This design comes from an exercise in tuning for small area, a short achievable clock period and few clock cycles on the open sky130 flow, not from production work.
Only simulation tests tie the RTL to the original design; equivalence was not proved.
The series may have gaps, and a smaller design here may also do less where the tests do not look.

`flow/design.v`:
```
`timescale 1ns / 1ps
module SP(
input clk,
input rstn,
input in_valid,
input [15:0] in_data,
input [2:0] in_mode,
output reg out_valid,
output reg [15:0] out_data
    );
    parameter IDLE       = 3'b000 ;
    parameter READ_IN    = 3'b001 ;
    parameter MMI        = 3'b010 ;
    parameter MM         = 3'b011 ; 
    parameter SORTING    = 3'b100 ;
    parameter SUM        = 3'b101 ;
    parameter READ_OUT   = 3'b110 ;
    reg [2:0] cs, ns ;
    reg [2:0] mode[0:2] ;
    reg [15:0] A[0:5] ;
    reg [15:0] B[0:5] ;
    reg [15:0] C[0:5] ;
    reg [15:0] D[0:5] ;
    reg [15:0] E[0:5] ;
    reg [3:0] cnt_read_in ;
    reg [6:0] cnt_mmi ;
    reg [3:0] cnt_sorting ;
    reg [3:0] cnt_read_out ;
    always@(posedge clk)begin
        if(!rstn) cs <= IDLE ;
        else cs <= ns ;
    end
    always@(*)begin
        case(cs)
            IDLE:begin
                if(in_valid) ns = READ_IN ;  
                else ns = IDLE ;
            end
            READ_IN:begin
                if(in_valid == 1 && cnt_read_in == (9-1)) ns = MMI ;  
                else ns = READ_IN ;
            end
            MMI:begin
                if(cnt_mmi == 95) ns = MM ; 
                else ns = MMI ;
            end
            MM:begin
                ns = SORTING ;
            end
            SORTING:begin
                if(cnt_sorting == 5) ns = SUM ;
                else ns = SORTING ;
            end
            SUM:begin
                ns = READ_OUT ;
            end
            READ_OUT:begin
                if(cnt_read_out == 5) ns = IDLE ;
                else ns = READ_OUT ;
            end
            default: ns = IDLE ;
        endcase
    end
    always@(posedge clk)begin
        if(!rstn) cnt_read_in <= 0 ;
        else begin
            if((cs == IDLE || cs == READ_IN) && in_valid == 1) cnt_read_in <= cnt_read_in + 1 ;
            else cnt_read_in <= 0 ;
        end
    end
    always@(posedge clk)begin
        if(!rstn) cnt_mmi <= 0 ;
        else begin
            if(cs == MMI) cnt_mmi <= cnt_mmi + 1 ;
            else cnt_mmi <= 0 ;
        end
    end
    always@(posedge clk)begin
        if(!rstn) cnt_sorting <= 0 ;
        else begin
            if(cs == SORTING) cnt_sorting <= cnt_sorting + 1 ;
            else cnt_sorting <= 0 ;
        end
    end
    always@(posedge clk)begin
        if(!rstn) cnt_read_out <= 0 ;
        else begin
            if(cs == READ_OUT) cnt_read_out <= cnt_read_out + 1 ;
            else cnt_read_out <= 0 ;
        end
    end
    integer i ;
    always@(posedge clk)begin
        if(!rstn) begin
            for(i=0; i<3; i=i+1)begin
                mode[i] <= 0 ;
            end
        end
        else begin
            if(in_valid == 1 && cnt_read_in<3) mode[cnt_read_in] <= in_mode ;
        end
    end
    always@(posedge clk)begin
        if(!rstn)begin
            for(i=0; i<6; i=i+1)begin
                A[i] <= 0 ;
            end
        end
        else begin
            case(cs)
                IDLE, READ_IN:begin
                    if(in_valid == 1 && cnt_read_in>2) A[cnt_read_in-3] <= in_data ;
                end
                default:begin
                    A[0] <= A[0] ;
                    A[1] <= A[1] ;
                    A[2] <= A[2] ;
                    A[3] <= A[3] ;
                    A[4] <= A[4] ;
                    A[5] <= A[5] ;
                end   
            endcase
        end
    end
    reg signed[15:0] T1[0:15] ;
    reg signed[15:0] T2[0:15] ;
    reg signed[15:0] A0[0:15] ;
    reg signed[15:0] B0[0:15] ;
    reg signed[15:0] R [0:15] ;
    reg signed[15:0] Q [0:15] ;
    always@(posedge clk)begin
        if(!rstn)begin
            for(i=0; i<6; i=i+1)begin
                B[i] <= 0 ;
            end
        end
        else begin
            case(cs)
                MMI:begin
                    if(mode[0] == 0)begin
                        B[0] <= A[0] ;
                        B[1] <= A[1] ;
                        B[2] <= A[2] ;
                        B[3] <= A[3] ;
                        B[4] <= A[4] ;
                        B[5] <= A[5] ;
                    end
                    else begin
                        if(cnt_mmi[3:0] == 0)begin
                            T1[cnt_mmi[3:0]] = 0 ;
                            T2[cnt_mmi[3:0]] = 1 ;
                            A0[cnt_mmi[3:0]] = 509 ;
                            B0[cnt_mmi[3:0]] = A[cnt_mmi[6:4]] ;
                            R [cnt_mmi[3:0]] = A0[cnt_mmi[3:0]]%B0[cnt_mmi[3:0]] ;
                            Q [cnt_mmi[3:0]] = A0[cnt_mmi[3:0]]/B0[cnt_mmi[3:0]] ;
                        end
                        else begin
                            if(R[cnt_mmi[3:0] - 1] != 0)begin
                                T1[cnt_mmi[3:0]] = T2[cnt_mmi[3:0] - 1] ;
                                T2[cnt_mmi[3:0]] = T1[cnt_mmi[3:0] - 1] - Q[cnt_mmi[3:0] - 1]*T2[cnt_mmi[3:0] - 1] ;
                                A0[cnt_mmi[3:0]] = B0[cnt_mmi[3:0] - 1] ;
                                B0[cnt_mmi[3:0]] = R [cnt_mmi[3:0] - 1] ;
                                R [cnt_mmi[3:0]] = A0[cnt_mmi[3:0]]%B0[cnt_mmi[3:0]] ;
                                Q [cnt_mmi[3:0]] = A0[cnt_mmi[3:0]]/B0[cnt_mmi[3:0]] ;
                            end
                            else begin
                                T1[cnt_mmi[3:0]] = T1[cnt_mmi[3:0] - 1] ;
                                T2[cnt_mmi[3:0]] = T2[cnt_mmi[3:0] - 1] ;
                                A0[cnt_mmi[3:0]] = A0[cnt_mmi[3:0] - 1] ;
                                B0[cnt_mmi[3:0]] = B0[cnt_mmi[3:0] - 1] ;
                                R [cnt_mmi[3:0]] = R [cnt_mmi[3:0] - 1] ;
                                Q [cnt_mmi[3:0]] = Q [cnt_mmi[3:0] - 1] ;
                                if(T2[cnt_mmi[3:0] - 1] <  0) B[cnt_mmi[6:4]] <= T2[cnt_mmi[3:0] - 1] + 509 ;
                                else B[cnt_mmi[6:4]] <= T2[cnt_mmi[3:0] - 1] ;
                            end
                        end
                    end
                end
                default:begin
                    B[0] <= B[0] ;
                    B[1] <= B[1] ;
                    B[2] <= B[2] ;
                    B[3] <= B[3] ;
                    B[4] <= B[4] ;
                    B[5] <= B[5] ;
                end
            endcase
        end
    end
    reg [31:0]mm[0:5] ;
    always@(posedge clk)begin
        if(!rstn)begin
            for(i=0; i<6; i=i+1)begin
                C[i] <= 0 ;
            end
        end
        else begin
            case(cs)
                MM:begin
                    if(mode[1] == 0)begin
                        C[0] <= B[0] ;
                        C[1] <= B[1] ;
                        C[2] <= B[2] ;
                        C[3] <= B[3] ;
                        C[4] <= B[4] ;
                        C[5] <= B[5] ;
                    end
                    else begin
                        mm[0] = (((((((B[1]*B[2])%509)*B[3])%509)*B[4])%509)*B[5])%509 ;
                        mm[1] = (((((((B[0]*B[2])%509)*B[3])%509)*B[4])%509)*B[5])%509 ;
                        mm[2] = (((((((B[0]*B[1])%509)*B[3])%509)*B[4])%509)*B[5])%509 ;
                        mm[3] = (((((((B[0]*B[1])%509)*B[2])%509)*B[4])%509)*B[5])%509 ;
                        mm[4] = (((((((B[0]*B[1])%509)*B[2])%509)*B[3])%509)*B[5])%509 ;
                        mm[5] = (((((((B[0]*B[1])%509)*B[2])%509)*B[3])%509)*B[4])%509 ;
                        C[0] <= mm[0][15:0] ;
                        C[1] <= mm[1][15:0] ;
                        C[2] <= mm[2][15:0] ;
                        C[3] <= mm[3][15:0] ;
                        C[4] <= mm[4][15:0] ;
                        C[5] <= mm[5][15:0] ;                        
                    end
                end
                default:begin
                    C[0] <= C[0] ;
                    C[1] <= C[1] ;
                    C[2] <= C[2] ;
                    C[3] <= C[3] ;
                    C[4] <= C[4] ;
                    C[5] <= C[5] ;
                end
            endcase
        end
    end
    wire [15:0] S [0:5] ;
    sort6 sort15(.in0(C[0]), .in1(C[1]), .in2(C[2]), .in3(C[3]), .in4(C[4]), .in5(C[5]),
                .out0(S[0]), .out1(S[1]), .out2(S[2]), .out3(S[3]), .out4(S[4]), .out5(S[5])) ;
    always@(posedge clk)begin
        if(!rstn)begin
            for(i=0; i<6; i=i+1)begin
                D[i] <= 0 ;
            end
        end
        else begin
            case(cs)
                SORTING:begin
                    if(mode[2] == 0)begin
                        D[0] <= C[0] ;
                        D[1] <= C[1] ;
                        D[2] <= C[2] ;
                        D[3] <= C[3] ;
                        D[4] <= C[4] ;
                        D[5] <= C[5] ;
                    end
                    else begin
                        if(cnt_sorting == 5)begin
                            D[0] <= S[0] ;
                            D[1] <= S[1] ;
                            D[2] <= S[2] ;
                            D[3] <= S[3] ;
                            D[4] <= S[4] ;
                            D[5] <= S[5] ;
                        end
                        else begin
                            D[0] <= D[0] ;
                            D[1] <= D[1] ;
                            D[2] <= D[2] ;
                            D[3] <= D[3] ;
                            D[4] <= D[4] ;
                            D[5] <= D[5] ;
                        end
                    end
                end
                default:begin
                    D[0] <= D[0] ;
                    D[1] <= D[1] ;
                    D[2] <= D[2] ;
                    D[3] <= D[3] ;
                    D[4] <= D[4] ;
                    D[5] <= D[5] ;
                end
            endcase
        end
    end
    reg [20:0] sum [0:5] ;
    always@(posedge clk)begin
        if(!rstn)begin
            for(i=0; i<6; i=i+1)begin
                E[i] <= 0 ;
            end
        end
        else begin
            case(cs)
                SUM:begin
                    sum[0] = (A[0]+B[0]+C[0]+D[0])%509 ;
                    sum[1] = (A[1]+B[1]+C[1]+D[1])%509 ;
                    sum[2] = (A[2]+B[2]+C[2]+D[2])%509 ;
                    sum[3] = (A[3]+B[3]+C[3]+D[3])%509 ;
                    sum[4] = (A[4]+B[4]+C[4]+D[4])%509 ;
                    sum[5] = (A[5]+B[5]+C[5]+D[5])%509 ;
                    E[0] <= sum[0] ;
                    E[1] <= sum[1] ;
                    E[2] <= sum[2] ;
                    E[3] <= sum[3] ;
                    E[4] <= sum[4] ;
                    E[5] <= sum[5] ;
                end
                default:begin
                    E[0] <= E[0] ;
                    E[1] <= E[1] ;
                    E[2] <= E[2] ;
                    E[3] <= E[3] ;
                    E[4] <= E[4] ;
                    E[5] <= E[5] ;
                end
            endcase
        end
    end
    always@(posedge clk)begin
        if(!rstn) out_valid <= 0 ;
        else begin
            if(cs == READ_OUT) out_valid <= 1 ;
            else out_valid <= 0 ;
        end
    end
    always@(posedge clk)begin
        if(!rstn) out_data <= 0 ;
        else begin
            case(cs)
                READ_OUT:begin
                    out_data <= E[cnt_read_out] ;
                end
                default:out_data <= 0 ;
            endcase
        end
    end
endmodule
module sort6
(
    input [15:0] in0, in1, in2, in3, in4, in5,
    output [15:0] out0, out1, out2, out3, out4, out5
) ;
    wire [15:0] s10, s11, s12, s13, s14, s15 ;
    wire [15:0] s20, s21, s22, s23, s24, s25 ;
    wire [15:0] s30, s31, s32, s33, s34, s35 ;
    wire [15:0] s40, s41, s42, s43, s44, s45 ;
    wire [15:0] s50, s51, s52, s53, s54, s55 ;
    assign s20 = s10 ;
    assign s25 = s15 ;
    assign s40 = s30 ;
    assign s45 = s35 ;
    assign out0 = s50 ;
    assign out5 = s55 ;
    sort2 sort0(.in0(in0), .in1(in1), .out0(s10), .out1(s11)) ;
    sort2 sort1(.in0(in2), .in1(in3), .out0(s12), .out1(s13)) ;
    sort2 sort2(.in0(in4), .in1(in5), .out0(s14), .out1(s15)) ;
    sort2 sort3(.in0(s11), .in1(s12), .out0(s21), .out1(s22)) ;
    sort2 sort4(.in0(s13), .in1(s14), .out0(s23), .out1(s24)) ;
    sort2 sort5(.in0(s20), .in1(s21), .out0(s30), .out1(s31)) ;
    sort2 sort6(.in0(s22), .in1(s23), .out0(s32), .out1(s33)) ;
    sort2 sort7(.in0(s24), .in1(s25), .out0(s34), .out1(s35)) ;
    sort2 sort8(.in0(s31), .in1(s32), .out0(s41), .out1(s42)) ;
    sort2 sort9(.in0(s33), .in1(s34), .out0(s43), .out1(s44)) ;
    sort2 sort10(.in0(s40), .in1(s41), .out0(s50), .out1(s51)) ;
    sort2 sort11(.in0(s42), .in1(s43), .out0(s52), .out1(s53)) ;
    sort2 sort12(.in0(s44), .in1(s45), .out0(s54), .out1(s55)) ;
    sort2 sort13(.in0(s51), .in1(s52), .out0(out1), .out1(out2)) ;
    sort2 sort14(.in0(s53), .in1(s54), .out0(out3), .out1(out4)) ;
endmodule
module sort2
(
    input [15:0] in0, in1,
    output reg [15:0] out0, out1
) ;
    always@(*)begin
        if(in0 > in1)begin
            out0 <= in1 ;
            out1 <= in0 ;
        end
        else begin
            out0 <= in0 ;
            out1 <= in1 ;
        end
    end
endmodule
```
`flow/run.sh`:
```
#!/bin/bash
# synth_recipe.tcl (not shown) runs the flow's synth.tcl, then flattens the netlist and writes it again
# the make line also repeats each setting of config.mk as NAME=value (left out here)
make -C /OpenROAD-flow-scripts/flow DESIGN_CONFIG=/design/flow/config.mk WORK_HOME=/design/flow/orfs CLKGATE_MAP_FILE= SYNTH_SCRIPT=/design/flow/synth_recipe.tcl finish
```
`flow/config.mk`:
```
export PLATFORM = sky130hd
export DESIGN_NAME = SP
export DESIGN_NICKNAME = SP
export VERILOG_FILES = /design/flow/design.v
export SDC_FILE = /design/flow/constraint.sdc
export NUM_CORES = 8
export LEC_CHECK = 0
export ABC_AREA = 1
export CAP_MARGIN = 20
export CORE_MARGIN = 2
export CORE_UTILIZATION = 40
export SLEW_MARGIN = 20
```
`flow/constraint.sdc`:
```
create_clock -name core_clock -period 115.0 [get_ports {clk}]
set_input_delay 23.0000 -clock core_clock [delete_from_list [all_inputs] [get_ports {clk}]]
set_output_delay 23.0000 -clock core_clock [all_outputs]
set_load 0.01 [all_outputs]
```
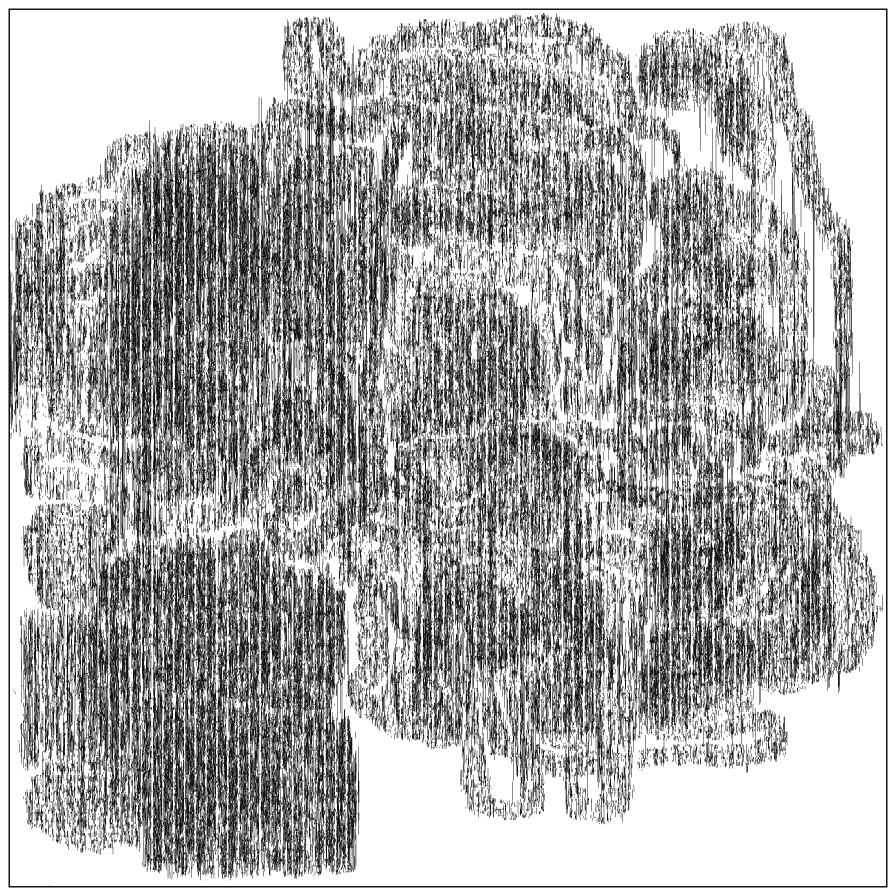
**Above:** run 1 (met2 routing).
The longest straight run is 334 um. The wires run mostly vertical. 59312 nets have wire on it. The layer carries 757 mm of wire. The layer holds 45% of the routed length.

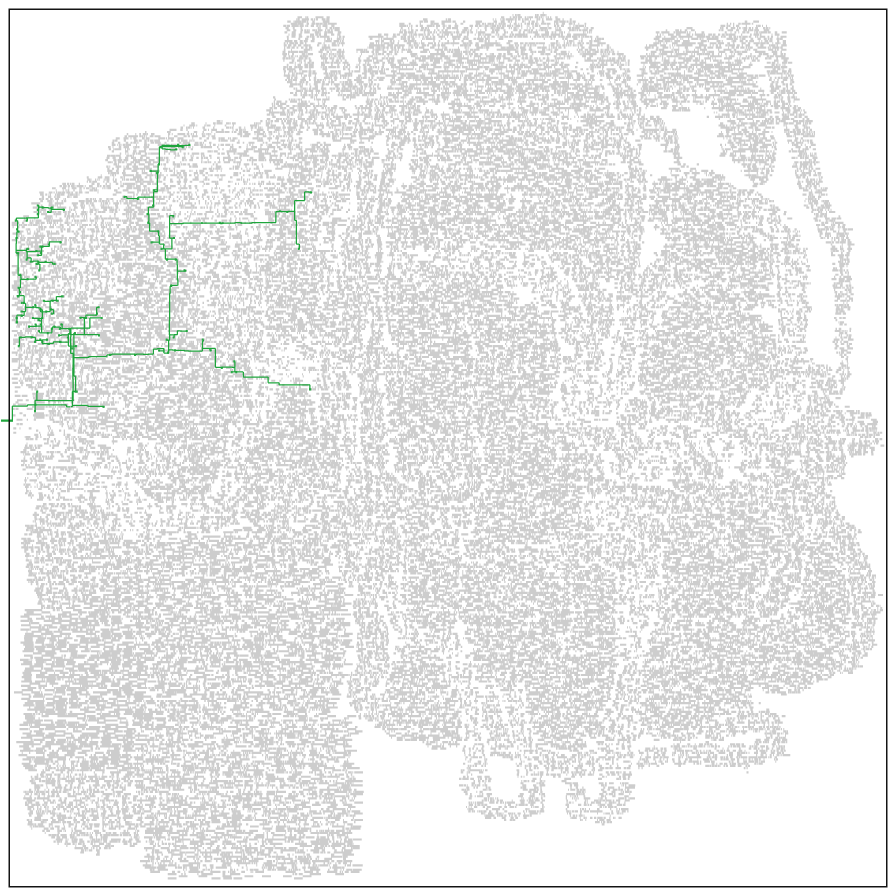
**Above:** run 1 (port wiring).
rstn: drawn in green, bits 1, direction input, edge west, end cells 131, buffers 3, wire 2650 um.

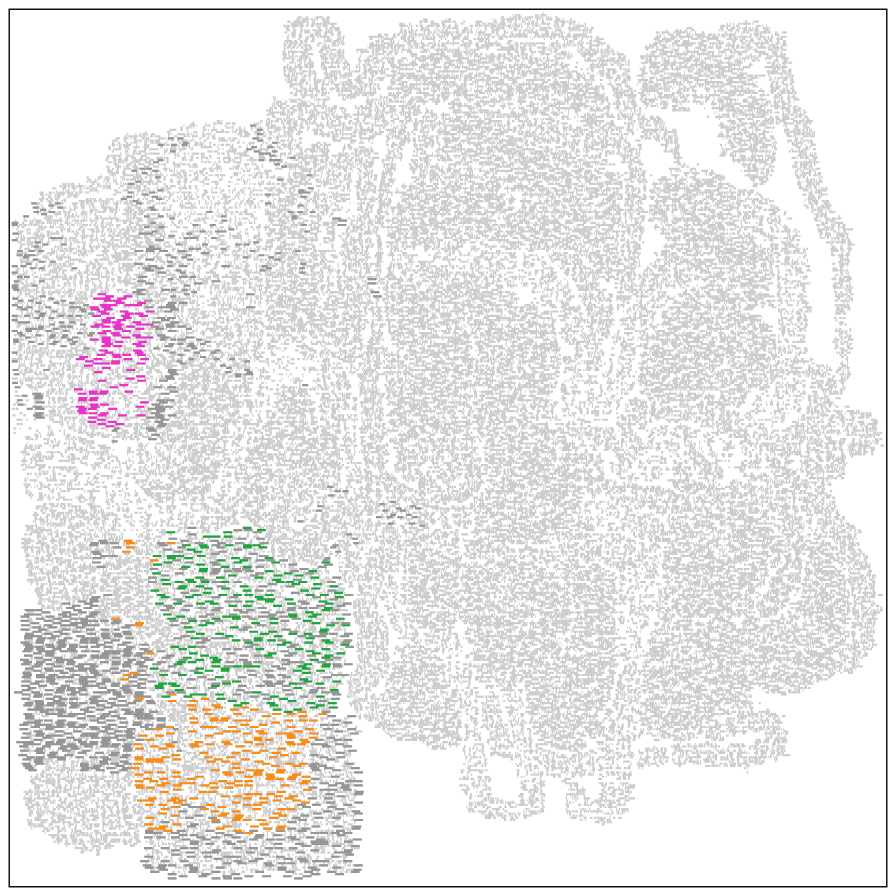
**Above:** run 1 (where the registers sit).
A: drawn in magenta, placed flops 128, where west. B0: drawn in orange, placed flops 256, where south-west. T1: drawn in green, placed flops 240.
Another 1424 sequential cells are not coloured.

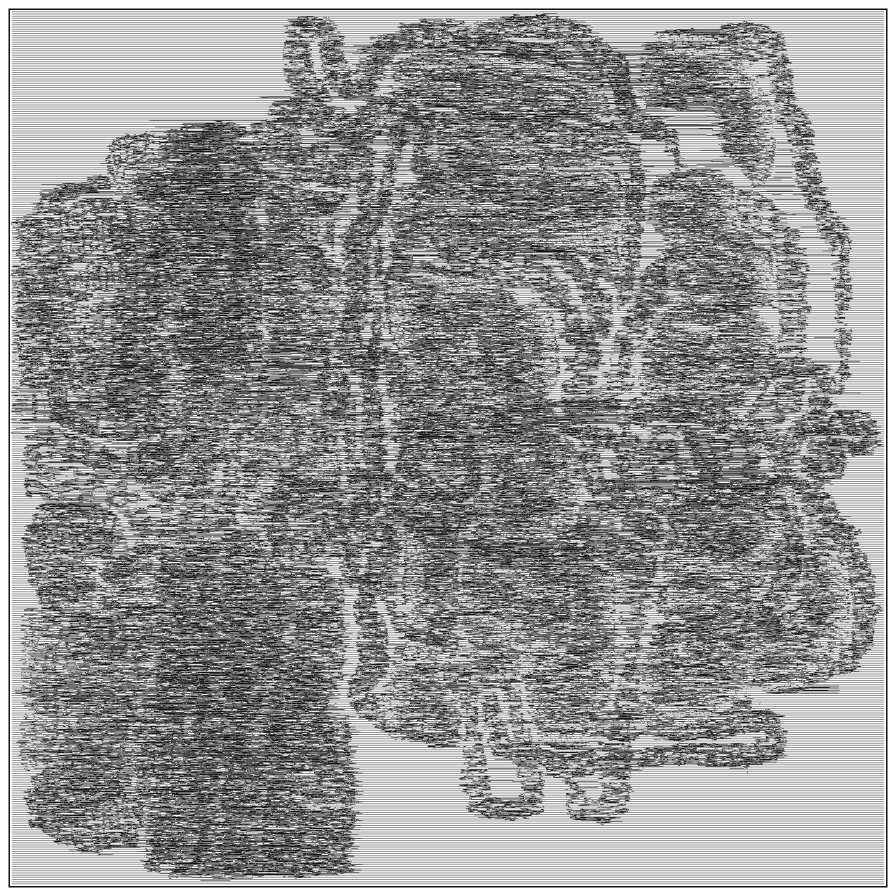
**Above:** run 1 (the metal 1 layer).
Supply wires on this layer in grey.
69315 nets have wire on it. The layer holds 41% of the routed length.

==> flow_metrics.py, run 1 <==
metrics = {
    "final_layout": {
        "layout.nets": 73600,
        "stdcell_count": 82300,
        "area_growth_pct": 4.97,
        "drive_gt1_share_pct": 14.9,
    },
    "synthesis": {
        "synth-edff-count": 1721,
        "synthMostInstantiatedCell": "nand2_1",
        "syn_area_per_cell_um2": 7.18,
        "yosys.area.top_type": "fa_1",
        "syn_area_mm2": 0.482,
        "synth_ff_type": "edfxtp_1",
        "synth_area_leaders": "fa_1 23%, nand2_1 12%, edfxtp_1 11%",
        "yosysUniqueCellTypes": 127,
        "yosysSeqAreaShare_pct": 12.1,
        "yosysWarnings": 24,
        "yosysTopAreaCellShare_pct": 22.6,
        "synth-seq-cells": 2048,
        "ys_async_sr_fraction_pct": 0,
        "synthTopCellsByCount": "14900 x nand2_1, 12400 x inv_1, 5429 x fa_1",
        "syn_inst": 67100,
    },
    "worst_setup_path": {
        "startpoint_type": "register",
        "critPathMaxStageDelay_ns": 1.06,
        "crit_arrival_ns": 103.60,
        "endpoint": "C[5][14]",
        "r2r-start": "B[0][5]",
        "path_common_cell": "nand2_2",
        "critPathMaxFanout": 24,
        "worst_ep_required_time_ns": 115.78,
        "critPathKind": "register to register",
        "critPathSlowestCell": "edfxtp_1",
        "startpoint": "B[0][5]",
        "rr_worst_depth": 651,
        "end_kind": "register",
        "path_buf_inv": 75,
        "r2r_slack_ns": 12.19,
        "r2r_end": "C[5][14]",
        "worstSetupPathDepth": 651,
        "cp_top_family": "simple AND/OR/NAND/NOR gates",
    },
    "worst_hold_path": {
        "hold_depth": 2,
        "holdCritPathClass": "register to register",
        "holdPathEnd": "E[1][1]",
        "worstHoldStart": "E[1][1]",
    },
    "global_route": {
        "grt_usage_pct": 27.1,
        "grt_pass1_vias": 422000,
        "grt_max_degree": 182,
        "grt_overflow_total": 0,
        "grt_first_pass_wirelength_um": 2560000,
        "grt_antenna_before_repair": 77,
    },
    "cts": {
        "tritoncts": "built",
        "clock_latency_ns": 1.01,
        "numCtsBuffers": 210,
        "htreeDepth": 4,
        "clockBufferDepth": 4,
        "cts.sinks": 2048,
        "cts_resized": 0,
        "post_cts_buffers": 0,
        "ctsRootBufferMaster": "clkbuf_16",
        "hold_buffers": 0,
        "path_clk_slew_ns": 0.07,
    },
    "detailed_routing": {
        "topRoutingLayerUsed": "met5",
        "dr.pass1.iters": 7,
        "route.detailed.drc": 0,
        "m1WireLength_um": 697000,
        "antenna_left": 0,
        "route.detailed.wl_per_inst_um": 20.4,
        "route.met3.wl_um": 141000,
        "wl_um": 1680000,
        "viasPerCell": 5.26,
        "vias": 433000,
        "drt_iter0_drc": 37000,
        "route.met2.wl_um": 757000,
    },
    "timing": {
        "setup_viol": 0,
        "period_share_pct": 89.4,
        "maxSlewViolCount": 0,
        "max_slew_margin_pct": 12.7,
        "setup_slack_ns": 12.19,
        "period_needed_ns": 102.81,
        "fin_tns_setup_ns": 0,
        "max_freq_mhz": 9.73,
        "rsz0062_at_grt": "no",
        "timing_hold_violations_final": 0,
        "clock_skew_ns": 0.143,
        "tightestPinTransition_ns": 1.30,
    },
    "placement": {
        "dp_slack_ns": 12.00,
        "io_buffers": 38,
        "gp_congestion": 0.997,
        "dp_hpwl_um": 1320000,
        "dp.cells": 81900,
    },
    "floorplanning": {
        "core-area_mm2": 1.20,
        "die-height_um": 1100,
        "initial_core_util_pct": 40.1,
        "die_area_mm2": 1.21,
        "die_w_um": 1100,
        "io_pins": 39,
    },
    "job": {
        "cap_viol_max_count": 0,
    },
    "status": {
        "outcome": "timing/DRC/antenna clean",
    },
}
Testbench counts for the RTL of run 1, summed over its fixed seeds: cycles 152,328.
run 1: sequential cells by signal, indices dropped and copies added (netlist names):
name	cells
B0	256
B	96
cnt_read_in	4
A0	240
cnt_read_out	4
T2	240
D	96
out_valid	1
E	96
cnt_mmi	7
out_data	16
R	256
T1	240
cnt_sorting	4
cs	3
A	128
Q	256
mode	9
C	96
run 1: layer usage:
metal,up-vias,global-route usage (%)
met4,30,11.3
met2,16100,44.2
met1,208000,35.8
met5,-,0
li1,206000,-
met3,3223,4.51
run 1: cell usage in the layout (no fill, tap or decap), types with 262 or more instances in the layout:
cell type,netlist,routed
a21oi_1,1999,1965
edfxtp_1,1721,1721
xor2_1,1336,1335
nand3_2,889,889
nand4_1,699,699
nor3_1,413,392
nor2_2,767,775
o21ai_2,271,291
nand2_1,14900,14900
o21bai_1,297,297
dfxtp_1,327,327
buf_4,13,801
nor2_4,316,353
nand2_2,2978,2980
nor2_1,5080,5035
nand3_1,3674,3673
inv_2,721,749
o21ai_0,2937,2900
xnor2_1,423,419
ha_1,2065,2065
o21ai_1,567,581
inv_1,12400,12300
o211ai_1,262,262
nand2_4,1196,1198
fa_1,5429,5429
run 1: kinds of logic after synthesis:
kind of cell,after synthesis,share of synthesized area (%)
compound gates,8066,10.2
flops,2048,12.1
fa+ha+maj,7494,27.9
xor+xnor,1814,3.40
mux,4,0.00909
simple gates,31900,33.1
buf+inv,15700,13.3
run 1: through the flow:
step / area (um2) / util, % / hold slack, ns
5_1_grt: 505000 / 42.0 / 0.499
6_report: 506000 / 42.1 / 0.468
3_5_place_dp: 498000 / 41.4 / 0.459
3_3_place_gp: 498000 / 41.4 / 0.454
2_1_floorplan: 482000 / - / 0.433
4_1_cts: 505000 / 42.0 / 0.470
run 1: cell type report:
type | count | area, um2
Sequential cell | 2048 | 58200
Clock inverter | 126 | 1510
Multi-Input combinational cell | 49300 | 360000
Timing Repair Buffer | 860 | 6820
Clock buffer | 258 | 5550
Fill cell | 126000 | 697000
Inverter | 13600 | 52900
Tap cell | 16000 | 20000
Antenna cell | 51 | 128
--- run 2 (changed files replaced; the others as in run 1) ---
==> flow/design.v <==
`timescale 1ns / 1ps
module SP(
input clk,
input rstn,
input in_valid,
input [15:0] in_data,
input [2:0] in_mode,
output reg out_valid,
output reg [15:0] out_data
    );
    function [8:0] inv_odd(input [7:0] k);
        case (k)
            8'd0: inv_odd = 9'd1;
            8'd1: inv_odd = 9'd170;
            8'd2: inv_odd = 9'd102;
            8'd3: inv_odd = 9'd291;
            8'd4: inv_odd = 9'd396;
            8'd5: inv_odd = 9'd324;
            8'd6: inv_odd = 9'd235;
            8'd7: inv_odd = 9'd34;
            8'd8: inv_odd = 9'd30;
            8'd9: inv_odd = 9'd134;
            8'd10: inv_odd = 9'd97;
            8'd11: inv_odd = 9'd332;
            8'd12: inv_odd = 9'd224;
            8'd13: inv_odd = 9'd132;
            8'd14: inv_odd = 9'd158;
            8'd15: inv_odd = 9'd312;
            8'd16: inv_odd = 9'd108;
            8'd17: inv_odd = 9'd160;
            8'd18: inv_odd = 9'd454;
            8'd19: inv_odd = 9'd248;
            8'd20: inv_odd = 9'd149;
            8'd21: inv_odd = 9'd438;
            8'd22: inv_odd = 9'd181;
            8'd23: inv_odd = 9'd65;
            8'd24: inv_odd = 9'd187;
            8'd25: inv_odd = 9'd10;
            8'd26: inv_odd = 9'd461;
            8'd27: inv_odd = 9'd472;
            8'd28: inv_odd = 9'd384;
            8'd29: inv_odd = 9'd440;
            8'd30: inv_odd = 9'd242;
            8'd31: inv_odd = 9'd202;
            8'd32: inv_odd = 9'd47;
            8'd33: inv_odd = 9'd38;
            8'd34: inv_odd = 9'd450;
            8'd35: inv_odd = 9'd466;
            8'd36: inv_odd = 9'd258;
            8'd37: inv_odd = 9'd414;
            8'd38: inv_odd = 9'd119;
            8'd39: inv_odd = 9'd58;
            8'd40: inv_odd = 9'd44;
            8'd41: inv_odd = 9'd92;
            8'd42: inv_odd = 9'd6;
            8'd43: inv_odd = 9'd392;
            8'd44: inv_odd = 9'd326;
            8'd45: inv_odd = 9'd179;
            8'd46: inv_odd = 9'd104;
            8'd47: inv_odd = 9'd434;
            8'd48: inv_odd = 9'd21;
            8'd49: inv_odd = 9'd36;
            8'd50: inv_odd = 9'd126;
            8'd51: inv_odd = 9'd425;
            8'd52: inv_odd = 9'd223;
            8'd53: inv_odd = 9'd333;
            8'd54: inv_odd = 9'd495;
            8'd55: inv_odd = 9'd321;
            8'd56: inv_odd = 9'd500;
            8'd57: inv_odd = 9'd270;
            8'd58: inv_odd = 9'd422;
            8'd59: inv_odd = 9'd77;
            8'd60: inv_odd = 9'd122;
            8'd61: inv_odd = 9'd389;
            8'd62: inv_odd = 9'd452;
            8'd63: inv_odd = 9'd505;
            8'd64: inv_odd = 9'd146;
            8'd65: inv_odd = 9'd136;
            8'd66: inv_odd = 9'd310;
            8'd67: inv_odd = 9'd230;
            8'd68: inv_odd = 9'd483;
            8'd69: inv_odd = 9'd260;
            8'd70: inv_odd = 9'd361;
            8'd71: inv_odd = 9'd299;
            8'd72: inv_odd = 9'd337;
            8'd73: inv_odd = 9'd232;
            8'd74: inv_odd = 9'd41;
            8'd75: inv_odd = 9'd209;
            8'd76: inv_odd = 9'd173;
            8'd77: inv_odd = 9'd266;
            8'd78: inv_odd = 9'd308;
            8'd79: inv_odd = 9'd493;
            8'd80: inv_odd = 9'd411;
            8'd81: inv_odd = 9'd178;
            8'd82: inv_odd = 9'd327;
            8'd83: inv_odd = 9'd445;
            8'd84: inv_odd = 9'd253;
            8'd85: inv_odd = 9'd128;
            8'd86: inv_odd = 9'd153;
            8'd87: inv_odd = 9'd32;
            8'd88: inv_odd = 9'd486;
            8'd89: inv_odd = 9'd91;
            8'd90: inv_odd = 9'd45;
            8'd91: inv_odd = 9'd420;
            8'd92: inv_odd = 9'd498;
            8'd93: inv_odd = 9'd49;
            8'd94: inv_odd = 9'd237;
            8'd95: inv_odd = 9'd8;
            8'd96: inv_odd = 9'd240;
            8'd97: inv_odd = 9'd355;
            8'd98: inv_odd = 9'd478;
            8'd99: inv_odd = 9'd376;
            8'd100: inv_odd = 9'd352;
            8'd101: inv_odd = 9'd168;
            8'd102: inv_odd = 9'd437;
            8'd103: inv_odd = 9'd150;
            8'd104: inv_odd = 9'd151;
            8'd105: inv_odd = 9'd234;
            8'd106: inv_odd = 9'd325;
            8'd107: inv_odd = 9'd393;
            8'd108: inv_odd = 9'd190;
            8'd109: inv_odd = 9'd86;
            8'd110: inv_odd = 9'd433;
            8'd111: inv_odd = 9'd105;
            8'd112: inv_odd = 9'd138;
            8'd113: inv_odd = 9'd74;
            8'd114: inv_odd = 9'd489;
            8'd115: inv_odd = 9'd379;
            8'd116: inv_odd = 9'd142;
            8'd117: inv_odd = 9'd13;
            8'd118: inv_odd = 9'd189;
            8'd119: inv_odd = 9'd394;
            8'd120: inv_odd = 9'd245;
            8'd121: inv_odd = 9'd354;
            8'd122: inv_odd = 9'd241;
            8'd123: inv_odd = 9'd441;
            8'd124: inv_odd = 9'd370;
            8'd125: inv_odd = 9'd436;
            8'd126: inv_odd = 9'd169;
            8'd127: inv_odd = 9'd2;
            8'd128: inv_odd = 9'd204;
            8'd129: inv_odd = 9'd283;
            8'd130: inv_odd = 9'd470;
            8'd131: inv_odd = 9'd60;
            8'd132: inv_odd = 9'd194;
            8'd133: inv_odd = 9'd448;
            8'd134: inv_odd = 9'd316;
            8'd135: inv_odd = 9'd216;
            8'd136: inv_odd = 9'd399;
            8'd137: inv_odd = 9'd298;
            8'd138: inv_odd = 9'd362;
            8'd139: inv_odd = 9'd374;
            8'd140: inv_odd = 9'd413;
            8'd141: inv_odd = 9'd259;
            8'd142: inv_odd = 9'd484;
            8'd143: inv_odd = 9'd94;
            8'd144: inv_odd = 9'd391;
            8'd145: inv_odd = 9'd7;
            8'd146: inv_odd = 9'd238;
            8'd147: inv_odd = 9'd88;
            8'd148: inv_odd = 9'd12;
            8'd149: inv_odd = 9'd143;
            8'd150: inv_odd = 9'd208;
            8'd151: inv_odd = 9'd42;
            8'd152: inv_odd = 9'd252;
            8'd153: inv_odd = 9'd446;
            8'd154: inv_odd = 9'd481;
            8'd155: inv_odd = 9'd491;
            8'd156: inv_odd = 9'd335;
            8'd157: inv_odd = 9'd244;
            8'd158: inv_odd = 9'd395;
            8'd159: inv_odd = 9'd292;
            8'd160: inv_odd = 9'd111;
            8'd161: inv_odd = 9'd457;
            8'd162: inv_odd = 9'd213;
            8'd163: inv_odd = 9'd165;
            8'd164: inv_odd = 9'd82;
            8'd165: inv_odd = 9'd346;
            8'd166: inv_odd = 9'd107;
            8'd167: inv_odd = 9'd313;
            8'd168: inv_odd = 9'd145;
            8'd169: inv_odd = 9'd506;
            8'd170: inv_odd = 9'd306;
            8'd171: inv_odd = 9'd463;
            8'd172: inv_odd = 9'd90;
            8'd173: inv_odd = 9'd487;
            8'd174: inv_odd = 9'd474;
            8'd175: inv_odd = 9'd480;
            8'd176: inv_odd = 9'd447;
            8'd177: inv_odd = 9'd195;
            8'd178: inv_odd = 9'd365;
            8'd179: inv_odd = 9'd302;
            8'd180: inv_odd = 9'd141;
            8'd181: inv_odd = 9'd380;
            8'd182: inv_odd = 9'd357;
            8'd183: inv_odd = 9'd276;
            8'd184: inv_odd = 9'd469;
            8'd185: inv_odd = 9'd284;
            8'd186: inv_odd = 9'd378;
            8'd187: inv_odd = 9'd490;
            8'd188: inv_odd = 9'd482;
            8'd189: inv_odd = 9'd231;
            8'd190: inv_odd = 9'd338;
            8'd191: inv_odd = 9'd408;
            8'd192: inv_odd = 9'd431;
            8'd193: inv_odd = 9'd388;
            8'd194: inv_odd = 9'd123;
            8'd195: inv_odd = 9'd289;
            8'd196: inv_odd = 9'd215;
            8'd197: inv_odd = 9'd317;
            8'd198: inv_odd = 9'd459;
            8'd199: inv_odd = 9'd273;
            8'd200: inv_odd = 9'd476;
            8'd201: inv_odd = 9'd24;
            8'd202: inv_odd = 9'd416;
            8'd203: inv_odd = 9'd504;
            8'd204: inv_odd = 9'd453;
            8'd205: inv_odd = 9'd161;
            8'd206: inv_odd = 9'd281;
            8'd207: inv_odd = 9'd222;
            8'd208: inv_odd = 9'd426;
            8'd209: inv_odd = 9'd164;
            8'd210: inv_odd = 9'd214;
            8'd211: inv_odd = 9'd290;
            8'd212: inv_odd = 9'd103;
            8'd213: inv_odd = 9'd180;
            8'd214: inv_odd = 9'd439;
            8'd215: inv_odd = 9'd385;
            8'd216: inv_odd = 9'd221;
            8'd217: inv_odd = 9'd282;
            8'd218: inv_odd = 9'd205;
            8'd219: inv_odd = 9'd429;
            8'd220: inv_odd = 9'd247;
            8'd221: inv_odd = 9'd455;
            8'd222: inv_odd = 9'd167;
            8'd223: inv_odd = 9'd353;
            8'd224: inv_odd = 9'd246;
            8'd225: inv_odd = 9'd430;
            8'd226: inv_odd = 9'd409;
            8'd227: inv_odd = 9'd443;
            8'd228: inv_odd = 9'd323;
            8'd229: inv_odd = 9'd397;
            8'd230: inv_odd = 9'd53;
            8'd231: inv_odd = 9'd343;
            8'd232: inv_odd = 9'd428;
            8'd233: inv_odd = 9'd206;
            8'd234: inv_odd = 9'd369;
            8'd235: inv_odd = 9'd442;
            8'd236: inv_odd = 9'd410;
            8'd237: inv_odd = 9'd494;
            8'd238: inv_odd = 9'd334;
            8'd239: inv_odd = 9'd492;
            8'd240: inv_odd = 9'd309;
            8'd241: inv_odd = 9'd137;
            8'd242: inv_odd = 9'd106;
            8'd243: inv_odd = 9'd347;
            8'd244: inv_odd = 9'd229;
            8'd245: inv_odd = 9'd311;
            8'd246: inv_odd = 9'd159;
            8'd247: inv_odd = 9'd109;
            8'd248: inv_odd = 9'd212;
            8'd249: inv_odd = 9'd458;
            8'd250: inv_odd = 9'd318;
            8'd251: inv_odd = 9'd424;
            8'd252: inv_odd = 9'd127;
            8'd253: inv_odd = 9'd254;
            default: inv_odd = 9'd0;
        endcase
    endfunction
    function [8:0] inv509(input [8:0] a);
        reg [8:0] x, v;
        begin
            x = a[0] ? a : 9'd509 - a;
            v = inv_odd(x[8:1]);
            inv509 = (!a[0] && a != 9'd0) ? 9'd509 - v : v;
        end
    endfunction
    function [8:0] red16(input [15:0] x);
        reg [9:0] t;
        begin
            t = x[8:0] + {x[15:9], 1'b0} + x[15:9];
            red16 = (t >= 10'd509) ? t - 10'd509 : t[8:0];
        end
    endfunction
    function [8:0] red11(input [10:0] x);
        reg [9:0] t;
        begin
            t = x[8:0] + {x[10:9], 1'b0} + x[10:9];
            red11 = (t >= 10'd509) ? t - 10'd509 : t[8:0];
        end
    endfunction
    function [8:0] mulmod(input [8:0] x, input [8:0] y);
        reg [17:0] p;
        reg [10:0] t;
        begin
            p = x * y;
            t = p[8:0] + {p[17:9], 1'b0} + p[17:9];
            mulmod = red11(t);
        end
    endfunction
    reg [4:0] ph;
    reg m0, m1, m2;
    reg [8:0] P;
    reg [1:0] z;
    reg [15:0] k0, k1, k2, k3, k4, k5;
    reg [8:0]  s0, s1, s2, s3, s4, s5;
    reg [2:0]  r0, r1, r2, r3, r4, r5;
    wire arr     = (ph >= 5'd3) && (ph <= 5'd8);
    wire proc_a  = (ph >= 5'd4) && (ph <= 5'd9);
    wire first   = (ph == 5'd4);
    wire is_t5   = (ph == 5'd9);
    wire proc_c  = m1 && (ph >= 5'd10) && (ph <= 5'd14);
    wire proc    = proc_a || proc_c;
    wire [8:0] a  = red16(k0);
    wire [8:0] h  = inv509(a);
    wire [8:0] b  = m0 ? h : a;
    wire [8:0] g  = m0 ? a : h;
    wire       bz = (b == 9'd0);
    wire       gz = (k0[8:0] == 9'd0);
    wire [8:0] yc = (z == 2'd0) ? k0[8:0] : ((z == 2'd1) && gz) ? 9'd1 : 9'd0;
    wire [8:0] mx = first ? 9'd1 : P;
    wire [8:0] my = proc_c ? yc : (bz ? 9'd1 : b);
    wire [8:0] mp = mulmod(mx, my);
    wire [8:0] c5 = (z == 2'd0) ? P : 9'd0;
    wire [9:0] ab   = m0 ? (a + h) : {a, 1'b0};
    wire [8:0] cadd = m1 ? (is_t5 ? c5 : 9'd0) : b;
    wire [10:0] sa_sum = ab + cadd;
    wire [10:0] sc_sum = s0 + mp;
    wire [8:0] s_a  = red11(sa_sum);
    wire [8:0] s_c  = red11(sc_sum);
    wire [8:0] ns   = proc_c ? s_c : s_a;
    wire [15:0] nk  = proc_c ? {7'd0, mp} :
                      m1 ? {7'd0, (is_t5 ? c5 : g)} :
                      m0 ? {7'd0, h} : k0;
    wire ins = m2 && (m1 ? ((ph >= 5'd9) && (ph <= 5'd14)) : proc_a);
    wire [2:0] n = m1 ? (ph[2:0] - 3'd1) : (ph[2:0] - 3'd4);    
    wire v1 = (n >= 3'd1), v2 = (n >= 3'd2), v3 = (n >= 3'd3), v4 = (n >= 3'd4), v5 = (n >= 3'd5);
    wire l1 = nk < k1, l2 = nk < k2, l3 = nk < k3, l4 = nk < k4, l5 = nk < k5;
    wire i1 = ins & v1 & l1, i2 = ins & v2 & l2, i3 = ins & v3 & l3, i4 = ins & v4 & l4, i5 = ins & v5 & l5;
    wire [2:0] nr = (v1 & ~l1) + (v2 & ~l2) + (v3 & ~l3) + (v4 & ~l4) + (v5 & ~l5);
    wire [2:0] q0 = ins ? nr : r0;
    wire [15:0] kq0 = ins ? nk : k0;
    wire [2:0] q1 = r1 + i1, q2 = r2 + i2, q3 = r3 + i3, q4 = r4 + i4, q5 = r5 + i5;
    wire win_a = !m1 && (ph >= 5'd9) && (ph <= 5'd14);
    wire win_b = m1 && !m2 && (ph >= 5'd10) && (ph <= 5'd15);
    wire win_c = m1 && m2 && (ph >= 5'd14) && (ph <= 5'd19);
    wire win   = win_a || win_b || win_c;
    wire [2:0] idx = ph[2:0] - (win_a ? 3'd1 : win_b ? 3'd2 : 3'd6);   
    wire [15:0] ksel = ({16{q0 == idx}} & kq0) | ({16{q1 == idx}} & k1) | ({16{q2 == idx}} & k2) |
                       ({16{q3 == idx}} & k3) | ({16{q4 == idx}} & k4) | ({16{q5 == idx}} & k5);
    wire [8:0] dsel = red16(m2 ? ksel : k5);
    wire [8:0] dv   = (m1 && !m2) ? (proc_c ? mp : k0[8:0]) : dsel;
    wire [8:0] sv   = m1 ? (m2 ? s4 : (proc_c ? s_c : s0)) : s5;
    wire [10:0] e_sum = sv + dv;
    wire [8:0] e    = red11(e_sum);
    wire [4:0] last = !m1 ? 5'd14 : !m2 ? 5'd15 : 5'd19;
    always @(posedge clk) begin
        if (!rstn) begin
            ph <= 5'd0;
            out_valid <= 1'b0;
            out_data <= 16'd0;
        end else begin
            if (ph == 5'd0) ph <= in_valid ? 5'd1 : 5'd0;
            else if (ph == last) ph <= 5'd0;
            else ph <= ph + 5'd1;
            out_valid <= win;
            out_data <= win ? {7'd0, e} : 16'd0;
        end
    end
    always @(posedge clk) begin
        if (ph == 5'd0) m0 <= |in_mode;
        if (ph == 5'd1) m1 <= |in_mode;
        if (ph == 5'd2) m2 <= |in_mode;
        if (proc_a) begin
            P <= mp;
            z <= (first ? 2'd0 : z) + ((bz && !(z[1] && !first)) ? 2'd1 : 2'd0);
        end
        k0 <= arr ? in_data : k5;
        k1 <= proc ? nk : k0;
        k2 <= k1; k3 <= k2; k4 <= k3; k5 <= k4;
        s0 <= s5;
        s1 <= proc ? ns : s0;
        s2 <= s1; s3 <= s2; s4 <= s3; s5 <= s4;
        r0 <= q5;
        r1 <= proc ? nr : r0;
        r2 <= q1; r3 <= q2; r4 <= q3; r5 <= q4;
    end
endmodule
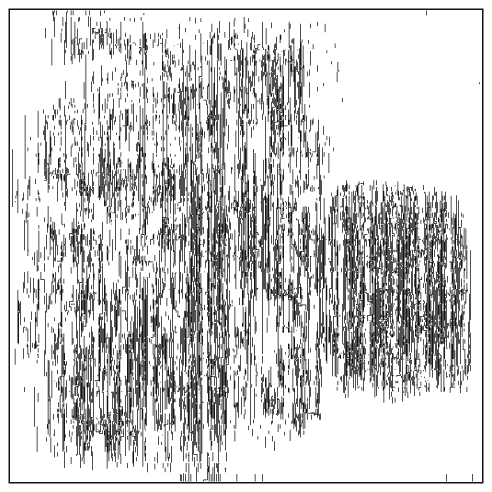
**Above:** run 2 (met2 routing).
(2 px per um)
The layer carries 31.2 mm of wire. The wires run mostly vertical.

==> run 2 against run 1 <==
- setup slack improved by 75 ns
- fmax grew to 3.7 times the previous value
- first-iteration DRC count shrank 93%
- area after synthesis decreased by 96%
- hold slack got worse by 0.15 ns
- die area decreased by 95%
- sequential share of layout area rose by 6.3 points
- design area shrank 95%
- register-to-register slack improved by 75 ns
==> flow_metrics.py, run 2 <==
metrics = {
    "job": {
        "cap_viol_max_count": 0,
    },
    "detailed_routing": {
        "viasPerCell": 5.41,
        "wl_um": 70000,
        "vias": 21100,
        "antenna_left": 0,
        "route.detailed.drc": 0,
        "dr.pass1.iters": 8,
    },
    "placement": {
        "dp.cells": 3876,
        "io_buffers": 31,
        "dp_hpwl_um": 53900,
    },
    "synthesis": {
        "synth-edff-count": 14,
        "yosys.area.top_type": "dfxtp_1",
        "yosysUniqueCellTypes": 65,
        "synthMostInstantiatedCell": "nand2_1",
        "yosysTopAreaCellShare_pct": 17.0,
        "ys_async_sr_fraction_pct": 0,
        "synth_ff_type": "dfxtp_1",
        "syn_inst": 3235,
        "yosysSeqAreaShare_pct": 19.0,
    },
    "worst_setup_path": {
        "worst_ep_required_time_ns": 115.36,
        "path_common_cell": "nand2_1",
        "rr_worst_depth": 156,
        "startpoint_type": "register",
        "path_buf_inv": 25,
        "crit_arrival_ns": 27.91,
        "end_kind": "register",
    },
    "floorplanning": {
        "initial_core_util_pct": 40.2,
        "die_area_mm2": 0.0557,
        "io_pins": 39,
        "die-height_um": 236,
    },
    "cts": {
        "clockBufferDepth": 2,
        "ctsRootBufferMaster": "clkbuf_16",
        "cts_resized": 0,
        "htreeDepth": 4,
        "tritoncts": "built",
    },
    "timing": {
        "period_share_pct": 23.9,
        "clock_skew_ns": 0.0160,
        "setup_viol": 0,
    },
    "status": {
        "outcome": "timing/DRC/antenna clean",
    },
    "final_layout": {
        "mostFrequentLayoutCells": "786 x nand2_1, 495 x inv_1, 382 x nand3_1",
    },
    "global_route": {
        "grt_antenna_before_repair": 0,
        "met2_usage_pct": 40.7,
    },
    "worst_hold_path": {
        "holdCritPathClass": "register to register",
        "holdPathEnd": "s2[3]",
    },
}
Testbench counts for the RTL of run 2, summed over its fixed seeds: cycles 21,177.
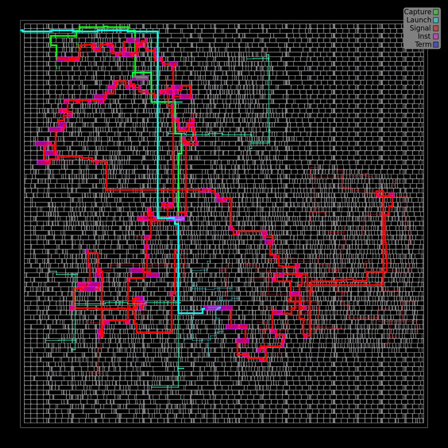
**Above:** run 2 (the worst timing path).
Setup TNS: 0 ns
fin crit period: 27.54 ns
Finished Layout Cells: 3908
setup ws final: 87.46 ns
final core utilization: 42.8%

-- run 2: changes by cell type after synthesis, sizes merged, moves of 3671 or more --
cell | before | now
nand2 | 19134 | 814
inv | 13255 | 515
nor2 | 6182 | 238
fa | 5429 | 86
nand3 | 4696 | 390
o21ai | 3791 | 120
-- run 2: final cells by class --
cell class / instances / area [um2]
Fill cell: 5662 / 30600
Multi-Input combinational cell: 2412 / 14900
Sequential cell: 197 / 4080
Inverter: 520 / 1950
Tap cell: 696 / 871
Timing Repair Buffer: 51 / 460
Clock buffer: 17 / 425
Clock inverter: 15 / 188
-- run 2: worst max-delay path by stage --
| stage | start | to | slack, ns | cells after the start |
|---|---|---|---|---|
| 2_1_floorplan | in_mode[1] | m0 | 91.35 | 1 |
| 3_3_place_gp | k0[1] | out_data[1] | 88.18 | 156 |
| 3_5_place_dp | k0[1] | out_data[1] | 87.86 | 156 |
| 4_1_cts | k0[1] | out_data[1] | 87.68 | 156 |
| 5_1_grt | k0[1] | out_data[2] | 84.73 | 155 |
| 6_report | k0[1] | out_data[1] | 87.46 | 156 |
-- run 2: per-layer routing --
layer / routed length (um) / vias to the layer above
li1: - / 10400
met1: 29900 / 9592
met2: 31200 / 935
met3: 5310 / 204
met4: 3520 / 0
met5: 0 / -
-- run 2: worst register-to-register path, delay by kind of cell (launching register included) --
| kind | cells | cell delay, ns |
|---|---|---|
| AO/OA/AOI/OAI | 29 | 4.87 |
| AND/OR/NAND/NOR | 73 | 9.03 |
| XOR/XNOR | 5 | 0.94 |
| flip-flops | 1 | 0.44 |
| adder cells (fa/ha/maj) | 24 | 9.33 |
| buffers and inverters | 25 | 2.83 |
-- run 2: cells by family after synthesis --
group,count (synthesis),share of synthesized area [%]
mux,1,0.0523
compound gates,440,11.8
fa+ha+maj,326,22.0
other cells,1,0.0174
buf+inv,632,12.0
simple gates,1540,31.2
xor+xnor,98,4.06
flops,197,19.0
--- run 3 (changed files replaced; the others as in run 2) ---
==> flow/design.v <==
`timescale 1ns / 1ps
module SP(
input clk,
input rstn,
input in_valid,
input [15:0] in_data,
input [2:0] in_mode,
output reg out_valid,
output reg [15:0] out_data
    );
    function [8:0] inv_odd(input [7:0] k);
        case (k)
            8'd0: inv_odd = 9'd1;
            8'd1: inv_odd = 9'd170;
            8'd2: inv_odd = 9'd102;
            8'd3: inv_odd = 9'd291;
            8'd4: inv_odd = 9'd396;
            8'd5: inv_odd = 9'd324;
            8'd6: inv_odd = 9'd235;
            8'd7: inv_odd = 9'd34;
            8'd8: inv_odd = 9'd30;
            8'd9: inv_odd = 9'd134;
            8'd10: inv_odd = 9'd97;
            8'd11: inv_odd = 9'd332;
            8'd12: inv_odd = 9'd224;
            8'd13: inv_odd = 9'd132;
            8'd14: inv_odd = 9'd158;
            8'd15: inv_odd = 9'd312;
            8'd16: inv_odd = 9'd108;
            8'd17: inv_odd = 9'd160;
            8'd18: inv_odd = 9'd454;
            8'd19: inv_odd = 9'd248;
            8'd20: inv_odd = 9'd149;
            8'd21: inv_odd = 9'd438;
            8'd22: inv_odd = 9'd181;
            8'd23: inv_odd = 9'd65;
            8'd24: inv_odd = 9'd187;
            8'd25: inv_odd = 9'd10;
            8'd26: inv_odd = 9'd461;
            8'd27: inv_odd = 9'd472;
            8'd28: inv_odd = 9'd384;
            8'd29: inv_odd = 9'd440;
            8'd30: inv_odd = 9'd242;
            8'd31: inv_odd = 9'd202;
            8'd32: inv_odd = 9'd47;
            8'd33: inv_odd = 9'd38;
            8'd34: inv_odd = 9'd450;
            8'd35: inv_odd = 9'd466;
            8'd36: inv_odd = 9'd258;
            8'd37: inv_odd = 9'd414;
            8'd38: inv_odd = 9'd119;
            8'd39: inv_odd = 9'd58;
            8'd40: inv_odd = 9'd44;
            8'd41: inv_odd = 9'd92;
            8'd42: inv_odd = 9'd6;
            8'd43: inv_odd = 9'd392;
            8'd44: inv_odd = 9'd326;
            8'd45: inv_odd = 9'd179;
            8'd46: inv_odd = 9'd104;
            8'd47: inv_odd = 9'd434;
            8'd48: inv_odd = 9'd21;
            8'd49: inv_odd = 9'd36;
            8'd50: inv_odd = 9'd126;
            8'd51: inv_odd = 9'd425;
            8'd52: inv_odd = 9'd223;
            8'd53: inv_odd = 9'd333;
            8'd54: inv_odd = 9'd495;
            8'd55: inv_odd = 9'd321;
            8'd56: inv_odd = 9'd500;
            8'd57: inv_odd = 9'd270;
            8'd58: inv_odd = 9'd422;
            8'd59: inv_odd = 9'd77;
            8'd60: inv_odd = 9'd122;
            8'd61: inv_odd = 9'd389;
            8'd62: inv_odd = 9'd452;
            8'd63: inv_odd = 9'd505;
            8'd64: inv_odd = 9'd146;
            8'd65: inv_odd = 9'd136;
            8'd66: inv_odd = 9'd310;
            8'd67: inv_odd = 9'd230;
            8'd68: inv_odd = 9'd483;
            8'd69: inv_odd = 9'd260;
            8'd70: inv_odd = 9'd361;
            8'd71: inv_odd = 9'd299;
            8'd72: inv_odd = 9'd337;
            8'd73: inv_odd = 9'd232;
            8'd74: inv_odd = 9'd41;
            8'd75: inv_odd = 9'd209;
            8'd76: inv_odd = 9'd173;
            8'd77: inv_odd = 9'd266;
            8'd78: inv_odd = 9'd308;
            8'd79: inv_odd = 9'd493;
            8'd80: inv_odd = 9'd411;
            8'd81: inv_odd = 9'd178;
            8'd82: inv_odd = 9'd327;
            8'd83: inv_odd = 9'd445;
            8'd84: inv_odd = 9'd253;
            8'd85: inv_odd = 9'd128;
            8'd86: inv_odd = 9'd153;
            8'd87: inv_odd = 9'd32;
            8'd88: inv_odd = 9'd486;
            8'd89: inv_odd = 9'd91;
            8'd90: inv_odd = 9'd45;
            8'd91: inv_odd = 9'd420;
            8'd92: inv_odd = 9'd498;
            8'd93: inv_odd = 9'd49;
            8'd94: inv_odd = 9'd237;
            8'd95: inv_odd = 9'd8;
            8'd96: inv_odd = 9'd240;
            8'd97: inv_odd = 9'd355;
            8'd98: inv_odd = 9'd478;
            8'd99: inv_odd = 9'd376;
            8'd100: inv_odd = 9'd352;
            8'd101: inv_odd = 9'd168;
            8'd102: inv_odd = 9'd437;
            8'd103: inv_odd = 9'd150;
            8'd104: inv_odd = 9'd151;
            8'd105: inv_odd = 9'd234;
            8'd106: inv_odd = 9'd325;
            8'd107: inv_odd = 9'd393;
            8'd108: inv_odd = 9'd190;
            8'd109: inv_odd = 9'd86;
            8'd110: inv_odd = 9'd433;
            8'd111: inv_odd = 9'd105;
            8'd112: inv_odd = 9'd138;
            8'd113: inv_odd = 9'd74;
            8'd114: inv_odd = 9'd489;
            8'd115: inv_odd = 9'd379;
            8'd116: inv_odd = 9'd142;
            8'd117: inv_odd = 9'd13;
            8'd118: inv_odd = 9'd189;
            8'd119: inv_odd = 9'd394;
            8'd120: inv_odd = 9'd245;
            8'd121: inv_odd = 9'd354;
            8'd122: inv_odd = 9'd241;
            8'd123: inv_odd = 9'd441;
            8'd124: inv_odd = 9'd370;
            8'd125: inv_odd = 9'd436;
            8'd126: inv_odd = 9'd169;
            8'd127: inv_odd = 9'd2;
            8'd128: inv_odd = 9'd204;
            8'd129: inv_odd = 9'd283;
            8'd130: inv_odd = 9'd470;
            8'd131: inv_odd = 9'd60;
            8'd132: inv_odd = 9'd194;
            8'd133: inv_odd = 9'd448;
            8'd134: inv_odd = 9'd316;
            8'd135: inv_odd = 9'd216;
            8'd136: inv_odd = 9'd399;
            8'd137: inv_odd = 9'd298;
            8'd138: inv_odd = 9'd362;
            8'd139: inv_odd = 9'd374;
            8'd140: inv_odd = 9'd413;
            8'd141: inv_odd = 9'd259;
            8'd142: inv_odd = 9'd484;
            8'd143: inv_odd = 9'd94;
            8'd144: inv_odd = 9'd391;
            8'd145: inv_odd = 9'd7;
            8'd146: inv_odd = 9'd238;
            8'd147: inv_odd = 9'd88;
            8'd148: inv_odd = 9'd12;
            8'd149: inv_odd = 9'd143;
            8'd150: inv_odd = 9'd208;
            8'd151: inv_odd = 9'd42;
            8'd152: inv_odd = 9'd252;
            8'd153: inv_odd = 9'd446;
            8'd154: inv_odd = 9'd481;
            8'd155: inv_odd = 9'd491;
            8'd156: inv_odd = 9'd335;
            8'd157: inv_odd = 9'd244;
            8'd158: inv_odd = 9'd395;
            8'd159: inv_odd = 9'd292;
            8'd160: inv_odd = 9'd111;
            8'd161: inv_odd = 9'd457;
            8'd162: inv_odd = 9'd213;
            8'd163: inv_odd = 9'd165;
            8'd164: inv_odd = 9'd82;
            8'd165: inv_odd = 9'd346;
            8'd166: inv_odd = 9'd107;
            8'd167: inv_odd = 9'd313;
            8'd168: inv_odd = 9'd145;
            8'd169: inv_odd = 9'd506;
            8'd170: inv_odd = 9'd306;
            8'd171: inv_odd = 9'd463;
            8'd172: inv_odd = 9'd90;
            8'd173: inv_odd = 9'd487;
            8'd174: inv_odd = 9'd474;
            8'd175: inv_odd = 9'd480;
            8'd176: inv_odd = 9'd447;
            8'd177: inv_odd = 9'd195;
            8'd178: inv_odd = 9'd365;
            8'd179: inv_odd = 9'd302;
            8'd180: inv_odd = 9'd141;
            8'd181: inv_odd = 9'd380;
            8'd182: inv_odd = 9'd357;
            8'd183: inv_odd = 9'd276;
            8'd184: inv_odd = 9'd469;
            8'd185: inv_odd = 9'd284;
            8'd186: inv_odd = 9'd378;
            8'd187: inv_odd = 9'd490;
            8'd188: inv_odd = 9'd482;
            8'd189: inv_odd = 9'd231;
            8'd190: inv_odd = 9'd338;
            8'd191: inv_odd = 9'd408;
            8'd192: inv_odd = 9'd431;
            8'd193: inv_odd = 9'd388;
            8'd194: inv_odd = 9'd123;
            8'd195: inv_odd = 9'd289;
            8'd196: inv_odd = 9'd215;
            8'd197: inv_odd = 9'd317;
            8'd198: inv_odd = 9'd459;
            8'd199: inv_odd = 9'd273;
            8'd200: inv_odd = 9'd476;
            8'd201: inv_odd = 9'd24;
            8'd202: inv_odd = 9'd416;
            8'd203: inv_odd = 9'd504;
            8'd204: inv_odd = 9'd453;
            8'd205: inv_odd = 9'd161;
            8'd206: inv_odd = 9'd281;
            8'd207: inv_odd = 9'd222;
            8'd208: inv_odd = 9'd426;
            8'd209: inv_odd = 9'd164;
            8'd210: inv_odd = 9'd214;
            8'd211: inv_odd = 9'd290;
            8'd212: inv_odd = 9'd103;
            8'd213: inv_odd = 9'd180;
            8'd214: inv_odd = 9'd439;
            8'd215: inv_odd = 9'd385;
            8'd216: inv_odd = 9'd221;
            8'd217: inv_odd = 9'd282;
            8'd218: inv_odd = 9'd205;
            8'd219: inv_odd = 9'd429;
            8'd220: inv_odd = 9'd247;
            8'd221: inv_odd = 9'd455;
            8'd222: inv_odd = 9'd167;
            8'd223: inv_odd = 9'd353;
            8'd224: inv_odd = 9'd246;
            8'd225: inv_odd = 9'd430;
            8'd226: inv_odd = 9'd409;
            8'd227: inv_odd = 9'd443;
            8'd228: inv_odd = 9'd323;
            8'd229: inv_odd = 9'd397;
            8'd230: inv_odd = 9'd53;
            8'd231: inv_odd = 9'd343;
            8'd232: inv_odd = 9'd428;
            8'd233: inv_odd = 9'd206;
            8'd234: inv_odd = 9'd369;
            8'd235: inv_odd = 9'd442;
            8'd236: inv_odd = 9'd410;
            8'd237: inv_odd = 9'd494;
            8'd238: inv_odd = 9'd334;
            8'd239: inv_odd = 9'd492;
            8'd240: inv_odd = 9'd309;
            8'd241: inv_odd = 9'd137;
            8'd242: inv_odd = 9'd106;
            8'd243: inv_odd = 9'd347;
            8'd244: inv_odd = 9'd229;
            8'd245: inv_odd = 9'd311;
            8'd246: inv_odd = 9'd159;
            8'd247: inv_odd = 9'd109;
            8'd248: inv_odd = 9'd212;
            8'd249: inv_odd = 9'd458;
            8'd250: inv_odd = 9'd318;
            8'd251: inv_odd = 9'd424;
            8'd252: inv_odd = 9'd127;
            8'd253: inv_odd = 9'd254;
            default: inv_odd = 9'd0;
        endcase
    endfunction
    function [8:0] inv509(input [8:0] a);
        reg [8:0] x, v;
        begin
            x = a[0] ? a : 9'd509 - a;
            v = inv_odd(x[8:1]);
            inv509 = (!a[0] && a != 9'd0) ? 9'd509 - v : v;
        end
    endfunction
    function [8:0] red16(input [15:0] x);
        reg [9:0] t;
        begin
            t = x[8:0] + {x[15:9], 1'b0} + x[15:9];
            red16 = (t >= 10'd509) ? t - 10'd509 : t[8:0];
        end
    endfunction
    function [8:0] red11(input [10:0] x);
        reg [9:0] t;
        begin
            t = x[8:0] + {x[10:9], 1'b0} + x[10:9];
            red11 = (t >= 10'd509) ? t - 10'd509 : t[8:0];
        end
    endfunction
    function [8:0] red17(input [8:0] x, input [15:0] d);
        reg [16:0] v;
        reg [10:0] t;
        reg [9:0] u;
        begin
            v = x + d;
            t = v[8:0] + {v[16:9], 1'b0} + v[16:9];
            u = t[8:0] + {t[10:9], 1'b0} + t[10:9];
            red17 = (u >= 10'd509) ? u - 10'd509 : u[8:0];
        end
    endfunction
    reg [4:0] ph;
    reg m0, m1, m2;
    reg [8:0] P;
    reg [1:0] z;
    reg [15:0] k0, k1, k2, k3, k4, k5;
    reg [8:0]  s0, s1, s2, s3, s4, s5;
    reg [2:0]  r0, r1, r2, r3, r4, r5;
    wire arr     = (ph >= 5'd3) && (ph <= 5'd8);
    wire proc_a  = (ph >= 5'd4) && (ph <= 5'd9);
    wire first   = (ph == 5'd4);
    wire is_t5   = (ph == 5'd9);
    wire proc_c  = m1 && (ph >= 5'd10) && (ph <= 5'd14);
    wire proc    = proc_a || proc_c;
    wire [8:0] a  = red16(k0);
    wire [8:0] h  = inv509(a);
    wire [8:0] b  = m0 ? h : a;
    wire [8:0] g  = m0 ? a : h;
    wire       bz = (b == 9'd0);
    wire       gz = (k0[8:0] == 9'd0);
    wire [8:0] yc = (z == 2'd0) ? k0[8:0] : ((z == 2'd1) && gz) ? 9'd1 : 9'd0;
    wire [8:0] mx = first ? 9'd1 : P;
    wire [8:0] my = proc_c ? yc : {b[8:1], b[0] | bz};
    wire [8:0] mp;
    mulmod509 mul(.x(mx), .y(my), .z(mp));
    wire [8:0] c5 = (z == 2'd0) ? P : 9'd0;
    wire [9:0] ab   = m0 ? (a + h) : {a, 1'b0};
    wire [8:0] cadd = m1 ? (is_t5 ? c5 : 9'd0) : b;
    wire [10:0] sa_sum = ab + cadd;
    wire [10:0] sc_sum = s0 + mp;
    wire [8:0] s_a  = red11(sa_sum);
    wire [8:0] s_c  = red11(sc_sum);
    wire [8:0] ns   = proc_c ? s_c : s_a;
    wire [15:0] nk  = proc_c ? {7'd0, mp} :
                      m1 ? {7'd0, (is_t5 ? c5 : g)} :
                      m0 ? {7'd0, h} : k0;
    wire ins = m2 && (m1 ? ((ph >= 5'd9) && (ph <= 5'd14)) : proc_a);
    wire [2:0] n = m1 ? (ph[2:0] - 3'd1) : (ph[2:0] - 3'd4);    
    wire v1 = (n >= 3'd1), v2 = (n >= 3'd2), v3 = (n >= 3'd3), v4 = (n >= 3'd4), v5 = (n >= 3'd5);
    wire l1 = nk < k1, l2 = nk < k2, l3 = nk < k3, l4 = nk < k4, l5 = nk < k5;
    wire i1 = ins & v1 & l1, i2 = ins & v2 & l2, i3 = ins & v3 & l3, i4 = ins & v4 & l4, i5 = ins & v5 & l5;
    wire [2:0] nr = (v1 & ~l1) + (v2 & ~l2) + (v3 & ~l3) + (v4 & ~l4) + (v5 & ~l5);
    wire [2:0] q1 = r1 + i1, q2 = r2 + i2, q3 = r3 + i3, q4 = r4 + i4, q5 = r5 + i5;
    wire win_a = !m1 && (ph >= 5'd9) && (ph <= 5'd14);
    wire win_b = m1 && !m2 && (ph >= 5'd10) && (ph <= 5'd15);
    wire win_c = m1 && m2 && (ph >= 5'd14) && (ph <= 5'd19);
    wire win   = win_a || win_b || win_c;
    wire [2:0] idx = ph[2:0] - (win_a ? 3'd1 : win_b ? 3'd2 : 3'd6);   
    wire e0 = !ins && (r0 == idx), e1 = (r1 == idx), e2 = (r2 == idx), e3 = (r3 == idx), e4 = (r4 == idx), e5 = (r5 == idx);
    wire [15:0] ksel = ({16{e0}} & k0) | ({16{e1}} & k1) | ({16{e2}} & k2) |
                       ({16{e3}} & k3) | ({16{e4}} & k4) | ({16{e5}} & k5);
    wire newmin = ins && ((e1 & l1) | (e2 & l2) | (e3 & l3) | (e4 & l4) | (e5 & l5));
    wire [8:0] nres = proc_c ? mp : m1 ? c5 : b;
    wire [8:0] dred = red16(m2 ? ksel : k5);
    wire [8:0] dsrt = newmin ? nres : dred;
    wire [9:0] dd = (m1 && !m2) ? (proc_c ? {mp, 1'b0} : {1'b0, k0[8:0]}) :
                    {1'b0, dsrt};
    wire [8:0] sv  = m1 ? (m2 ? s4 : s0) : s5;
    wire [10:0] e_sum = sv + dd;
    wire [8:0] e   = red11(e_sum);
    wire [4:0] last = !m1 ? 5'd14 : !m2 ? 5'd15 : 5'd19;
    always @(posedge clk) begin
        if (!rstn) begin
            ph <= 5'd0;
            out_valid <= 1'b0;
            out_data <= 16'd0;
        end else begin
            if (ph == 5'd0) ph <= in_valid ? 5'd1 : 5'd0;
            else if (ph == last) ph <= 5'd0;
            else ph <= ph + 5'd1;
            out_valid <= win;
            out_data <= win ? {7'd0, e} : 16'd0;
        end
    end
    always @(posedge clk) begin
        if (ph == 5'd0) m0 <= |in_mode;
        if (ph == 5'd1) m1 <= |in_mode;
        if (ph == 5'd2) m2 <= |in_mode;
        if (proc_a) begin
            P <= mp;
            z <= (first ? 2'd0 : z) + ((bz && !(z[1] && !first)) ? 2'd1 : 2'd0);
        end
        k0 <= arr ? in_data : k5;
        k1 <= proc ? nk : k0;
        k2 <= k1; k3 <= k2; k4 <= k3; k5 <= k4;
        s0 <= s5;
        s1 <= proc ? ns : s0;
        s2 <= s1; s3 <= s2; s4 <= s3; s5 <= s4;
        r0 <= q5;
        r1 <= proc ? nr : r0;
        r2 <= q1; r3 <= q2; r4 <= q3; r5 <= q4;
    end
endmodule
module mulmod509(input [8:0] x, input [8:0] y, output [8:0] z);
    wire w1;
    assign w1 = ~(x[0]&y[0]);
    wire w2;
    assign w2 = ~(x[0]&y[1]);
    wire w3;
    assign w3 = ~(x[0]&y[2]);
    wire w4;
    assign w4 = ~(x[0]&y[3]);
    wire w5;
    assign w5 = ~(x[0]&y[4]);
    wire w6;
    assign w6 = ~(x[0]&y[5]);
    wire w7;
    assign w7 = ~(x[0]&y[6]);
    wire w8;
    assign w8 = ~(x[0]&y[7]);
    wire w9;
    assign w9 = ~(x[0]&y[8]);
    wire w10;
    assign w10 = ~(x[1]&y[0]);
    wire w11;
    assign w11 = ~(x[1]&y[1]);
    wire w12;
    assign w12 = ~(x[1]&y[2]);
    wire w13;
    assign w13 = ~(x[1]&y[3]);
    wire w14;
    assign w14 = ~(x[1]&y[4]);
    wire w15;
    assign w15 = ~(x[1]&y[5]);
    wire w16;
    assign w16 = ~(x[1]&y[6]);
    wire w17;
    assign w17 = ~(x[1]&y[7]);
    wire w18;
    assign w18 = ~(x[1]&y[8]);
    wire w19;
    assign w19 = ~(x[2]&y[0]);
    wire w20;
    assign w20 = ~(x[2]&y[1]);
    wire w21;
    assign w21 = ~(x[2]&y[2]);
    wire w22;
    assign w22 = ~(x[2]&y[3]);
    wire w23;
    assign w23 = ~(x[2]&y[4]);
    wire w24;
    assign w24 = ~(x[2]&y[5]);
    wire w25;
    assign w25 = ~(x[2]&y[6]);
    wire w26;
    assign w26 = ~(x[2]&y[7]);
    wire w27;
    assign w27 = ~(x[2]&y[8]);
    wire w28;
    assign w28 = ~(x[3]&y[0]);
    wire w29;
    assign w29 = ~(x[3]&y[1]);
    wire w30;
    assign w30 = ~(x[3]&y[2]);
    wire w31;
    assign w31 = ~(x[3]&y[3]);
    wire w32;
    assign w32 = ~(x[3]&y[4]);
    wire w33;
    assign w33 = ~(x[3]&y[5]);
    wire w34;
    assign w34 = ~(x[3]&y[6]);
    wire w35;
    assign w35 = ~(x[3]&y[7]);
    wire w36;
    assign w36 = ~(x[3]&y[8]);
    wire w37;
    assign w37 = ~(x[4]&y[0]);
    wire w38;
    assign w38 = ~(x[4]&y[1]);
    wire w39;
    assign w39 = ~(x[4]&y[2]);
    wire w40;
    assign w40 = ~(x[4]&y[3]);
    wire w41;
    assign w41 = ~(x[4]&y[4]);
    wire w42;
    assign w42 = ~(x[4]&y[5]);
    wire w43;
    assign w43 = ~(x[4]&y[6]);
    wire w44;
    assign w44 = ~(x[4]&y[7]);
    wire w45;
    assign w45 = ~(x[4]&y[8]);
    wire w46;
    assign w46 = ~(x[5]&y[0]);
    wire w47;
    assign w47 = ~(x[5]&y[1]);
    wire w48;
    assign w48 = ~(x[5]&y[2]);
    wire w49;
    assign w49 = ~(x[5]&y[3]);
    wire w50;
    assign w50 = ~(x[5]&y[4]);
    wire w51;
    assign w51 = ~(x[5]&y[5]);
    wire w52;
    assign w52 = ~(x[5]&y[6]);
    wire w53;
    assign w53 = ~(x[5]&y[7]);
    wire w54;
    assign w54 = ~(x[5]&y[8]);
    wire w55;
    assign w55 = ~(x[6]&y[0]);
    wire w56;
    assign w56 = ~(x[6]&y[1]);
    wire w57;
    assign w57 = ~(x[6]&y[2]);
    wire w58;
    assign w58 = ~(x[6]&y[3]);
    wire w59;
    assign w59 = ~(x[6]&y[4]);
    wire w60;
    assign w60 = ~(x[6]&y[5]);
    wire w61;
    assign w61 = ~(x[6]&y[6]);
    wire w62;
    assign w62 = ~(x[6]&y[7]);
    wire w63;
    assign w63 = ~(x[6]&y[8]);
    wire w64;
    assign w64 = ~(x[7]&y[0]);
    wire w65;
    assign w65 = ~(x[7]&y[1]);
    wire w66;
    assign w66 = ~(x[7]&y[2]);
    wire w67;
    assign w67 = ~(x[7]&y[3]);
    wire w68;
    assign w68 = ~(x[7]&y[4]);
    wire w69;
    assign w69 = ~(x[7]&y[5]);
    wire w70;
    assign w70 = ~(x[7]&y[6]);
    wire w71;
    assign w71 = ~(x[7]&y[7]);
    wire w72;
    assign w72 = ~(x[7]&y[8]);
    wire w73;
    assign w73 = ~(x[8]&y[0]);
    wire w74;
    assign w74 = ~(x[8]&y[1]);
    wire w75;
    assign w75 = ~(x[8]&y[2]);
    wire w76;
    assign w76 = ~(x[8]&y[3]);
    wire w77;
    assign w77 = ~(x[8]&y[4]);
    wire w78;
    assign w78 = ~(x[8]&y[5]);
    wire w79;
    assign w79 = ~(x[8]&y[6]);
    wire w80;
    assign w80 = ~(x[8]&y[7]);
    wire w81;
    assign w81 = ~(x[8]&y[8]);
    wire w82;
    wire w83;
    assign w82 = w74^w66^w58;
    assign w83 = (w74&w66)|(w74&w58)|(w66&w58);
    wire w84;
    wire w85;
    assign w84 = w50^w42^w34;
    assign w85 = (w50&w42)|(w50&w34)|(w42&w34);
    wire w86;
    wire w87;
    assign w86 = w26^w18^w1;
    assign w87 = (w26&w18)|(w26&w1)|(w18&w1);
    wire w88;
    wire w89;
    assign w88 = w75^w74^w67;
    assign w89 = (w75&w74)|(w75&w67)|(w74&w67);
    wire w90;
    wire w91;
    assign w90 = w66^w59^w58;
    assign w91 = (w66&w59)|(w66&w58)|(w59&w58);
    wire w92;
    wire w93;
    assign w92 = w51^w50^w43;
    assign w93 = (w51&w50)|(w51&w43)|(w50&w43);
    wire w94;
    wire w95;
    assign w94 = w42^w35^w34;
    assign w95 = (w42&w35)|(w42&w34)|(w35&w34);
    wire w96;
    wire w97;
    assign w96 = w27^w26^w18;
    assign w97 = (w27&w26)|(w27&w18)|(w26&w18);
    wire w98;
    wire w99;
    assign w98 = w76^w75^w68;
    assign w99 = (w76&w75)|(w76&w68)|(w75&w68);
    wire w100;
    wire w101;
    assign w100 = w67^w60^w59;
    assign w101 = (w67&w60)|(w67&w59)|(w60&w59);
    wire w102;
    wire w103;
    assign w102 = w52^w51^w44;
    assign w103 = (w52&w51)|(w52&w44)|(w51&w44);
    wire w104;
    wire w105;
    assign w104 = w43^w36^w35;
    assign w105 = (w43&w36)|(w43&w35)|(w36&w35);
    wire w106;
    wire w107;
    assign w106 = w27^w19^w11;
    assign w107 = (w27&w19)|(w27&w11)|(w19&w11);
    wire w108;
    wire w109;
    assign w108 = w77^w76^w69;
    assign w109 = (w77&w76)|(w77&w69)|(w76&w69);
    wire w110;
    wire w111;
    assign w110 = w68^w61^w60;
    assign w111 = (w68&w61)|(w68&w60)|(w61&w60);
    wire w112;
    wire w113;
    assign w112 = w53^w52^w45;
    assign w113 = (w53&w52)|(w53&w45)|(w52&w45);
    wire w114;
    wire w115;
    assign w114 = w44^w36^w28;
    assign w115 = (w44&w36)|(w44&w28)|(w36&w28);
    wire w116;
    wire w117;
    assign w116 = w20^w12^w4;
    assign w117 = (w20&w12)|(w20&w4)|(w12&w4);
    wire w118;
    wire w119;
    assign w118 = w78^w77^w70;
    assign w119 = (w78&w77)|(w78&w70)|(w77&w70);
    wire w120;
    wire w121;
    assign w120 = w69^w62^w61;
    assign w121 = (w69&w62)|(w69&w61)|(w62&w61);
    wire w122;
    wire w123;
    assign w122 = w54^w53^w45;
    assign w123 = (w54&w53)|(w54&w45)|(w53&w45);
    wire w124;
    wire w125;
    assign w124 = w37^w29^w21;
    assign w125 = (w37&w29)|(w37&w21)|(w29&w21);
    wire w126;
    wire w127;
    assign w126 = w79^w78^w71;
    assign w127 = (w79&w78)|(w79&w71)|(w78&w71);
    wire w128;
    wire w129;
    assign w128 = w70^w63^w62;
    assign w129 = (w70&w63)|(w70&w62)|(w63&w62);
    wire w130;
    wire w131;
    assign w130 = w54^w46^w38;
    assign w131 = (w54&w46)|(w54&w38)|(w46&w38);
    wire w132;
    wire w133;
    assign w132 = w30^w22^w14;
    assign w133 = (w30&w22)|(w30&w14)|(w22&w14);
    wire w134;
    wire w135;
    assign w134 = w80^w79^w72;
    assign w135 = (w80&w79)|(w80&w72)|(w79&w72);
    wire w136;
    wire w137;
    assign w136 = w71^w63^w55;
    assign w137 = (w71&w63)|(w71&w55)|(w63&w55);
    wire w138;
    wire w139;
    assign w138 = w47^w39^w31;
    assign w139 = (w47&w39)|(w47&w31)|(w39&w31);
    wire w140;
    wire w141;
    assign w140 = w23^w15^w7;
    assign w141 = (w23&w15)|(w23&w7)|(w15&w7);
    wire w142;
    wire w143;
    assign w142 = w81^w80^w72;
    assign w143 = (w81&w80)|(w81&w72)|(w80&w72);
    wire w144;
    wire w145;
    assign w144 = w64^w56^w48;
    assign w145 = (w64&w56)|(w64&w48)|(w56&w48);
    wire w146;
    wire w147;
    assign w146 = w40^w32^w24;
    assign w147 = (w40&w32)|(w40&w24)|(w32&w24);
    wire w148;
    wire w149;
    assign w148 = w81^w73^w65;
    assign w149 = (w81&w73)|(w81&w65)|(w73&w65);
    wire w150;
    wire w151;
    assign w150 = w57^w49^w41;
    assign w151 = (w57&w49)|(w57&w41)|(w49&w41);
    wire w152;
    wire w153;
    assign w152 = w33^w25^w17;
    assign w153 = (w33&w25)|(w33&w17)|(w25&w17);
    wire w154;
    wire w155;
    assign w154 = w86^w84^w82;
    assign w155 = (w86&w84)|(w86&w82)|(w84&w82);
    wire w156;
    wire w157;
    assign w156 = w10^w2^w96;
    assign w157 = (w10&w2)|(w10&w96)|(w2&w96);
    wire w158;
    wire w159;
    assign w158 = w94^w92^w90;
    assign w159 = (w94&w92)|(w94&w90)|(w92&w90);
    wire w160;
    wire w161;
    assign w160 = w88^w87^w85;
    assign w161 = (w88&w87)|(w88&w85)|(w87&w85);
    wire w162;
    wire w163;
    assign w162 = w3^w106^w104;
    assign w163 = (w3&w106)|(w3&w104)|(w106&w104);
    wire w164;
    wire w165;
    assign w164 = w102^w100^w98;
    assign w165 = (w102&w100)|(w102&w98)|(w100&w98);
    wire w166;
    wire w167;
    assign w166 = w97^w95^w93;
    assign w167 = (w97&w95)|(w97&w93)|(w95&w93);
    wire w168;
    wire w169;
    assign w168 = w116^w114^w112;
    assign w169 = (w116&w114)|(w116&w112)|(w114&w112);
    wire w170;
    wire w171;
    assign w170 = w110^w108^w107;
    assign w171 = (w110&w108)|(w110&w107)|(w108&w107);
    wire w172;
    wire w173;
    assign w172 = w105^w103^w101;
    assign w173 = (w105&w103)|(w105&w101)|(w103&w101);
    wire w174;
    wire w175;
    assign w174 = w13^w5^w124;
    assign w175 = (w13&w5)|(w13&w124)|(w5&w124);
    wire w176;
    wire w177;
    assign w176 = w122^w120^w118;
    assign w177 = (w122&w120)|(w122&w118)|(w120&w118);
    wire w178;
    wire w179;
    assign w178 = w117^w115^w113;
    assign w179 = (w117&w115)|(w117&w113)|(w115&w113);
    wire w180;
    wire w181;
    assign w180 = w6^w132^w130;
    assign w181 = (w6&w132)|(w6&w130)|(w132&w130);
    wire w182;
    wire w183;
    assign w182 = w128^w126^w125;
    assign w183 = (w128&w126)|(w128&w125)|(w126&w125);
    wire w184;
    wire w185;
    assign w184 = w123^w121^w119;
    assign w185 = (w123&w121)|(w123&w119)|(w121&w119);
    wire w186;
    wire w187;
    assign w186 = w140^w138^w136;
    assign w187 = (w140&w138)|(w140&w136)|(w138&w136);
    wire w188;
    wire w189;
    assign w188 = w134^w133^w131;
    assign w189 = (w134&w133)|(w134&w131)|(w133&w131);
    wire w190;
    wire w191;
    assign w190 = w16^w8^w146;
    assign w191 = (w16&w8)|(w16&w146)|(w8&w146);
    wire w192;
    wire w193;
    assign w192 = w144^w142^w141;
    assign w193 = (w144&w142)|(w144&w141)|(w142&w141);
    wire w194;
    wire w195;
    assign w194 = w139^w137^w135;
    assign w195 = (w139&w137)|(w139&w135)|(w137&w135);
    wire w196;
    wire w197;
    assign w196 = w9^w152^w150;
    assign w197 = (w9&w152)|(w9&w150)|(w152&w150);
    wire w198;
    wire w199;
    assign w198 = w148^w147^w145;
    assign w199 = (w148&w147)|(w148&w145)|(w147&w145);
    wire w200;
    wire w201;
    assign w200 = w153^w151^w149;
    assign w201 = (w153&w151)|(w153&w149)|(w151&w149);
    wire w202;
    wire w203;
    assign w202 = w83^w160^w158;
    assign w203 = (w83&w160)|(w83&w158)|(w160&w158);
    wire w204;
    wire w205;
    assign w204 = w91^w89^w166;
    assign w205 = (w91&w89)|(w91&w166)|(w89&w166);
    wire w206;
    wire w207;
    assign w206 = w164^w162^w161;
    assign w207 = (w164&w162)|(w164&w161)|(w162&w161);
    wire w208;
    wire w209;
    assign w208 = w99^w172^w170;
    assign w209 = (w99&w172)|(w99&w170)|(w172&w170);
    wire w210;
    wire w211;
    assign w210 = w168^w167^w165;
    assign w211 = (w168&w167)|(w168&w165)|(w167&w165);
    wire w212;
    wire w213;
    assign w212 = w111^w109^w178;
    assign w213 = (w111&w109)|(w111&w178)|(w109&w178);
    wire w214;
    wire w215;
    assign w214 = w176^w174^w173;
    assign w215 = (w176&w174)|(w176&w173)|(w174&w173);
    wire w216;
    wire w217;
    assign w216 = w184^w182^w180;
    assign w217 = (w184&w182)|(w184&w180)|(w182&w180);
    wire w218;
    wire w219;
    assign w218 = w179^w177^w175;
    assign w219 = (w179&w177)|(w179&w175)|(w177&w175);
    wire w220;
    wire w221;
    assign w220 = w129^w127^w188;
    assign w221 = (w129&w127)|(w129&w188)|(w127&w188);
    wire w222;
    wire w223;
    assign w222 = w186^w185^w183;
    assign w223 = (w186&w185)|(w186&w183)|(w185&w183);
    wire w224;
    wire w225;
    assign w224 = w194^w192^w190;
    assign w225 = (w194&w192)|(w194&w190)|(w192&w190);
    wire w226;
    wire w227;
    assign w226 = w143^w198^w196;
    assign w227 = (w143&w198)|(w143&w196)|(w198&w196);
    wire w228;
    wire w229;
    assign w228 = w195^w193^w191;
    assign w229 = (w195&w193)|(w195&w191)|(w193&w191);
    wire w230;
    wire w231;
    assign w230 = w200^w199^w197;
    assign w231 = (w200&w199)|(w200&w197)|(w199&w197);
    wire w232;
    wire w233;
    assign w232 = w156^w155^w202;
    assign w233 = (w156&w155)|(w156&w202)|(w155&w202);
    wire w234;
    wire w235;
    assign w234 = w159^w157^w206;
    assign w235 = (w159&w157)|(w159&w206)|(w157&w206);
    wire w236;
    wire w237;
    assign w236 = w163^w210^w208;
    assign w237 = (w163&w210)|(w163&w208)|(w210&w208);
    wire w238;
    wire w239;
    assign w238 = w171^w169^w214;
    assign w239 = (w171&w169)|(w171&w214)|(w169&w214);
    wire w240;
    wire w241;
    assign w240 = w212^w211^w209;
    assign w241 = (w212&w211)|(w212&w209)|(w211&w209);
    wire w242;
    wire w243;
    assign w242 = w218^w216^w215;
    assign w243 = (w218&w216)|(w218&w215)|(w216&w215);
    wire w244;
    wire w245;
    assign w244 = w181^w222^w220;
    assign w245 = (w181&w222)|(w181&w220)|(w222&w220);
    wire w246;
    wire w247;
    assign w246 = w189^w187^w224;
    assign w247 = (w189&w187)|(w189&w224)|(w187&w224);
    wire w248;
    wire w249;
    assign w248 = w228^w226^w225;
    assign w249 = (w228&w226)|(w228&w225)|(w226&w225);
    wire w250;
    wire w251;
    assign w250 = w230^w229^w227;
    assign w251 = (w230&w229)|(w230&w227)|(w229&w227);
    wire w252;
    wire w253;
    assign w252 = w204^w203^w234;
    assign w253 = (w204&w203)|(w204&w234)|(w203&w234);
    wire w254;
    wire w255;
    assign w254 = w207^w205^w236;
    assign w255 = (w207&w205)|(w207&w236)|(w205&w236);
    wire w256;
    wire w257;
    assign w256 = w240^w238^w237;
    assign w257 = (w240&w238)|(w240&w237)|(w238&w237);
    wire w258;
    wire w259;
    assign w258 = w213^w242^w241;
    assign w259 = (w213&w242)|(w213&w241)|(w242&w241);
    wire w260;
    wire w261;
    assign w260 = w219^w217^w244;
    assign w261 = (w219&w217)|(w219&w244)|(w217&w244);
    wire w262;
    wire w263;
    assign w262 = w223^w221^w246;
    assign w263 = (w223&w221)|(w223&w246)|(w221&w246);
    wire w264;
    wire w265;
    assign w264 = w201^w231^w251;
    assign w265 = (w201&w231)|(w201&w251)|(w231&w251);
    wire w266;
    wire w267;
    assign w266 = w235^w254^w253;
    assign w267 = (w235&w254)|(w235&w253)|(w254&w253);
    wire w268;
    wire w269;
    assign w268 = w239^w258^w257;
    assign w269 = (w239&w258)|(w239&w257)|(w258&w257);
    wire w270;
    wire w271;
    assign w270 = w243^w260^w259;
    assign w271 = (w243&w260)|(w243&w259)|(w260&w259);
    wire w272;
    wire w273;
    assign w272 = w245^w262^w261;
    assign w273 = (w245&w262)|(w245&w261)|(w262&w261);
    wire w274;
    wire w275;
    assign w274 = w248^w247^w263;
    assign w275 = (w248&w247)|(w248&w263)|(w247&w263);
    wire w276;
    wire w277;
    assign w276 = w256^w255^w267;
    assign w277 = (w256&w255)|(w256&w267)|(w255&w267);
    wire w278;
    wire w279;
    assign w278 = w250^w249^w275;
    assign w279 = (w250&w249)|(w250&w275)|(w249&w275);
    wire [13:0] ra = {1'b1,1'b1,w265,w279,w278,w273,w271,w269,w277,w276,w266,w252,w232,w154};
    wire [13:0] rb = {1'b1,1'b1,1'b1,w264,1'b1,w274,w272,w270,w268,1'b1,1'b1,w233,1'b1,1'b1};
    wire [13:0] t = (~ra) + (~rb);
    wire [9:0] u = t[8:0] + {t[13:9],1'b0} + t[13:9];
    assign z = (u >= 10'd509) ? u - 10'd509 : u[8:0];
endmodule
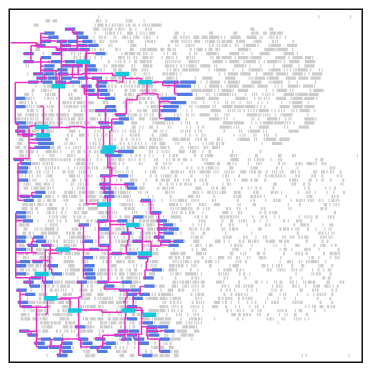
**Above:** run 3 (clock distribution).
(1.5 px per um)
clock wires: drawn in magenta, length 2440 um. clock-net drivers: drawn in cyan, count 17. flip-flops: drawn in blue, count 197.
There are 18 routed clock nets.

==> run 3 against run 2 <==
- still clean
- critical path depth down 155
- final cell count is 4.7% lower
- core utilization increased by 0.28 points
- area after synthesis down 1.3%
- wire length grew 3.7%
- fmax increased by 13%
- flip-flop and latch count unchanged
- setup slack improved by 3.2 ns
- sequential share of layout area rose by 0.20 points
- design area shrank 1.1%
- critical endpoint is now out_data[5]
- largest cell class unchanged
- highest routed layer is now met5
==> flow_metrics.py, run 3 <==
metrics = {
    "floorplanning": {
        "core-area_mm2": 0.0526,
        "io_pins": 39,
        "die_area_mm2": 0.0549,
        "die-height_um": 234,
        "initial_core_util_pct": 40.4,
        "die_w_um": 234,
    },
    "detailed_routing": {
        "wl_um": 72600,
        "vias": 20600,
        "dr.pass1.iters": 7,
        "route.detailed.drc": 0,
        "drt_iter0_drc": 1875,
        "antenna_left": 0,
        "viasPerCell": 5.53,
        "route.detailed.wl_per_inst_um": 19.5,
    },
    "global_route": {
        "grt_overflow_total": 0,
        "grt_max_degree": 71,
        "grt_antenna_before_repair": 2,
        "grt_usage_pct": 26.7,
        "grt_first_pass_wirelength_um": 113000,
    },
    "placement": {
        "gp_congestion": 0.974,
        "place_area_mm2": 0.0221,
        "io_buffers": 31,
        "dp_hpwl_um": 57200,
    },
    "cts": {
        "clock_latency_ns": 0.46,
        "path_clk_slew_ns": 0.07,
        "numCtsBuffers": 17,
        "hold_buffers": 0,
        "ctsRootBufferMaster": "clkbuf_16",
        "cts.sinks": 197,
        "cts_resized": 0,
        "post_cts_buffers": 0,
        "clockBufferDepth": 2,
        "htreeDepth": 4,
        "tritoncts": "built",
    },
    "synthesis": {
        "yosysUniqueCellTypes": 67,
        "synth_ff_type": "dfxtp_1",
        "yosysSeqAreaShare_pct": 19.2,
        "syn_area_mm2": 0.0212,
        "synth-seq-cells": 197,
        "syn_area_per_cell_um2": 6.99,
        "synth_area_leaders": "dfxtp_1 17%, fa_1 12%, ha_1 12%",
        "synthMostInstantiatedCell": "nand2_1",
        "yosysWarnings": 1,
        "ys_async_sr_fraction_pct": 0,
        "syn_inst": 3039,
        "yosys.area.top_type": "dfxtp_1",
        "synthTopCellsByCount": "582 x nand2_1, 512 x inv_1, 262 x nor2_1",
        "synth-edff-count": 14,
    },
    "timing": {
        "rsz0062_at_grt": "no",
        "max_slew_margin_pct": 29.9,
        "period_needed_ns": 24.32,
        "fin_tns_setup_ns": 0,
        "max_freq_mhz": 41.1,
        "period_share_pct": 21.1,
        "tightestPinTransition_ns": 1.05,
        "timing_hold_violations_final": 0,
        "clock_skew_ns": 0.0141,
        "maxSlewViolCount": 0,
        "setup_viol": 0,
    },
    "worst_setup_path": {
        "critPathKind": "register to output port",
        "worst_ep_required_time_ns": 92.00,
        "path_cells": "clkdlybuf4s50_1",
        "crit_arrival_ns": 1.32,
        "startpoint_type": "register",
        "cp_top_family": "buffers and inverters",
        "critPathMaxStageDelay_ns": 0.53,
        "end_kind": "output port",
        "critPathSlowestCell": "clkdlybuf4s50_1",
        "path_buf_inv": 1,
        "critPathMaxFanout": 1,
    },
    "final_layout": {
        "drive_gt1_share_pct": 5.57,
        "final_common_cell": "nand2_1",
        "n_fill_cell": 5486,
        "area_growth_pct": 6.63,
        "design_area_mm2": 0.0226,
        "mostFrequentLayoutCells": "581 x nand2_1, 512 x inv_1, 261 x nor2_1",
        "layout.nets": 3378,
        "utilization_pct": 43.1,
    },
    "worst_hold_path": {
        "holdCritPathClass": "register to register",
    },
    "status": {
        "outcome": "timing/DRC/antenna clean",
    },
    "job": {
        "cap_viol_max_count": 0,
    },
}
Testbench counts for the RTL of run 3, summed over its fixed seeds: cycles 21,177.
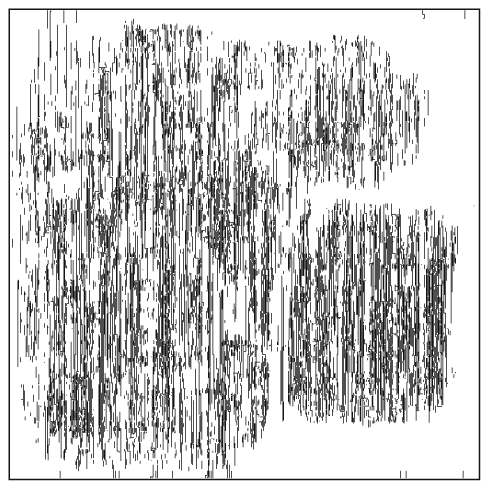
**Above:** run 3 (met2 routing).
(2 px per um)
The wires run mostly vertical. The layer holds 46% of the routed length. 2767 nets have wire on it. The longest straight run is 79.9 um.

run 3: cell count changes after synthesis, moves of 17 or more:
cell / delta
nand2_1: -204
nand3_1: -152
fa_1: +43
o21ai_1: +37
ha_1: -36
nor2_1: +31
o22ai_1: +27
o211ai_1: +20
a211oi_1: +18
a21oi_1: -18
inv_1: +17
run 3: final timing paths:
kind              slack [ns]  cells past startpoint          end         from
setup / recovery       90.68                      1  out_data[5]  out_data[5]
hold / removal          0.33                      0        s4[3]        s3[3]
hold reg to reg         0.33                      0        s4[3]        s3[3]
setup reg to reg       90.97                    123  out_data[5]        k0[1]
run 3: cell families after synthesis:
group,Yosys count,synth area share [%]
xor gates and xnor gates,97,4.04
and+or+nand+nor,1222,24.9
adders and majority gates,333,24.2
DFF,197,19.2
muxes,1,0.0530
AOI/OAI and AO/OA,549,15.4
other,1,0.0177
buffers and inverters,639,12.2
run 3: stage by stage:
stage	setup WS (ns)	hold WS (ns)	cells
after CTS	90.63	0.329	3724
final	90.68	0.327	3725
after global placement	90.90	0.310	3692
after global routing	89.18	0.335	3724
after detailed placement	90.90	0.312	3692
after floorplan	91.35	0.310	3045
run 3: final cells by class:
cell class / instances / area [um2] / share of cell area [%]
antenna: 1 / 2.50 / 0.0111
clock inverter: 12 / 106 / 0.470
inverter: 546 / 2050 / 9.05
multi-input combinational: 2209 / 14600 / 64.5
tap: 688 / 861 / 3.80
clock buffer: 20 / 478 / 2.11
timing repair buffer: 52 / 468 / 2.07
sequential: 197 / 4080 / 18.0
run 3: worst reg2reg max path: cells and delay by family (launching register included):
| family | cells | cell delay, ns |
|---|---|---|
| buf+inv | 18 | 2.54 |
| simple gates | 57 | 8.15 |
| fa+ha+maj | 19 | 7.60 |
| flops | 1 | 0.45 |
| xor+xnor | 5 | 0.76 |
| compound gates | 24 | 4.45 |
run 3: layer usage:
metal | GRT usage (%) | share of wire [%] | up-vias | wire (um)
li1 | - | - | 9849 | -
met1 | 33.6 | 41 | 9695 | 30100
met2 | 44.8 | 46 | 882 | 33600
met3 | 3.71 | 7.2 | 189 | 5260
met4 | 13.2 | 5.1 | 2 | 3690
met5 | 0 | 0.018 | - | 13
--- run 4 (diff from run 3) ---
--- a/flow/design.v
+++ b/flow/design.v
@@ -266,2 +266,4 @@
             8'd253: inv_odd = 9'd254;
+            8'd254: inv_odd = 9'd0;
+            8'd255: inv_odd = 9'd255;
             default: inv_odd = 9'd0;
@@ -274,29 +276,17 @@
             v = inv_odd(x[8:1]);
-            inv509 = (!a[0] && a != 9'd0) ? 9'd509 - v : v;
+            inv509 = (a == 9'd510) ? 9'd1 : (!a[0] && a != 9'd0) ? 9'd509 - v : v;
         end
     endfunction
-    function [8:0] red16(input [15:0] x);
+    function [8:0] fold16(input [15:0] x);
         reg [9:0] t;
         begin
-            t = x[8:0] + {x[15:9], 1'b0} + x[15:9];
-            red16 = (t >= 10'd509) ? t - 10'd509 : t[8:0];
+            t = x[8:0] + {x[15:9], 1'b0} + x[15:9];    
+            fold16 = t[8:0] + {t[9], t[9]};            
         end
     endfunction
-    function [8:0] red11(input [10:0] x);
-        reg [9:0] t;
-        begin
-            t = x[8:0] + {x[10:9], 1'b0} + x[10:9];
-            red11 = (t >= 10'd509) ? t - 10'd509 : t[8:0];
-        end
+    function [8:0] canon(input [8:0] x);
+        canon = (x[8:2] == 7'h7f && x[1:0] != 2'd0) ? {7'd0, x[1:0] - 2'd1} : x;
     endfunction
-    function [8:0] red17(input [8:0] x, input [15:0] d);
-        reg [16:0] v;
-        reg [10:0] t;
-        reg [9:0] u;
-        begin
-            v = x + d;
-            t = v[8:0] + {v[16:9], 1'b0} + v[16:9];
-            u = t[8:0] + {t[10:9], 1'b0} + t[10:9];
-            red17 = (u >= 10'd509) ? u - 10'd509 : u[8:0];
-        end
+    function [9:0] fold11(input [10:0] x);
+        fold11 = x[8:0] + {x[10:9], 1'b0} + x[10:9];
     endfunction
@@ -307,3 +297,3 @@
     reg [15:0] k0, k1, k2, k3, k4, k5;
-    reg [8:0]  s0, s1, s2, s3, s4, s5;
+    reg [9:0]  s0, s1, s2, s3, s4, s5;
     reg [2:0]  r0, r1, r2, r3, r4, r5;
@@ -315,3 +305,3 @@
     wire proc    = proc_a || proc_c;
-    wire [8:0] a  = red16(k0);
+    wire [8:0] a  = fold16(k0);    
     wire [8:0] h  = inv509(a);
@@ -319,3 +309,3 @@
     wire [8:0] g  = m0 ? a : h;
-    wire       bz = (b == 9'd0);
+    wire       bz = (b == 9'd0) || (b == 9'd509);
     wire       gz = (k0[8:0] == 9'd0);
@@ -323,3 +313,3 @@
     wire [8:0] mx = first ? 9'd1 : P;
-    wire [8:0] my = proc_c ? yc : {b[8:1], b[0] | bz};
+    wire [8:0] my = proc_c ? yc : bz ? 9'd1 : b;
     wire [8:0] mp;
@@ -327,9 +317,4 @@
     wire [8:0] c5 = (z == 2'd0) ? P : 9'd0;
-    wire [9:0] ab   = m0 ? (a + h) : {a, 1'b0};
-    wire [8:0] cadd = m1 ? (is_t5 ? c5 : 9'd0) : b;
-    wire [10:0] sa_sum = ab + cadd;
-    wire [10:0] sc_sum = s0 + mp;
-    wire [8:0] s_a  = red11(sa_sum);
-    wire [8:0] s_c  = red11(sc_sum);
-    wire [8:0] ns   = proc_c ? s_c : s_a;
+    wire [10:0] sa_sum = a + b + (m1 ? 9'd0 : b);
+    wire [9:0] ns   = fold11(sa_sum);
     wire [15:0] nk  = proc_c ? {7'd0, mp} :
@@ -354,9 +339,12 @@
     wire [8:0] nres = proc_c ? mp : m1 ? c5 : b;
-    wire [8:0] dred = red16(m2 ? ksel : k5);
+    wire [8:0] dred = fold16(m2 ? ksel : k5);
     wire [8:0] dsrt = newmin ? nres : dred;
-    wire [9:0] dd = (m1 && !m2) ? (proc_c ? {mp, 1'b0} : {1'b0, k0[8:0]}) :
-                    {1'b0, dsrt};
-    wire [8:0] sv  = m1 ? (m2 ? s4 : s0) : s5;
-    wire [10:0] e_sum = sv + dd;
-    wire [8:0] e   = red11(e_sum);
+    wire [8:0] cself = proc_c ? mp : k0[8:0];
+    wire [9:0] dd = (m1 && !m2) ? {cself, 1'b0} : {1'b0, dsrt};
+    wire [9:0] sv = m1 ? (m2 ? s4 : s0) : s5;
+    wire [8:0] xc = (m1 && m2) ? k4[8:0] : 9'd0;
+    wire [10:0] e_base = sv + xc;
+    wire [10:0] e_sum = e_base + dd;
+    wire [9:0] ef = fold11(e_sum);
+    wire [8:0] e = (ef >= 10'd509) ? ef - 10'd509 : ef[8:0];
     wire [4:0] last = !m1 ? 5'd14 : !m2 ? 5'd15 : 5'd19;
@@ -387,3 +375,3 @@
         s0 <= s5;
-        s1 <= proc ? ns : s0;
+        s1 <= proc_a ? ns : s0;
         s2 <= s1; s3 <= s2; s4 <= s3; s5 <= s4;
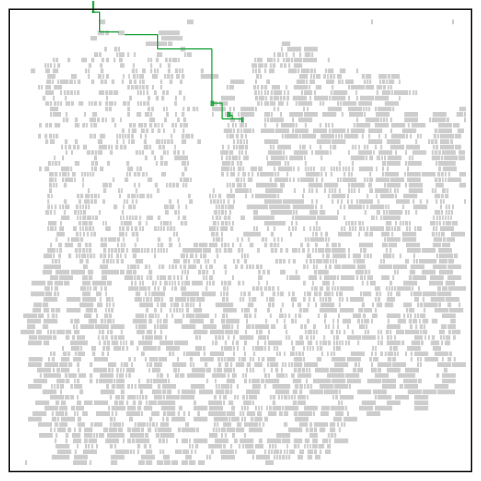
**Above:** run 4 (port wiring).
(2 px per um)
rstn: drawn in green, bits 1, direction input, edge north, end cells 3, buffers 1, wire 128 um.

==> run 4 against run 3 <==
- wire length decreased by 1.7%
- fmax decreased by 0.25%
- die area decreased by 3.4%
- clock skew decreased by 0.00068 ns
- area after synthesis decreased by 3.5%
- setup slack got worse by 0.061 ns
- still clean on timing, DRC and antenna
- design area decreased by 2.3%
==> flow_metrics.py, run 4 <==
metrics = {
    "synthesis": {
        "synth-edff-count": 14,
        "yosysSeqAreaShare_pct": 20.5,
        "syn_area_mm2": 0.0205,
        "yosysUniqueCellTypes": 70,
        "synth-seq-cells": 203,
        "yosys.area.top_type": "dfxtp_1",
        "syn_inst": 2820,
        "ys_async_sr_fraction_pct": 0,
        "synthMostInstantiatedCell": "nand2_1",
        "synthTopCellsByCount": "502 x nand2_1, 464 x inv_1, 256 x nor2_1",
        "yosysWarnings": 1,
        "synth_area_leaders": "dfxtp_1 18%, fa_1 14%, ha_1 11%",
        "yosysTopAreaCellShare_pct": 18.5,
        "synth_ff_type": "dfxtp_1",
        "syn_area_per_cell_um2": 7.27,
    },
    "timing": {
        "max_freq_mhz": 41.0,
        "timing_hold_violations_final": 0,
        "setup_viol": 0,
        "fin_tns_setup_ns": 0,
        "period_share_pct": 21.2,
        "clock_skew_ns": 0.0134,
        "holdWs_ns": 0.321,
        "tightestPinTransition_ns": 0.868,
        "rsz0062_at_grt": "no",
        "max_slew_margin_pct": 41.7,
        "maxSlewViolCount": 0,
    },
    "final_layout": {
        "final_common_cell": "nand2_1",
        "drive_gt1_share_pct": 7.90,
        "layout.nets": 3170,
        "mostFrequentLayoutCells": "501 x nand2_1, 464 x inv_1, 256 x nor2_1",
        "n_fill_cell": 5132,
        "antenna_cells": 0,
        "area_growth_pct": 7.98,
    },
    "worst_setup_path": {
        "critPathMaxFanout": 16,
        "critPathSlowestCell": "fa_1",
        "end_kind": "register",
        "critPathMaxStageDelay_ns": 0.60,
        "startpoint_type": "register",
        "path_buf_inv": 23,
        "cp_top_family": "adder cells",
        "path_common_cell": "nand2_1",
        "crit_arrival_ns": 24.80,
        "critPathKind": "register to register",
        "worst_ep_required_time_ns": 115.42,
    },
    "cts": {
        "clockBufferDepth": 3,
        "htreeDepth": 1,
        "post_cts_buffers": 0,
        "hold_buffers": 0,
        "path_clk_slew_ns": 0.06,
        "clock_latency_ns": 0.55,
        "cts.sinks": 203,
        "numCtsBuffers": 25,
        "tritoncts": "built",
        "cts_resized": 0,
        "ctsRootBufferMaster": "clkbuf_16",
    },
    "global_route": {
        "grt_usage_pct": 26.7,
        "grt_pass1_vias": 19100,
        "grt_antenna_before_repair": 0,
        "grt_overflow_total": 0,
        "grt_max_degree": 59,
        "grt_first_pass_wirelength_um": 110000,
    },
    "floorplanning": {
        "core-area_mm2": 0.0504,
        "die-height_um": 230,
        "initial_core_util_pct": 40.7,
        "die_area_mm2": 0.0531,
        "io_pins": 39,
        "die_w_um": 230,
        "rows": 82,
    },
    "detailed_routing": {
        "antenna_left": 0,
        "vias": 19400,
        "route.detailed.wl_per_inst_um": 20.3,
        "drt_iter0_drc": 1880,
        "route.detailed.drc": 0,
        "dr.pass1.iters": 6,
        "wl_um": 71400,
        "viasPerCell": 5.54,
    },
    "job": {
        "cap_viol_max_count": 0,
    },
    "placement": {
        "io_buffers": 31,
        "gp_congestion": 1.04,
        "dp.cells": 3464,
        "dp_hpwl_um": 56500,
        "dp_slack_ns": 90.61,
    },
    "status": {
        "outcome": "timing/DRC/antenna clean",
    },
    "worst_hold_path": {
        "holdCritPathClass": "register to register",
    },
}
Testbench counts for the RTL of run 4, summed over its fixed seeds: cycles 21,177.
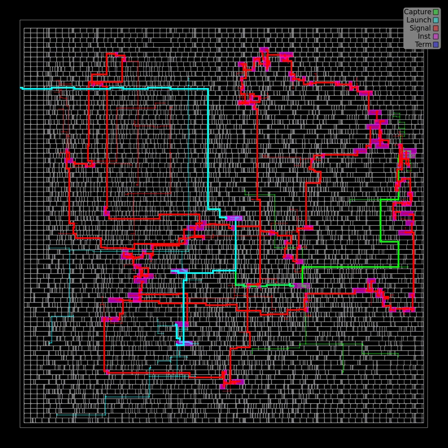
**Above:** run 4 (the worst timing path).
fin crit period: 24.38 ns
final core utilization: 43.9%
setup ws final: 90.62 ns
Finished Layout Cells: 3507

## run 4: cell count changes in the layout (fill, tap and decap cells not counted), moves of 14 or more
cell / change
nand3_1: -63
a21oi_1: -21
o21ai_1: +14
nand2_1: -80
ha_1: -18
inv_1: -48
fa_1: +14
xor2_1: -21
o21ai_0: -15
## run 4: area by class of cell
type                            instances  area [um2]  share of cell area, %
Timing Repair Buffer                   56         498                   2.25
Clock buffer                           35         724                   3.27
Tap cell                              672         841                   3.80
Multi-Input combinational cell       2029       13900                   62.9
Sequential cell                       203        4200                   19.0
Inverter                              504        1900                   8.57
Clock inverter                          8        50.0                  0.226
## run 4: cells by family (layout without fill, tap and decap cells)
family,count (synthesis),after routing,share of synthesized area [%]
other,1,7,0.0183
xor gates and xnor gates,78,78,3.46
muxes,3,3,0.165
buffers and inverters,594,603,11.7
adders and majority gates,329,329,25.3
and+or+nand+nor,1086,1086,23.3
AOI/OAI and AO/OA,526,526,15.5
DFF,203,203,20.5
## run 4: worst paths after layout
path / slack, ns / from / endpoint / cells after the start
setup / recovery: 90.62 / k0[1] / out_data[7] / 131
hold / removal: 0.32 / s1[5] / s2[5] / 0
setup reg to reg: 90.62 / k0[1] / out_data[7] / 131
hold reg to reg: 0.32 / s1[5] / s2[5] / 0
## run 4: worst reg2reg max path: cells and delay by family, from the launching register on
kind | cells | cell delay, ns
compound gates | 24 | 4.91
xor+xnor | 5 | 0.78
fa+ha+maj | 22 | 8.77
buf+inv | 23 | 2.34
flops | 1 | 0.42
simple gates | 57 | 7.01
## run 4: per-stage QoR
step / cell area, um2
final: 22100
after floorplan: 20500
after detailed placement: 21400
after CTS: 22100
after global placement: 21400
after global routing: 22100
## run 4: metal layers
layer  up-vias  global-route usage [%]  share of wire, %
li1       9135                       -                 -
met1      9219                    35.6                43
met2       891                    44.0                46
met3       179                    3.71               7.1
met4         0                    9.94               4.2
met5         -                       0                 0
--- run 5 (diff from run 4) ---
==> flow/flow/run.sh (new file) <==
#!/bin/bash
# The standard layout (standard.sh), with two changes:
#  - synthesis skips the fine-grained "abc -fast" pass inside yosys's synth
#    (SYNTH_ARGS=-noabc); the final ABC mapping still runs, registers are untouched
#  - the input and output ports are buffered with buf_2 cells
# Each step's full output goes to a log file in this folder.
set -euo pipefail
ARGS=(SYNTH_ARGS=-noabc "BUFFER_PORTS_ARGS=-buffer_cell sky130_fd_sc_hd__buf_2")
bash standard.sh "${ARGS[@]}" synth > synth.log 2>&1
bash standard.sh "${ARGS[@]}" finish > layout.log 2>&1
==> flow/standard.sh (new file) <==
#!/bin/bash
# synth_recipe.tcl (not shown) runs the flow's synth.tcl, then flattens the netlist and writes it again
# the make line also repeats each setting of config.mk as NAME=value (left out here)
make -C /OpenROAD-flow-scripts/flow DESIGN_CONFIG=/design/flow/config.mk WORK_HOME=/design/flow/orfs CLKGATE_MAP_FILE= SYNTH_SCRIPT=/design/flow/synth_recipe.tcl "${@:-finish}"
--- a/flow/config.mk
+++ b/flow/config.mk
@@ -11,2 +11,4 @@
 export CORE_UTILIZATION = 40
+export CTS_CLUSTER_DIAMETER = 150
+export CTS_CLUSTER_SIZE = 25
 export SLEW_MARGIN = 20
removed: flow/run.sh
==> run 5 against run 4 <==
- still clean
- clock skew is 0.055 ns higher
- non-clock buffer count decreased by 9
- global-route usage shrank 0.56 points
- hold slack gained 0.0084 ns
- sequential share of layout area up 1.1 points
==> flow_metrics.py, run 5 <==
metrics = {
    "detailed_routing": {
        "wl_um": 67400,
        "route.detailed.drc": 0,
        "viasPerCell": 5.54,
        "drt_iter0_drc": 2002,
        "route.detailed.wl_per_inst_um": 19.6,
    },
    "synthesis": {
        "yosys.area_share.adder_pct": 25.6,
        "synth_xor_xnor_area_share_pct": 3.34,
        "yosysSeqAreaShare_pct": 21.1,
        "synthSimpleGateAreaFrac_pct": 27.8,
        "yosys.area.top_type": "dfxtp_1",
        "synth_top_family_by_area": "simple AND/OR/NAND/NOR gates",
        "synth_area_leaders": "dfxtp_1 19%, fa_1 15%, nand2_1 13%",
        "ys_async_sr_fraction_pct": 0,
        "synth_mux_area_share_pct": 0.0566,
        "synth_compound_area_share_pct": 12.2,
        "synth_ff_type": "dfxtp_1",
        "yosysTopAreaCellShare_pct": 19.0,
        "yosysUniqueCellTypes": 50,
        "syn_inst": 2800,
        "synthMostInstantiatedCell": "nand2_1",
    },
    "worst_setup_path": {
        "r2r-start": "k0[1]",
        "critPathSlowestCell": "fa_1",
        "startpoint": "k0[1]",
        "critPathMaxStageDelay_ns": 0.91,
        "end_kind": "register",
        "r2r_slack_ns": 90.05,
        "path_common_cell": "nand2_1",
        "crit_arrival_ns": 25.31,
        "critPathMaxFanout": 74,
    },
    "cts": {
        "hold_buffers": 0,
        "post_cts_buffers": 0,
        "ctsRootBufferMaster": "clkbuf_16",
        "path_clk_slew_ns": 0.11,
        "tritoncts": "built",
        "cts.sinks": 203,
        "htreeDepth": 1,
        "clock_latency_ns": 0.53,
        "cts_resized": 0,
    },
    "floorplanning": {
        "die-height_um": 227,
        "io_pins": 39,
        "rows": 81,
        "die_area_mm2": 0.0515,
        "core-area_mm2": 0.0491,
        "initial_core_util_pct": 40.5,
    },
    "timing": {
        "fin_tns_setup_ns": 0,
        "period_share_pct": 21.7,
        "rsz0062_at_grt": "no",
        "holdWs_ns": 0.329,
        "period_needed_ns": 24.95,
        "max_slew_margin_pct": 25.9,
        "maxSlewViolCount": 0,
        "max_freq_mhz": 40.1,
    },
    "global_route": {
        "grt_antenna_before_repair": 0,
        "grt_usage_pct": 26.1,
        "grt_pass1_vias": 18700,
        "grt_first_pass_wirelength_um": 104000,
    },
    "final_layout": {
        "mostFrequentLayoutCells": "697 x nand2_1, 365 x inv_1, 308 x nand3_1",
        "drive_gt1_share_pct": 4.69,
        "antenna_cells": 0,
        "area_growth_pct": 4.96,
        "final_common_cell": "nand2_1",
    },
    "worst_hold_path": {
        "worstHoldStart": "s1[3]",
        "holdCritPathClass": "register to register",
    },
    "placement": {
        "io_buffers": 31,
    },
    "status": {
        "outcome": "timing/DRC/antenna clean",
    },
}
-- run 5: cell types whose count changed after synthesis, moves of 21 or more --
cell and delta:
o21ai_1 -48, nand2_1 +196, nor2_1 -100, a211oi_1 -28, a21oi_1 +56, inv_1 -99
inv_2 -21, nand4_1 +29, o22ai_1 -21, o211ai_1 -22, nand3_1 +141
-- run 5: critical path, delay by kind of cell, from the launching register on --
kind,cells,cell delay [ns]
adders and majority gates,23,9.77
and+or+nand+nor,42,6.57
AOI/OAI and AO/OA,28,4.54
buffers and inverters,17,2.27
xor gates and xnor gates,5,1.11
DFF,1,0.51
-- run 5: stage by stage --
stage	std cells	utilization, %	area, um2	setup WS (ns)
2_1_floorplan	2806	-	19900	91.35
3_3_place_gp	3420	41.8	20500	91.16
3_5_place_dp	3420	41.8	20500	90.55
4_1_cts	3437	42.5	20900	90.41
5_1_grt	3437	42.5	20900	87.98
6_report	3437	42.5	20900	90.05
-- run 5: kinds of logic after synthesis --
logic type | after synthesis
AND/OR/NAND/NOR | 1279
buffers and inverters | 484
AO/OA/AOI/OAI | 437
adder cells (fa/ha/maj) | 320
flip-flops | 203
XOR/XNOR | 75
other | 1
multiplexers | 1
-- run 5: path summary, 6_finish.rpt --
check        cells after the start          end
max reg2reg                    115  out_data[4]
min reg2reg                      0        s2[3]
max                            115  out_data[4]
min                              0        s2[3]
-- run 5: final cells by class --
class	instances	share of cell area, %
clock buffer	13	1.46
timing repair buffer	47	1.32
clock inverter	4	0.216
sequential	203	20.1
inverter	387	6.96
multi-input combinational	2119	65.9
tap	664	3.98
-- run 5: per-layer routing --
metal	GRT usage, %	wire (um)	up-vias
met5	0	0	-
met4	8.67	2410	0
met3	3.42	5170	153
met2	44.1	31400	804
met1	34.7	28400	9003
li1	-	-	9091
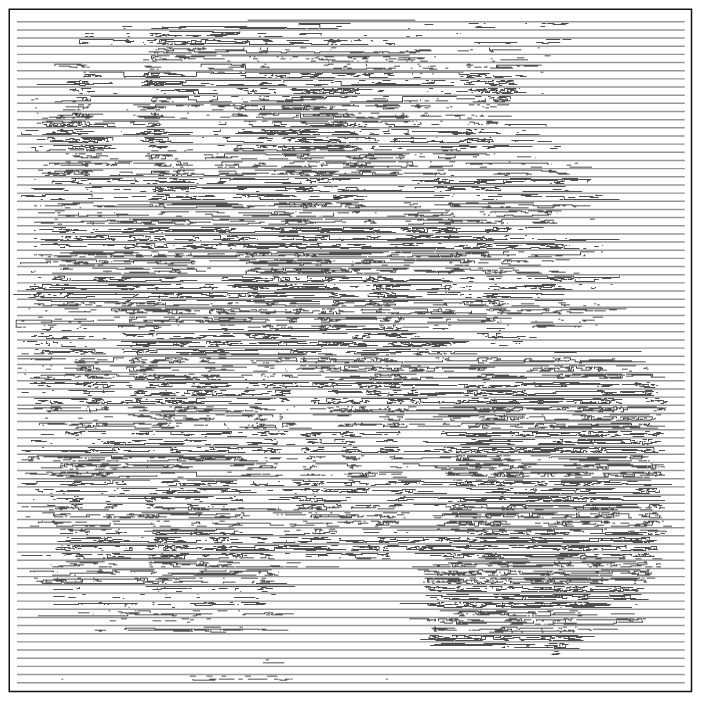
**Above:** run 5 (the metal 1 layer).
(3 px per um) Supply wires on this layer in grey.
2945 nets have wire on it. The layer carries 28.4 mm of wire. The layer holds 42% of the routed length. The longest straight run is 62.6 um. The wires run mostly horizontal.

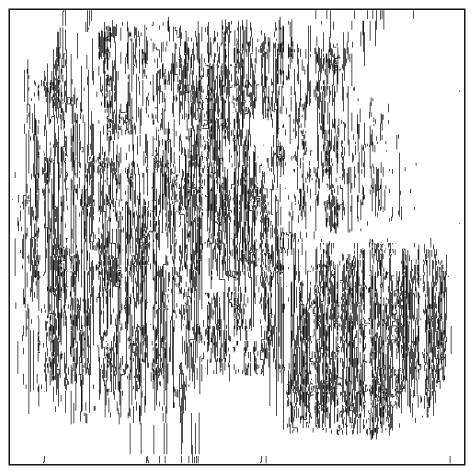
**Above:** run 5 (met2 routing).
(2 px per um)
The longest straight run is 78.2 um. The layer holds 47% of the routed length. The wires run mostly vertical.


==> layout pictures side by side <==
Clock distribution.
(1.5 px per um)
shot_01.png
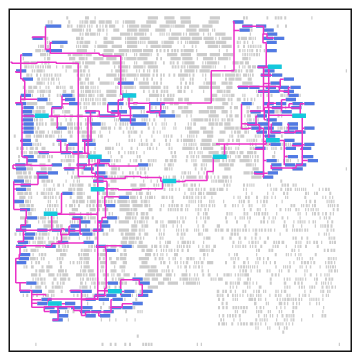
shot_02.png
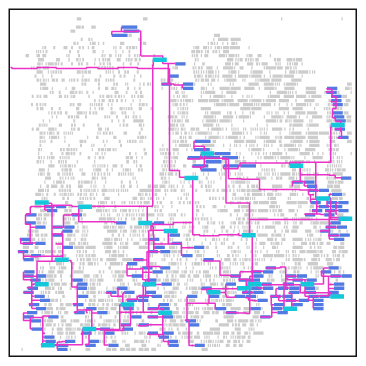
shot_03.png
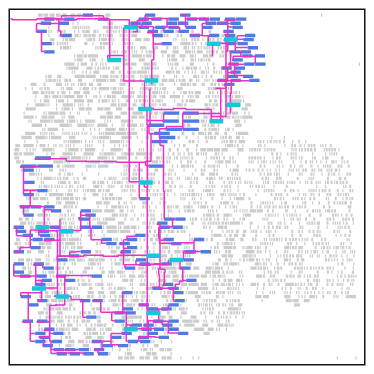
shot_03.png comes from run 2.
shot_02.png comes from run 4.
shot_01.png comes from run 5.

Key to shot_01.png:
flip-flops: drawn in blue, count 203. clock-net drivers: drawn in cyan, count 12. clock wires: drawn in magenta, length 2530 um.
There are 13 routed clock nets.


## Gallery

Port wiring.
(2 px per um)
Plate I
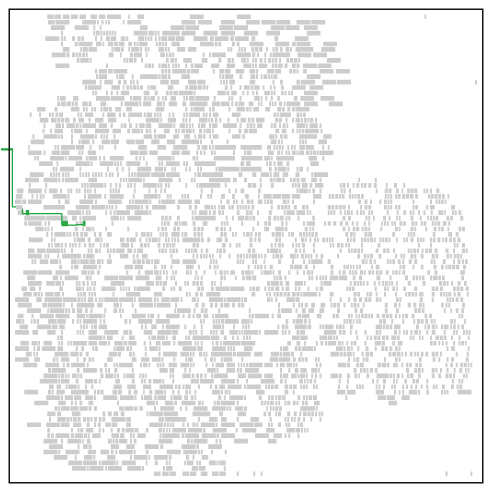
Plate II
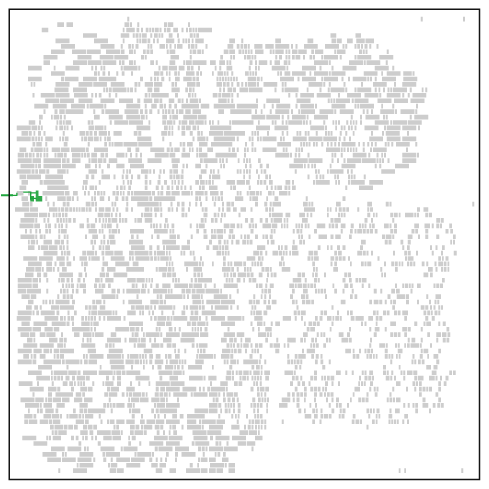
Plate III
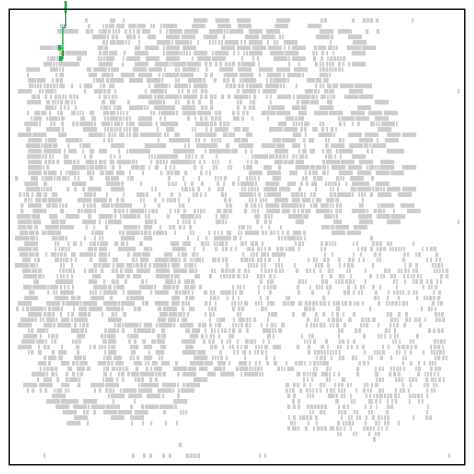
Plate III comes from run 5.
Plate II comes from run 3.
Plate I comes from run 2.

## static timing again, ports no longer ideal
The flow's constraints put no driver on any port. The routed layouts listed below were extracted and timed again, unchanged, in two steps.
Step 1 sets driving cells, clkbuf_16 on the clock port and buf_2 on the other inputs (assumed; they add their load-dependent delay and slew).
Step 2 moves the port delays by t, midway between the first and last clock arrival at a register: inputs arrive t later, outputs are due t later. That takes back most of the time a late clock gives input paths.
Three values: no drivers, after step 1, after step 2; two values: the first two.
run | t (ns) | setup slack, ns | worst setup path at the end | latest minus earliest clock arrival (ns)
run 1 | 1.059 | 12.188 / 12.188 / 12.188 | register to register | 0.143 / 0.143
run 2 | 0.528 | 87.458 / 87.458 / 87.458 | register to register | 0.018 / 0.019
run 3 | 0.500 | 90.679 / 90.628 / 90.913 | input to register | 0.015 / 0.014
run 4 | 0.599 | 90.618 / 90.569 / 90.567 | input to register | 0.014 / 0.013
run 5 | 0.551 | 90.053 / 90.053 / 90.053 | register to register | 0.068 / 0.068
After both steps every run listed still meets setup and hold. For run 4, which loses most, drivers alone change the setup slack by -0.049 ns; drivers and shift together by -0.051 ns.
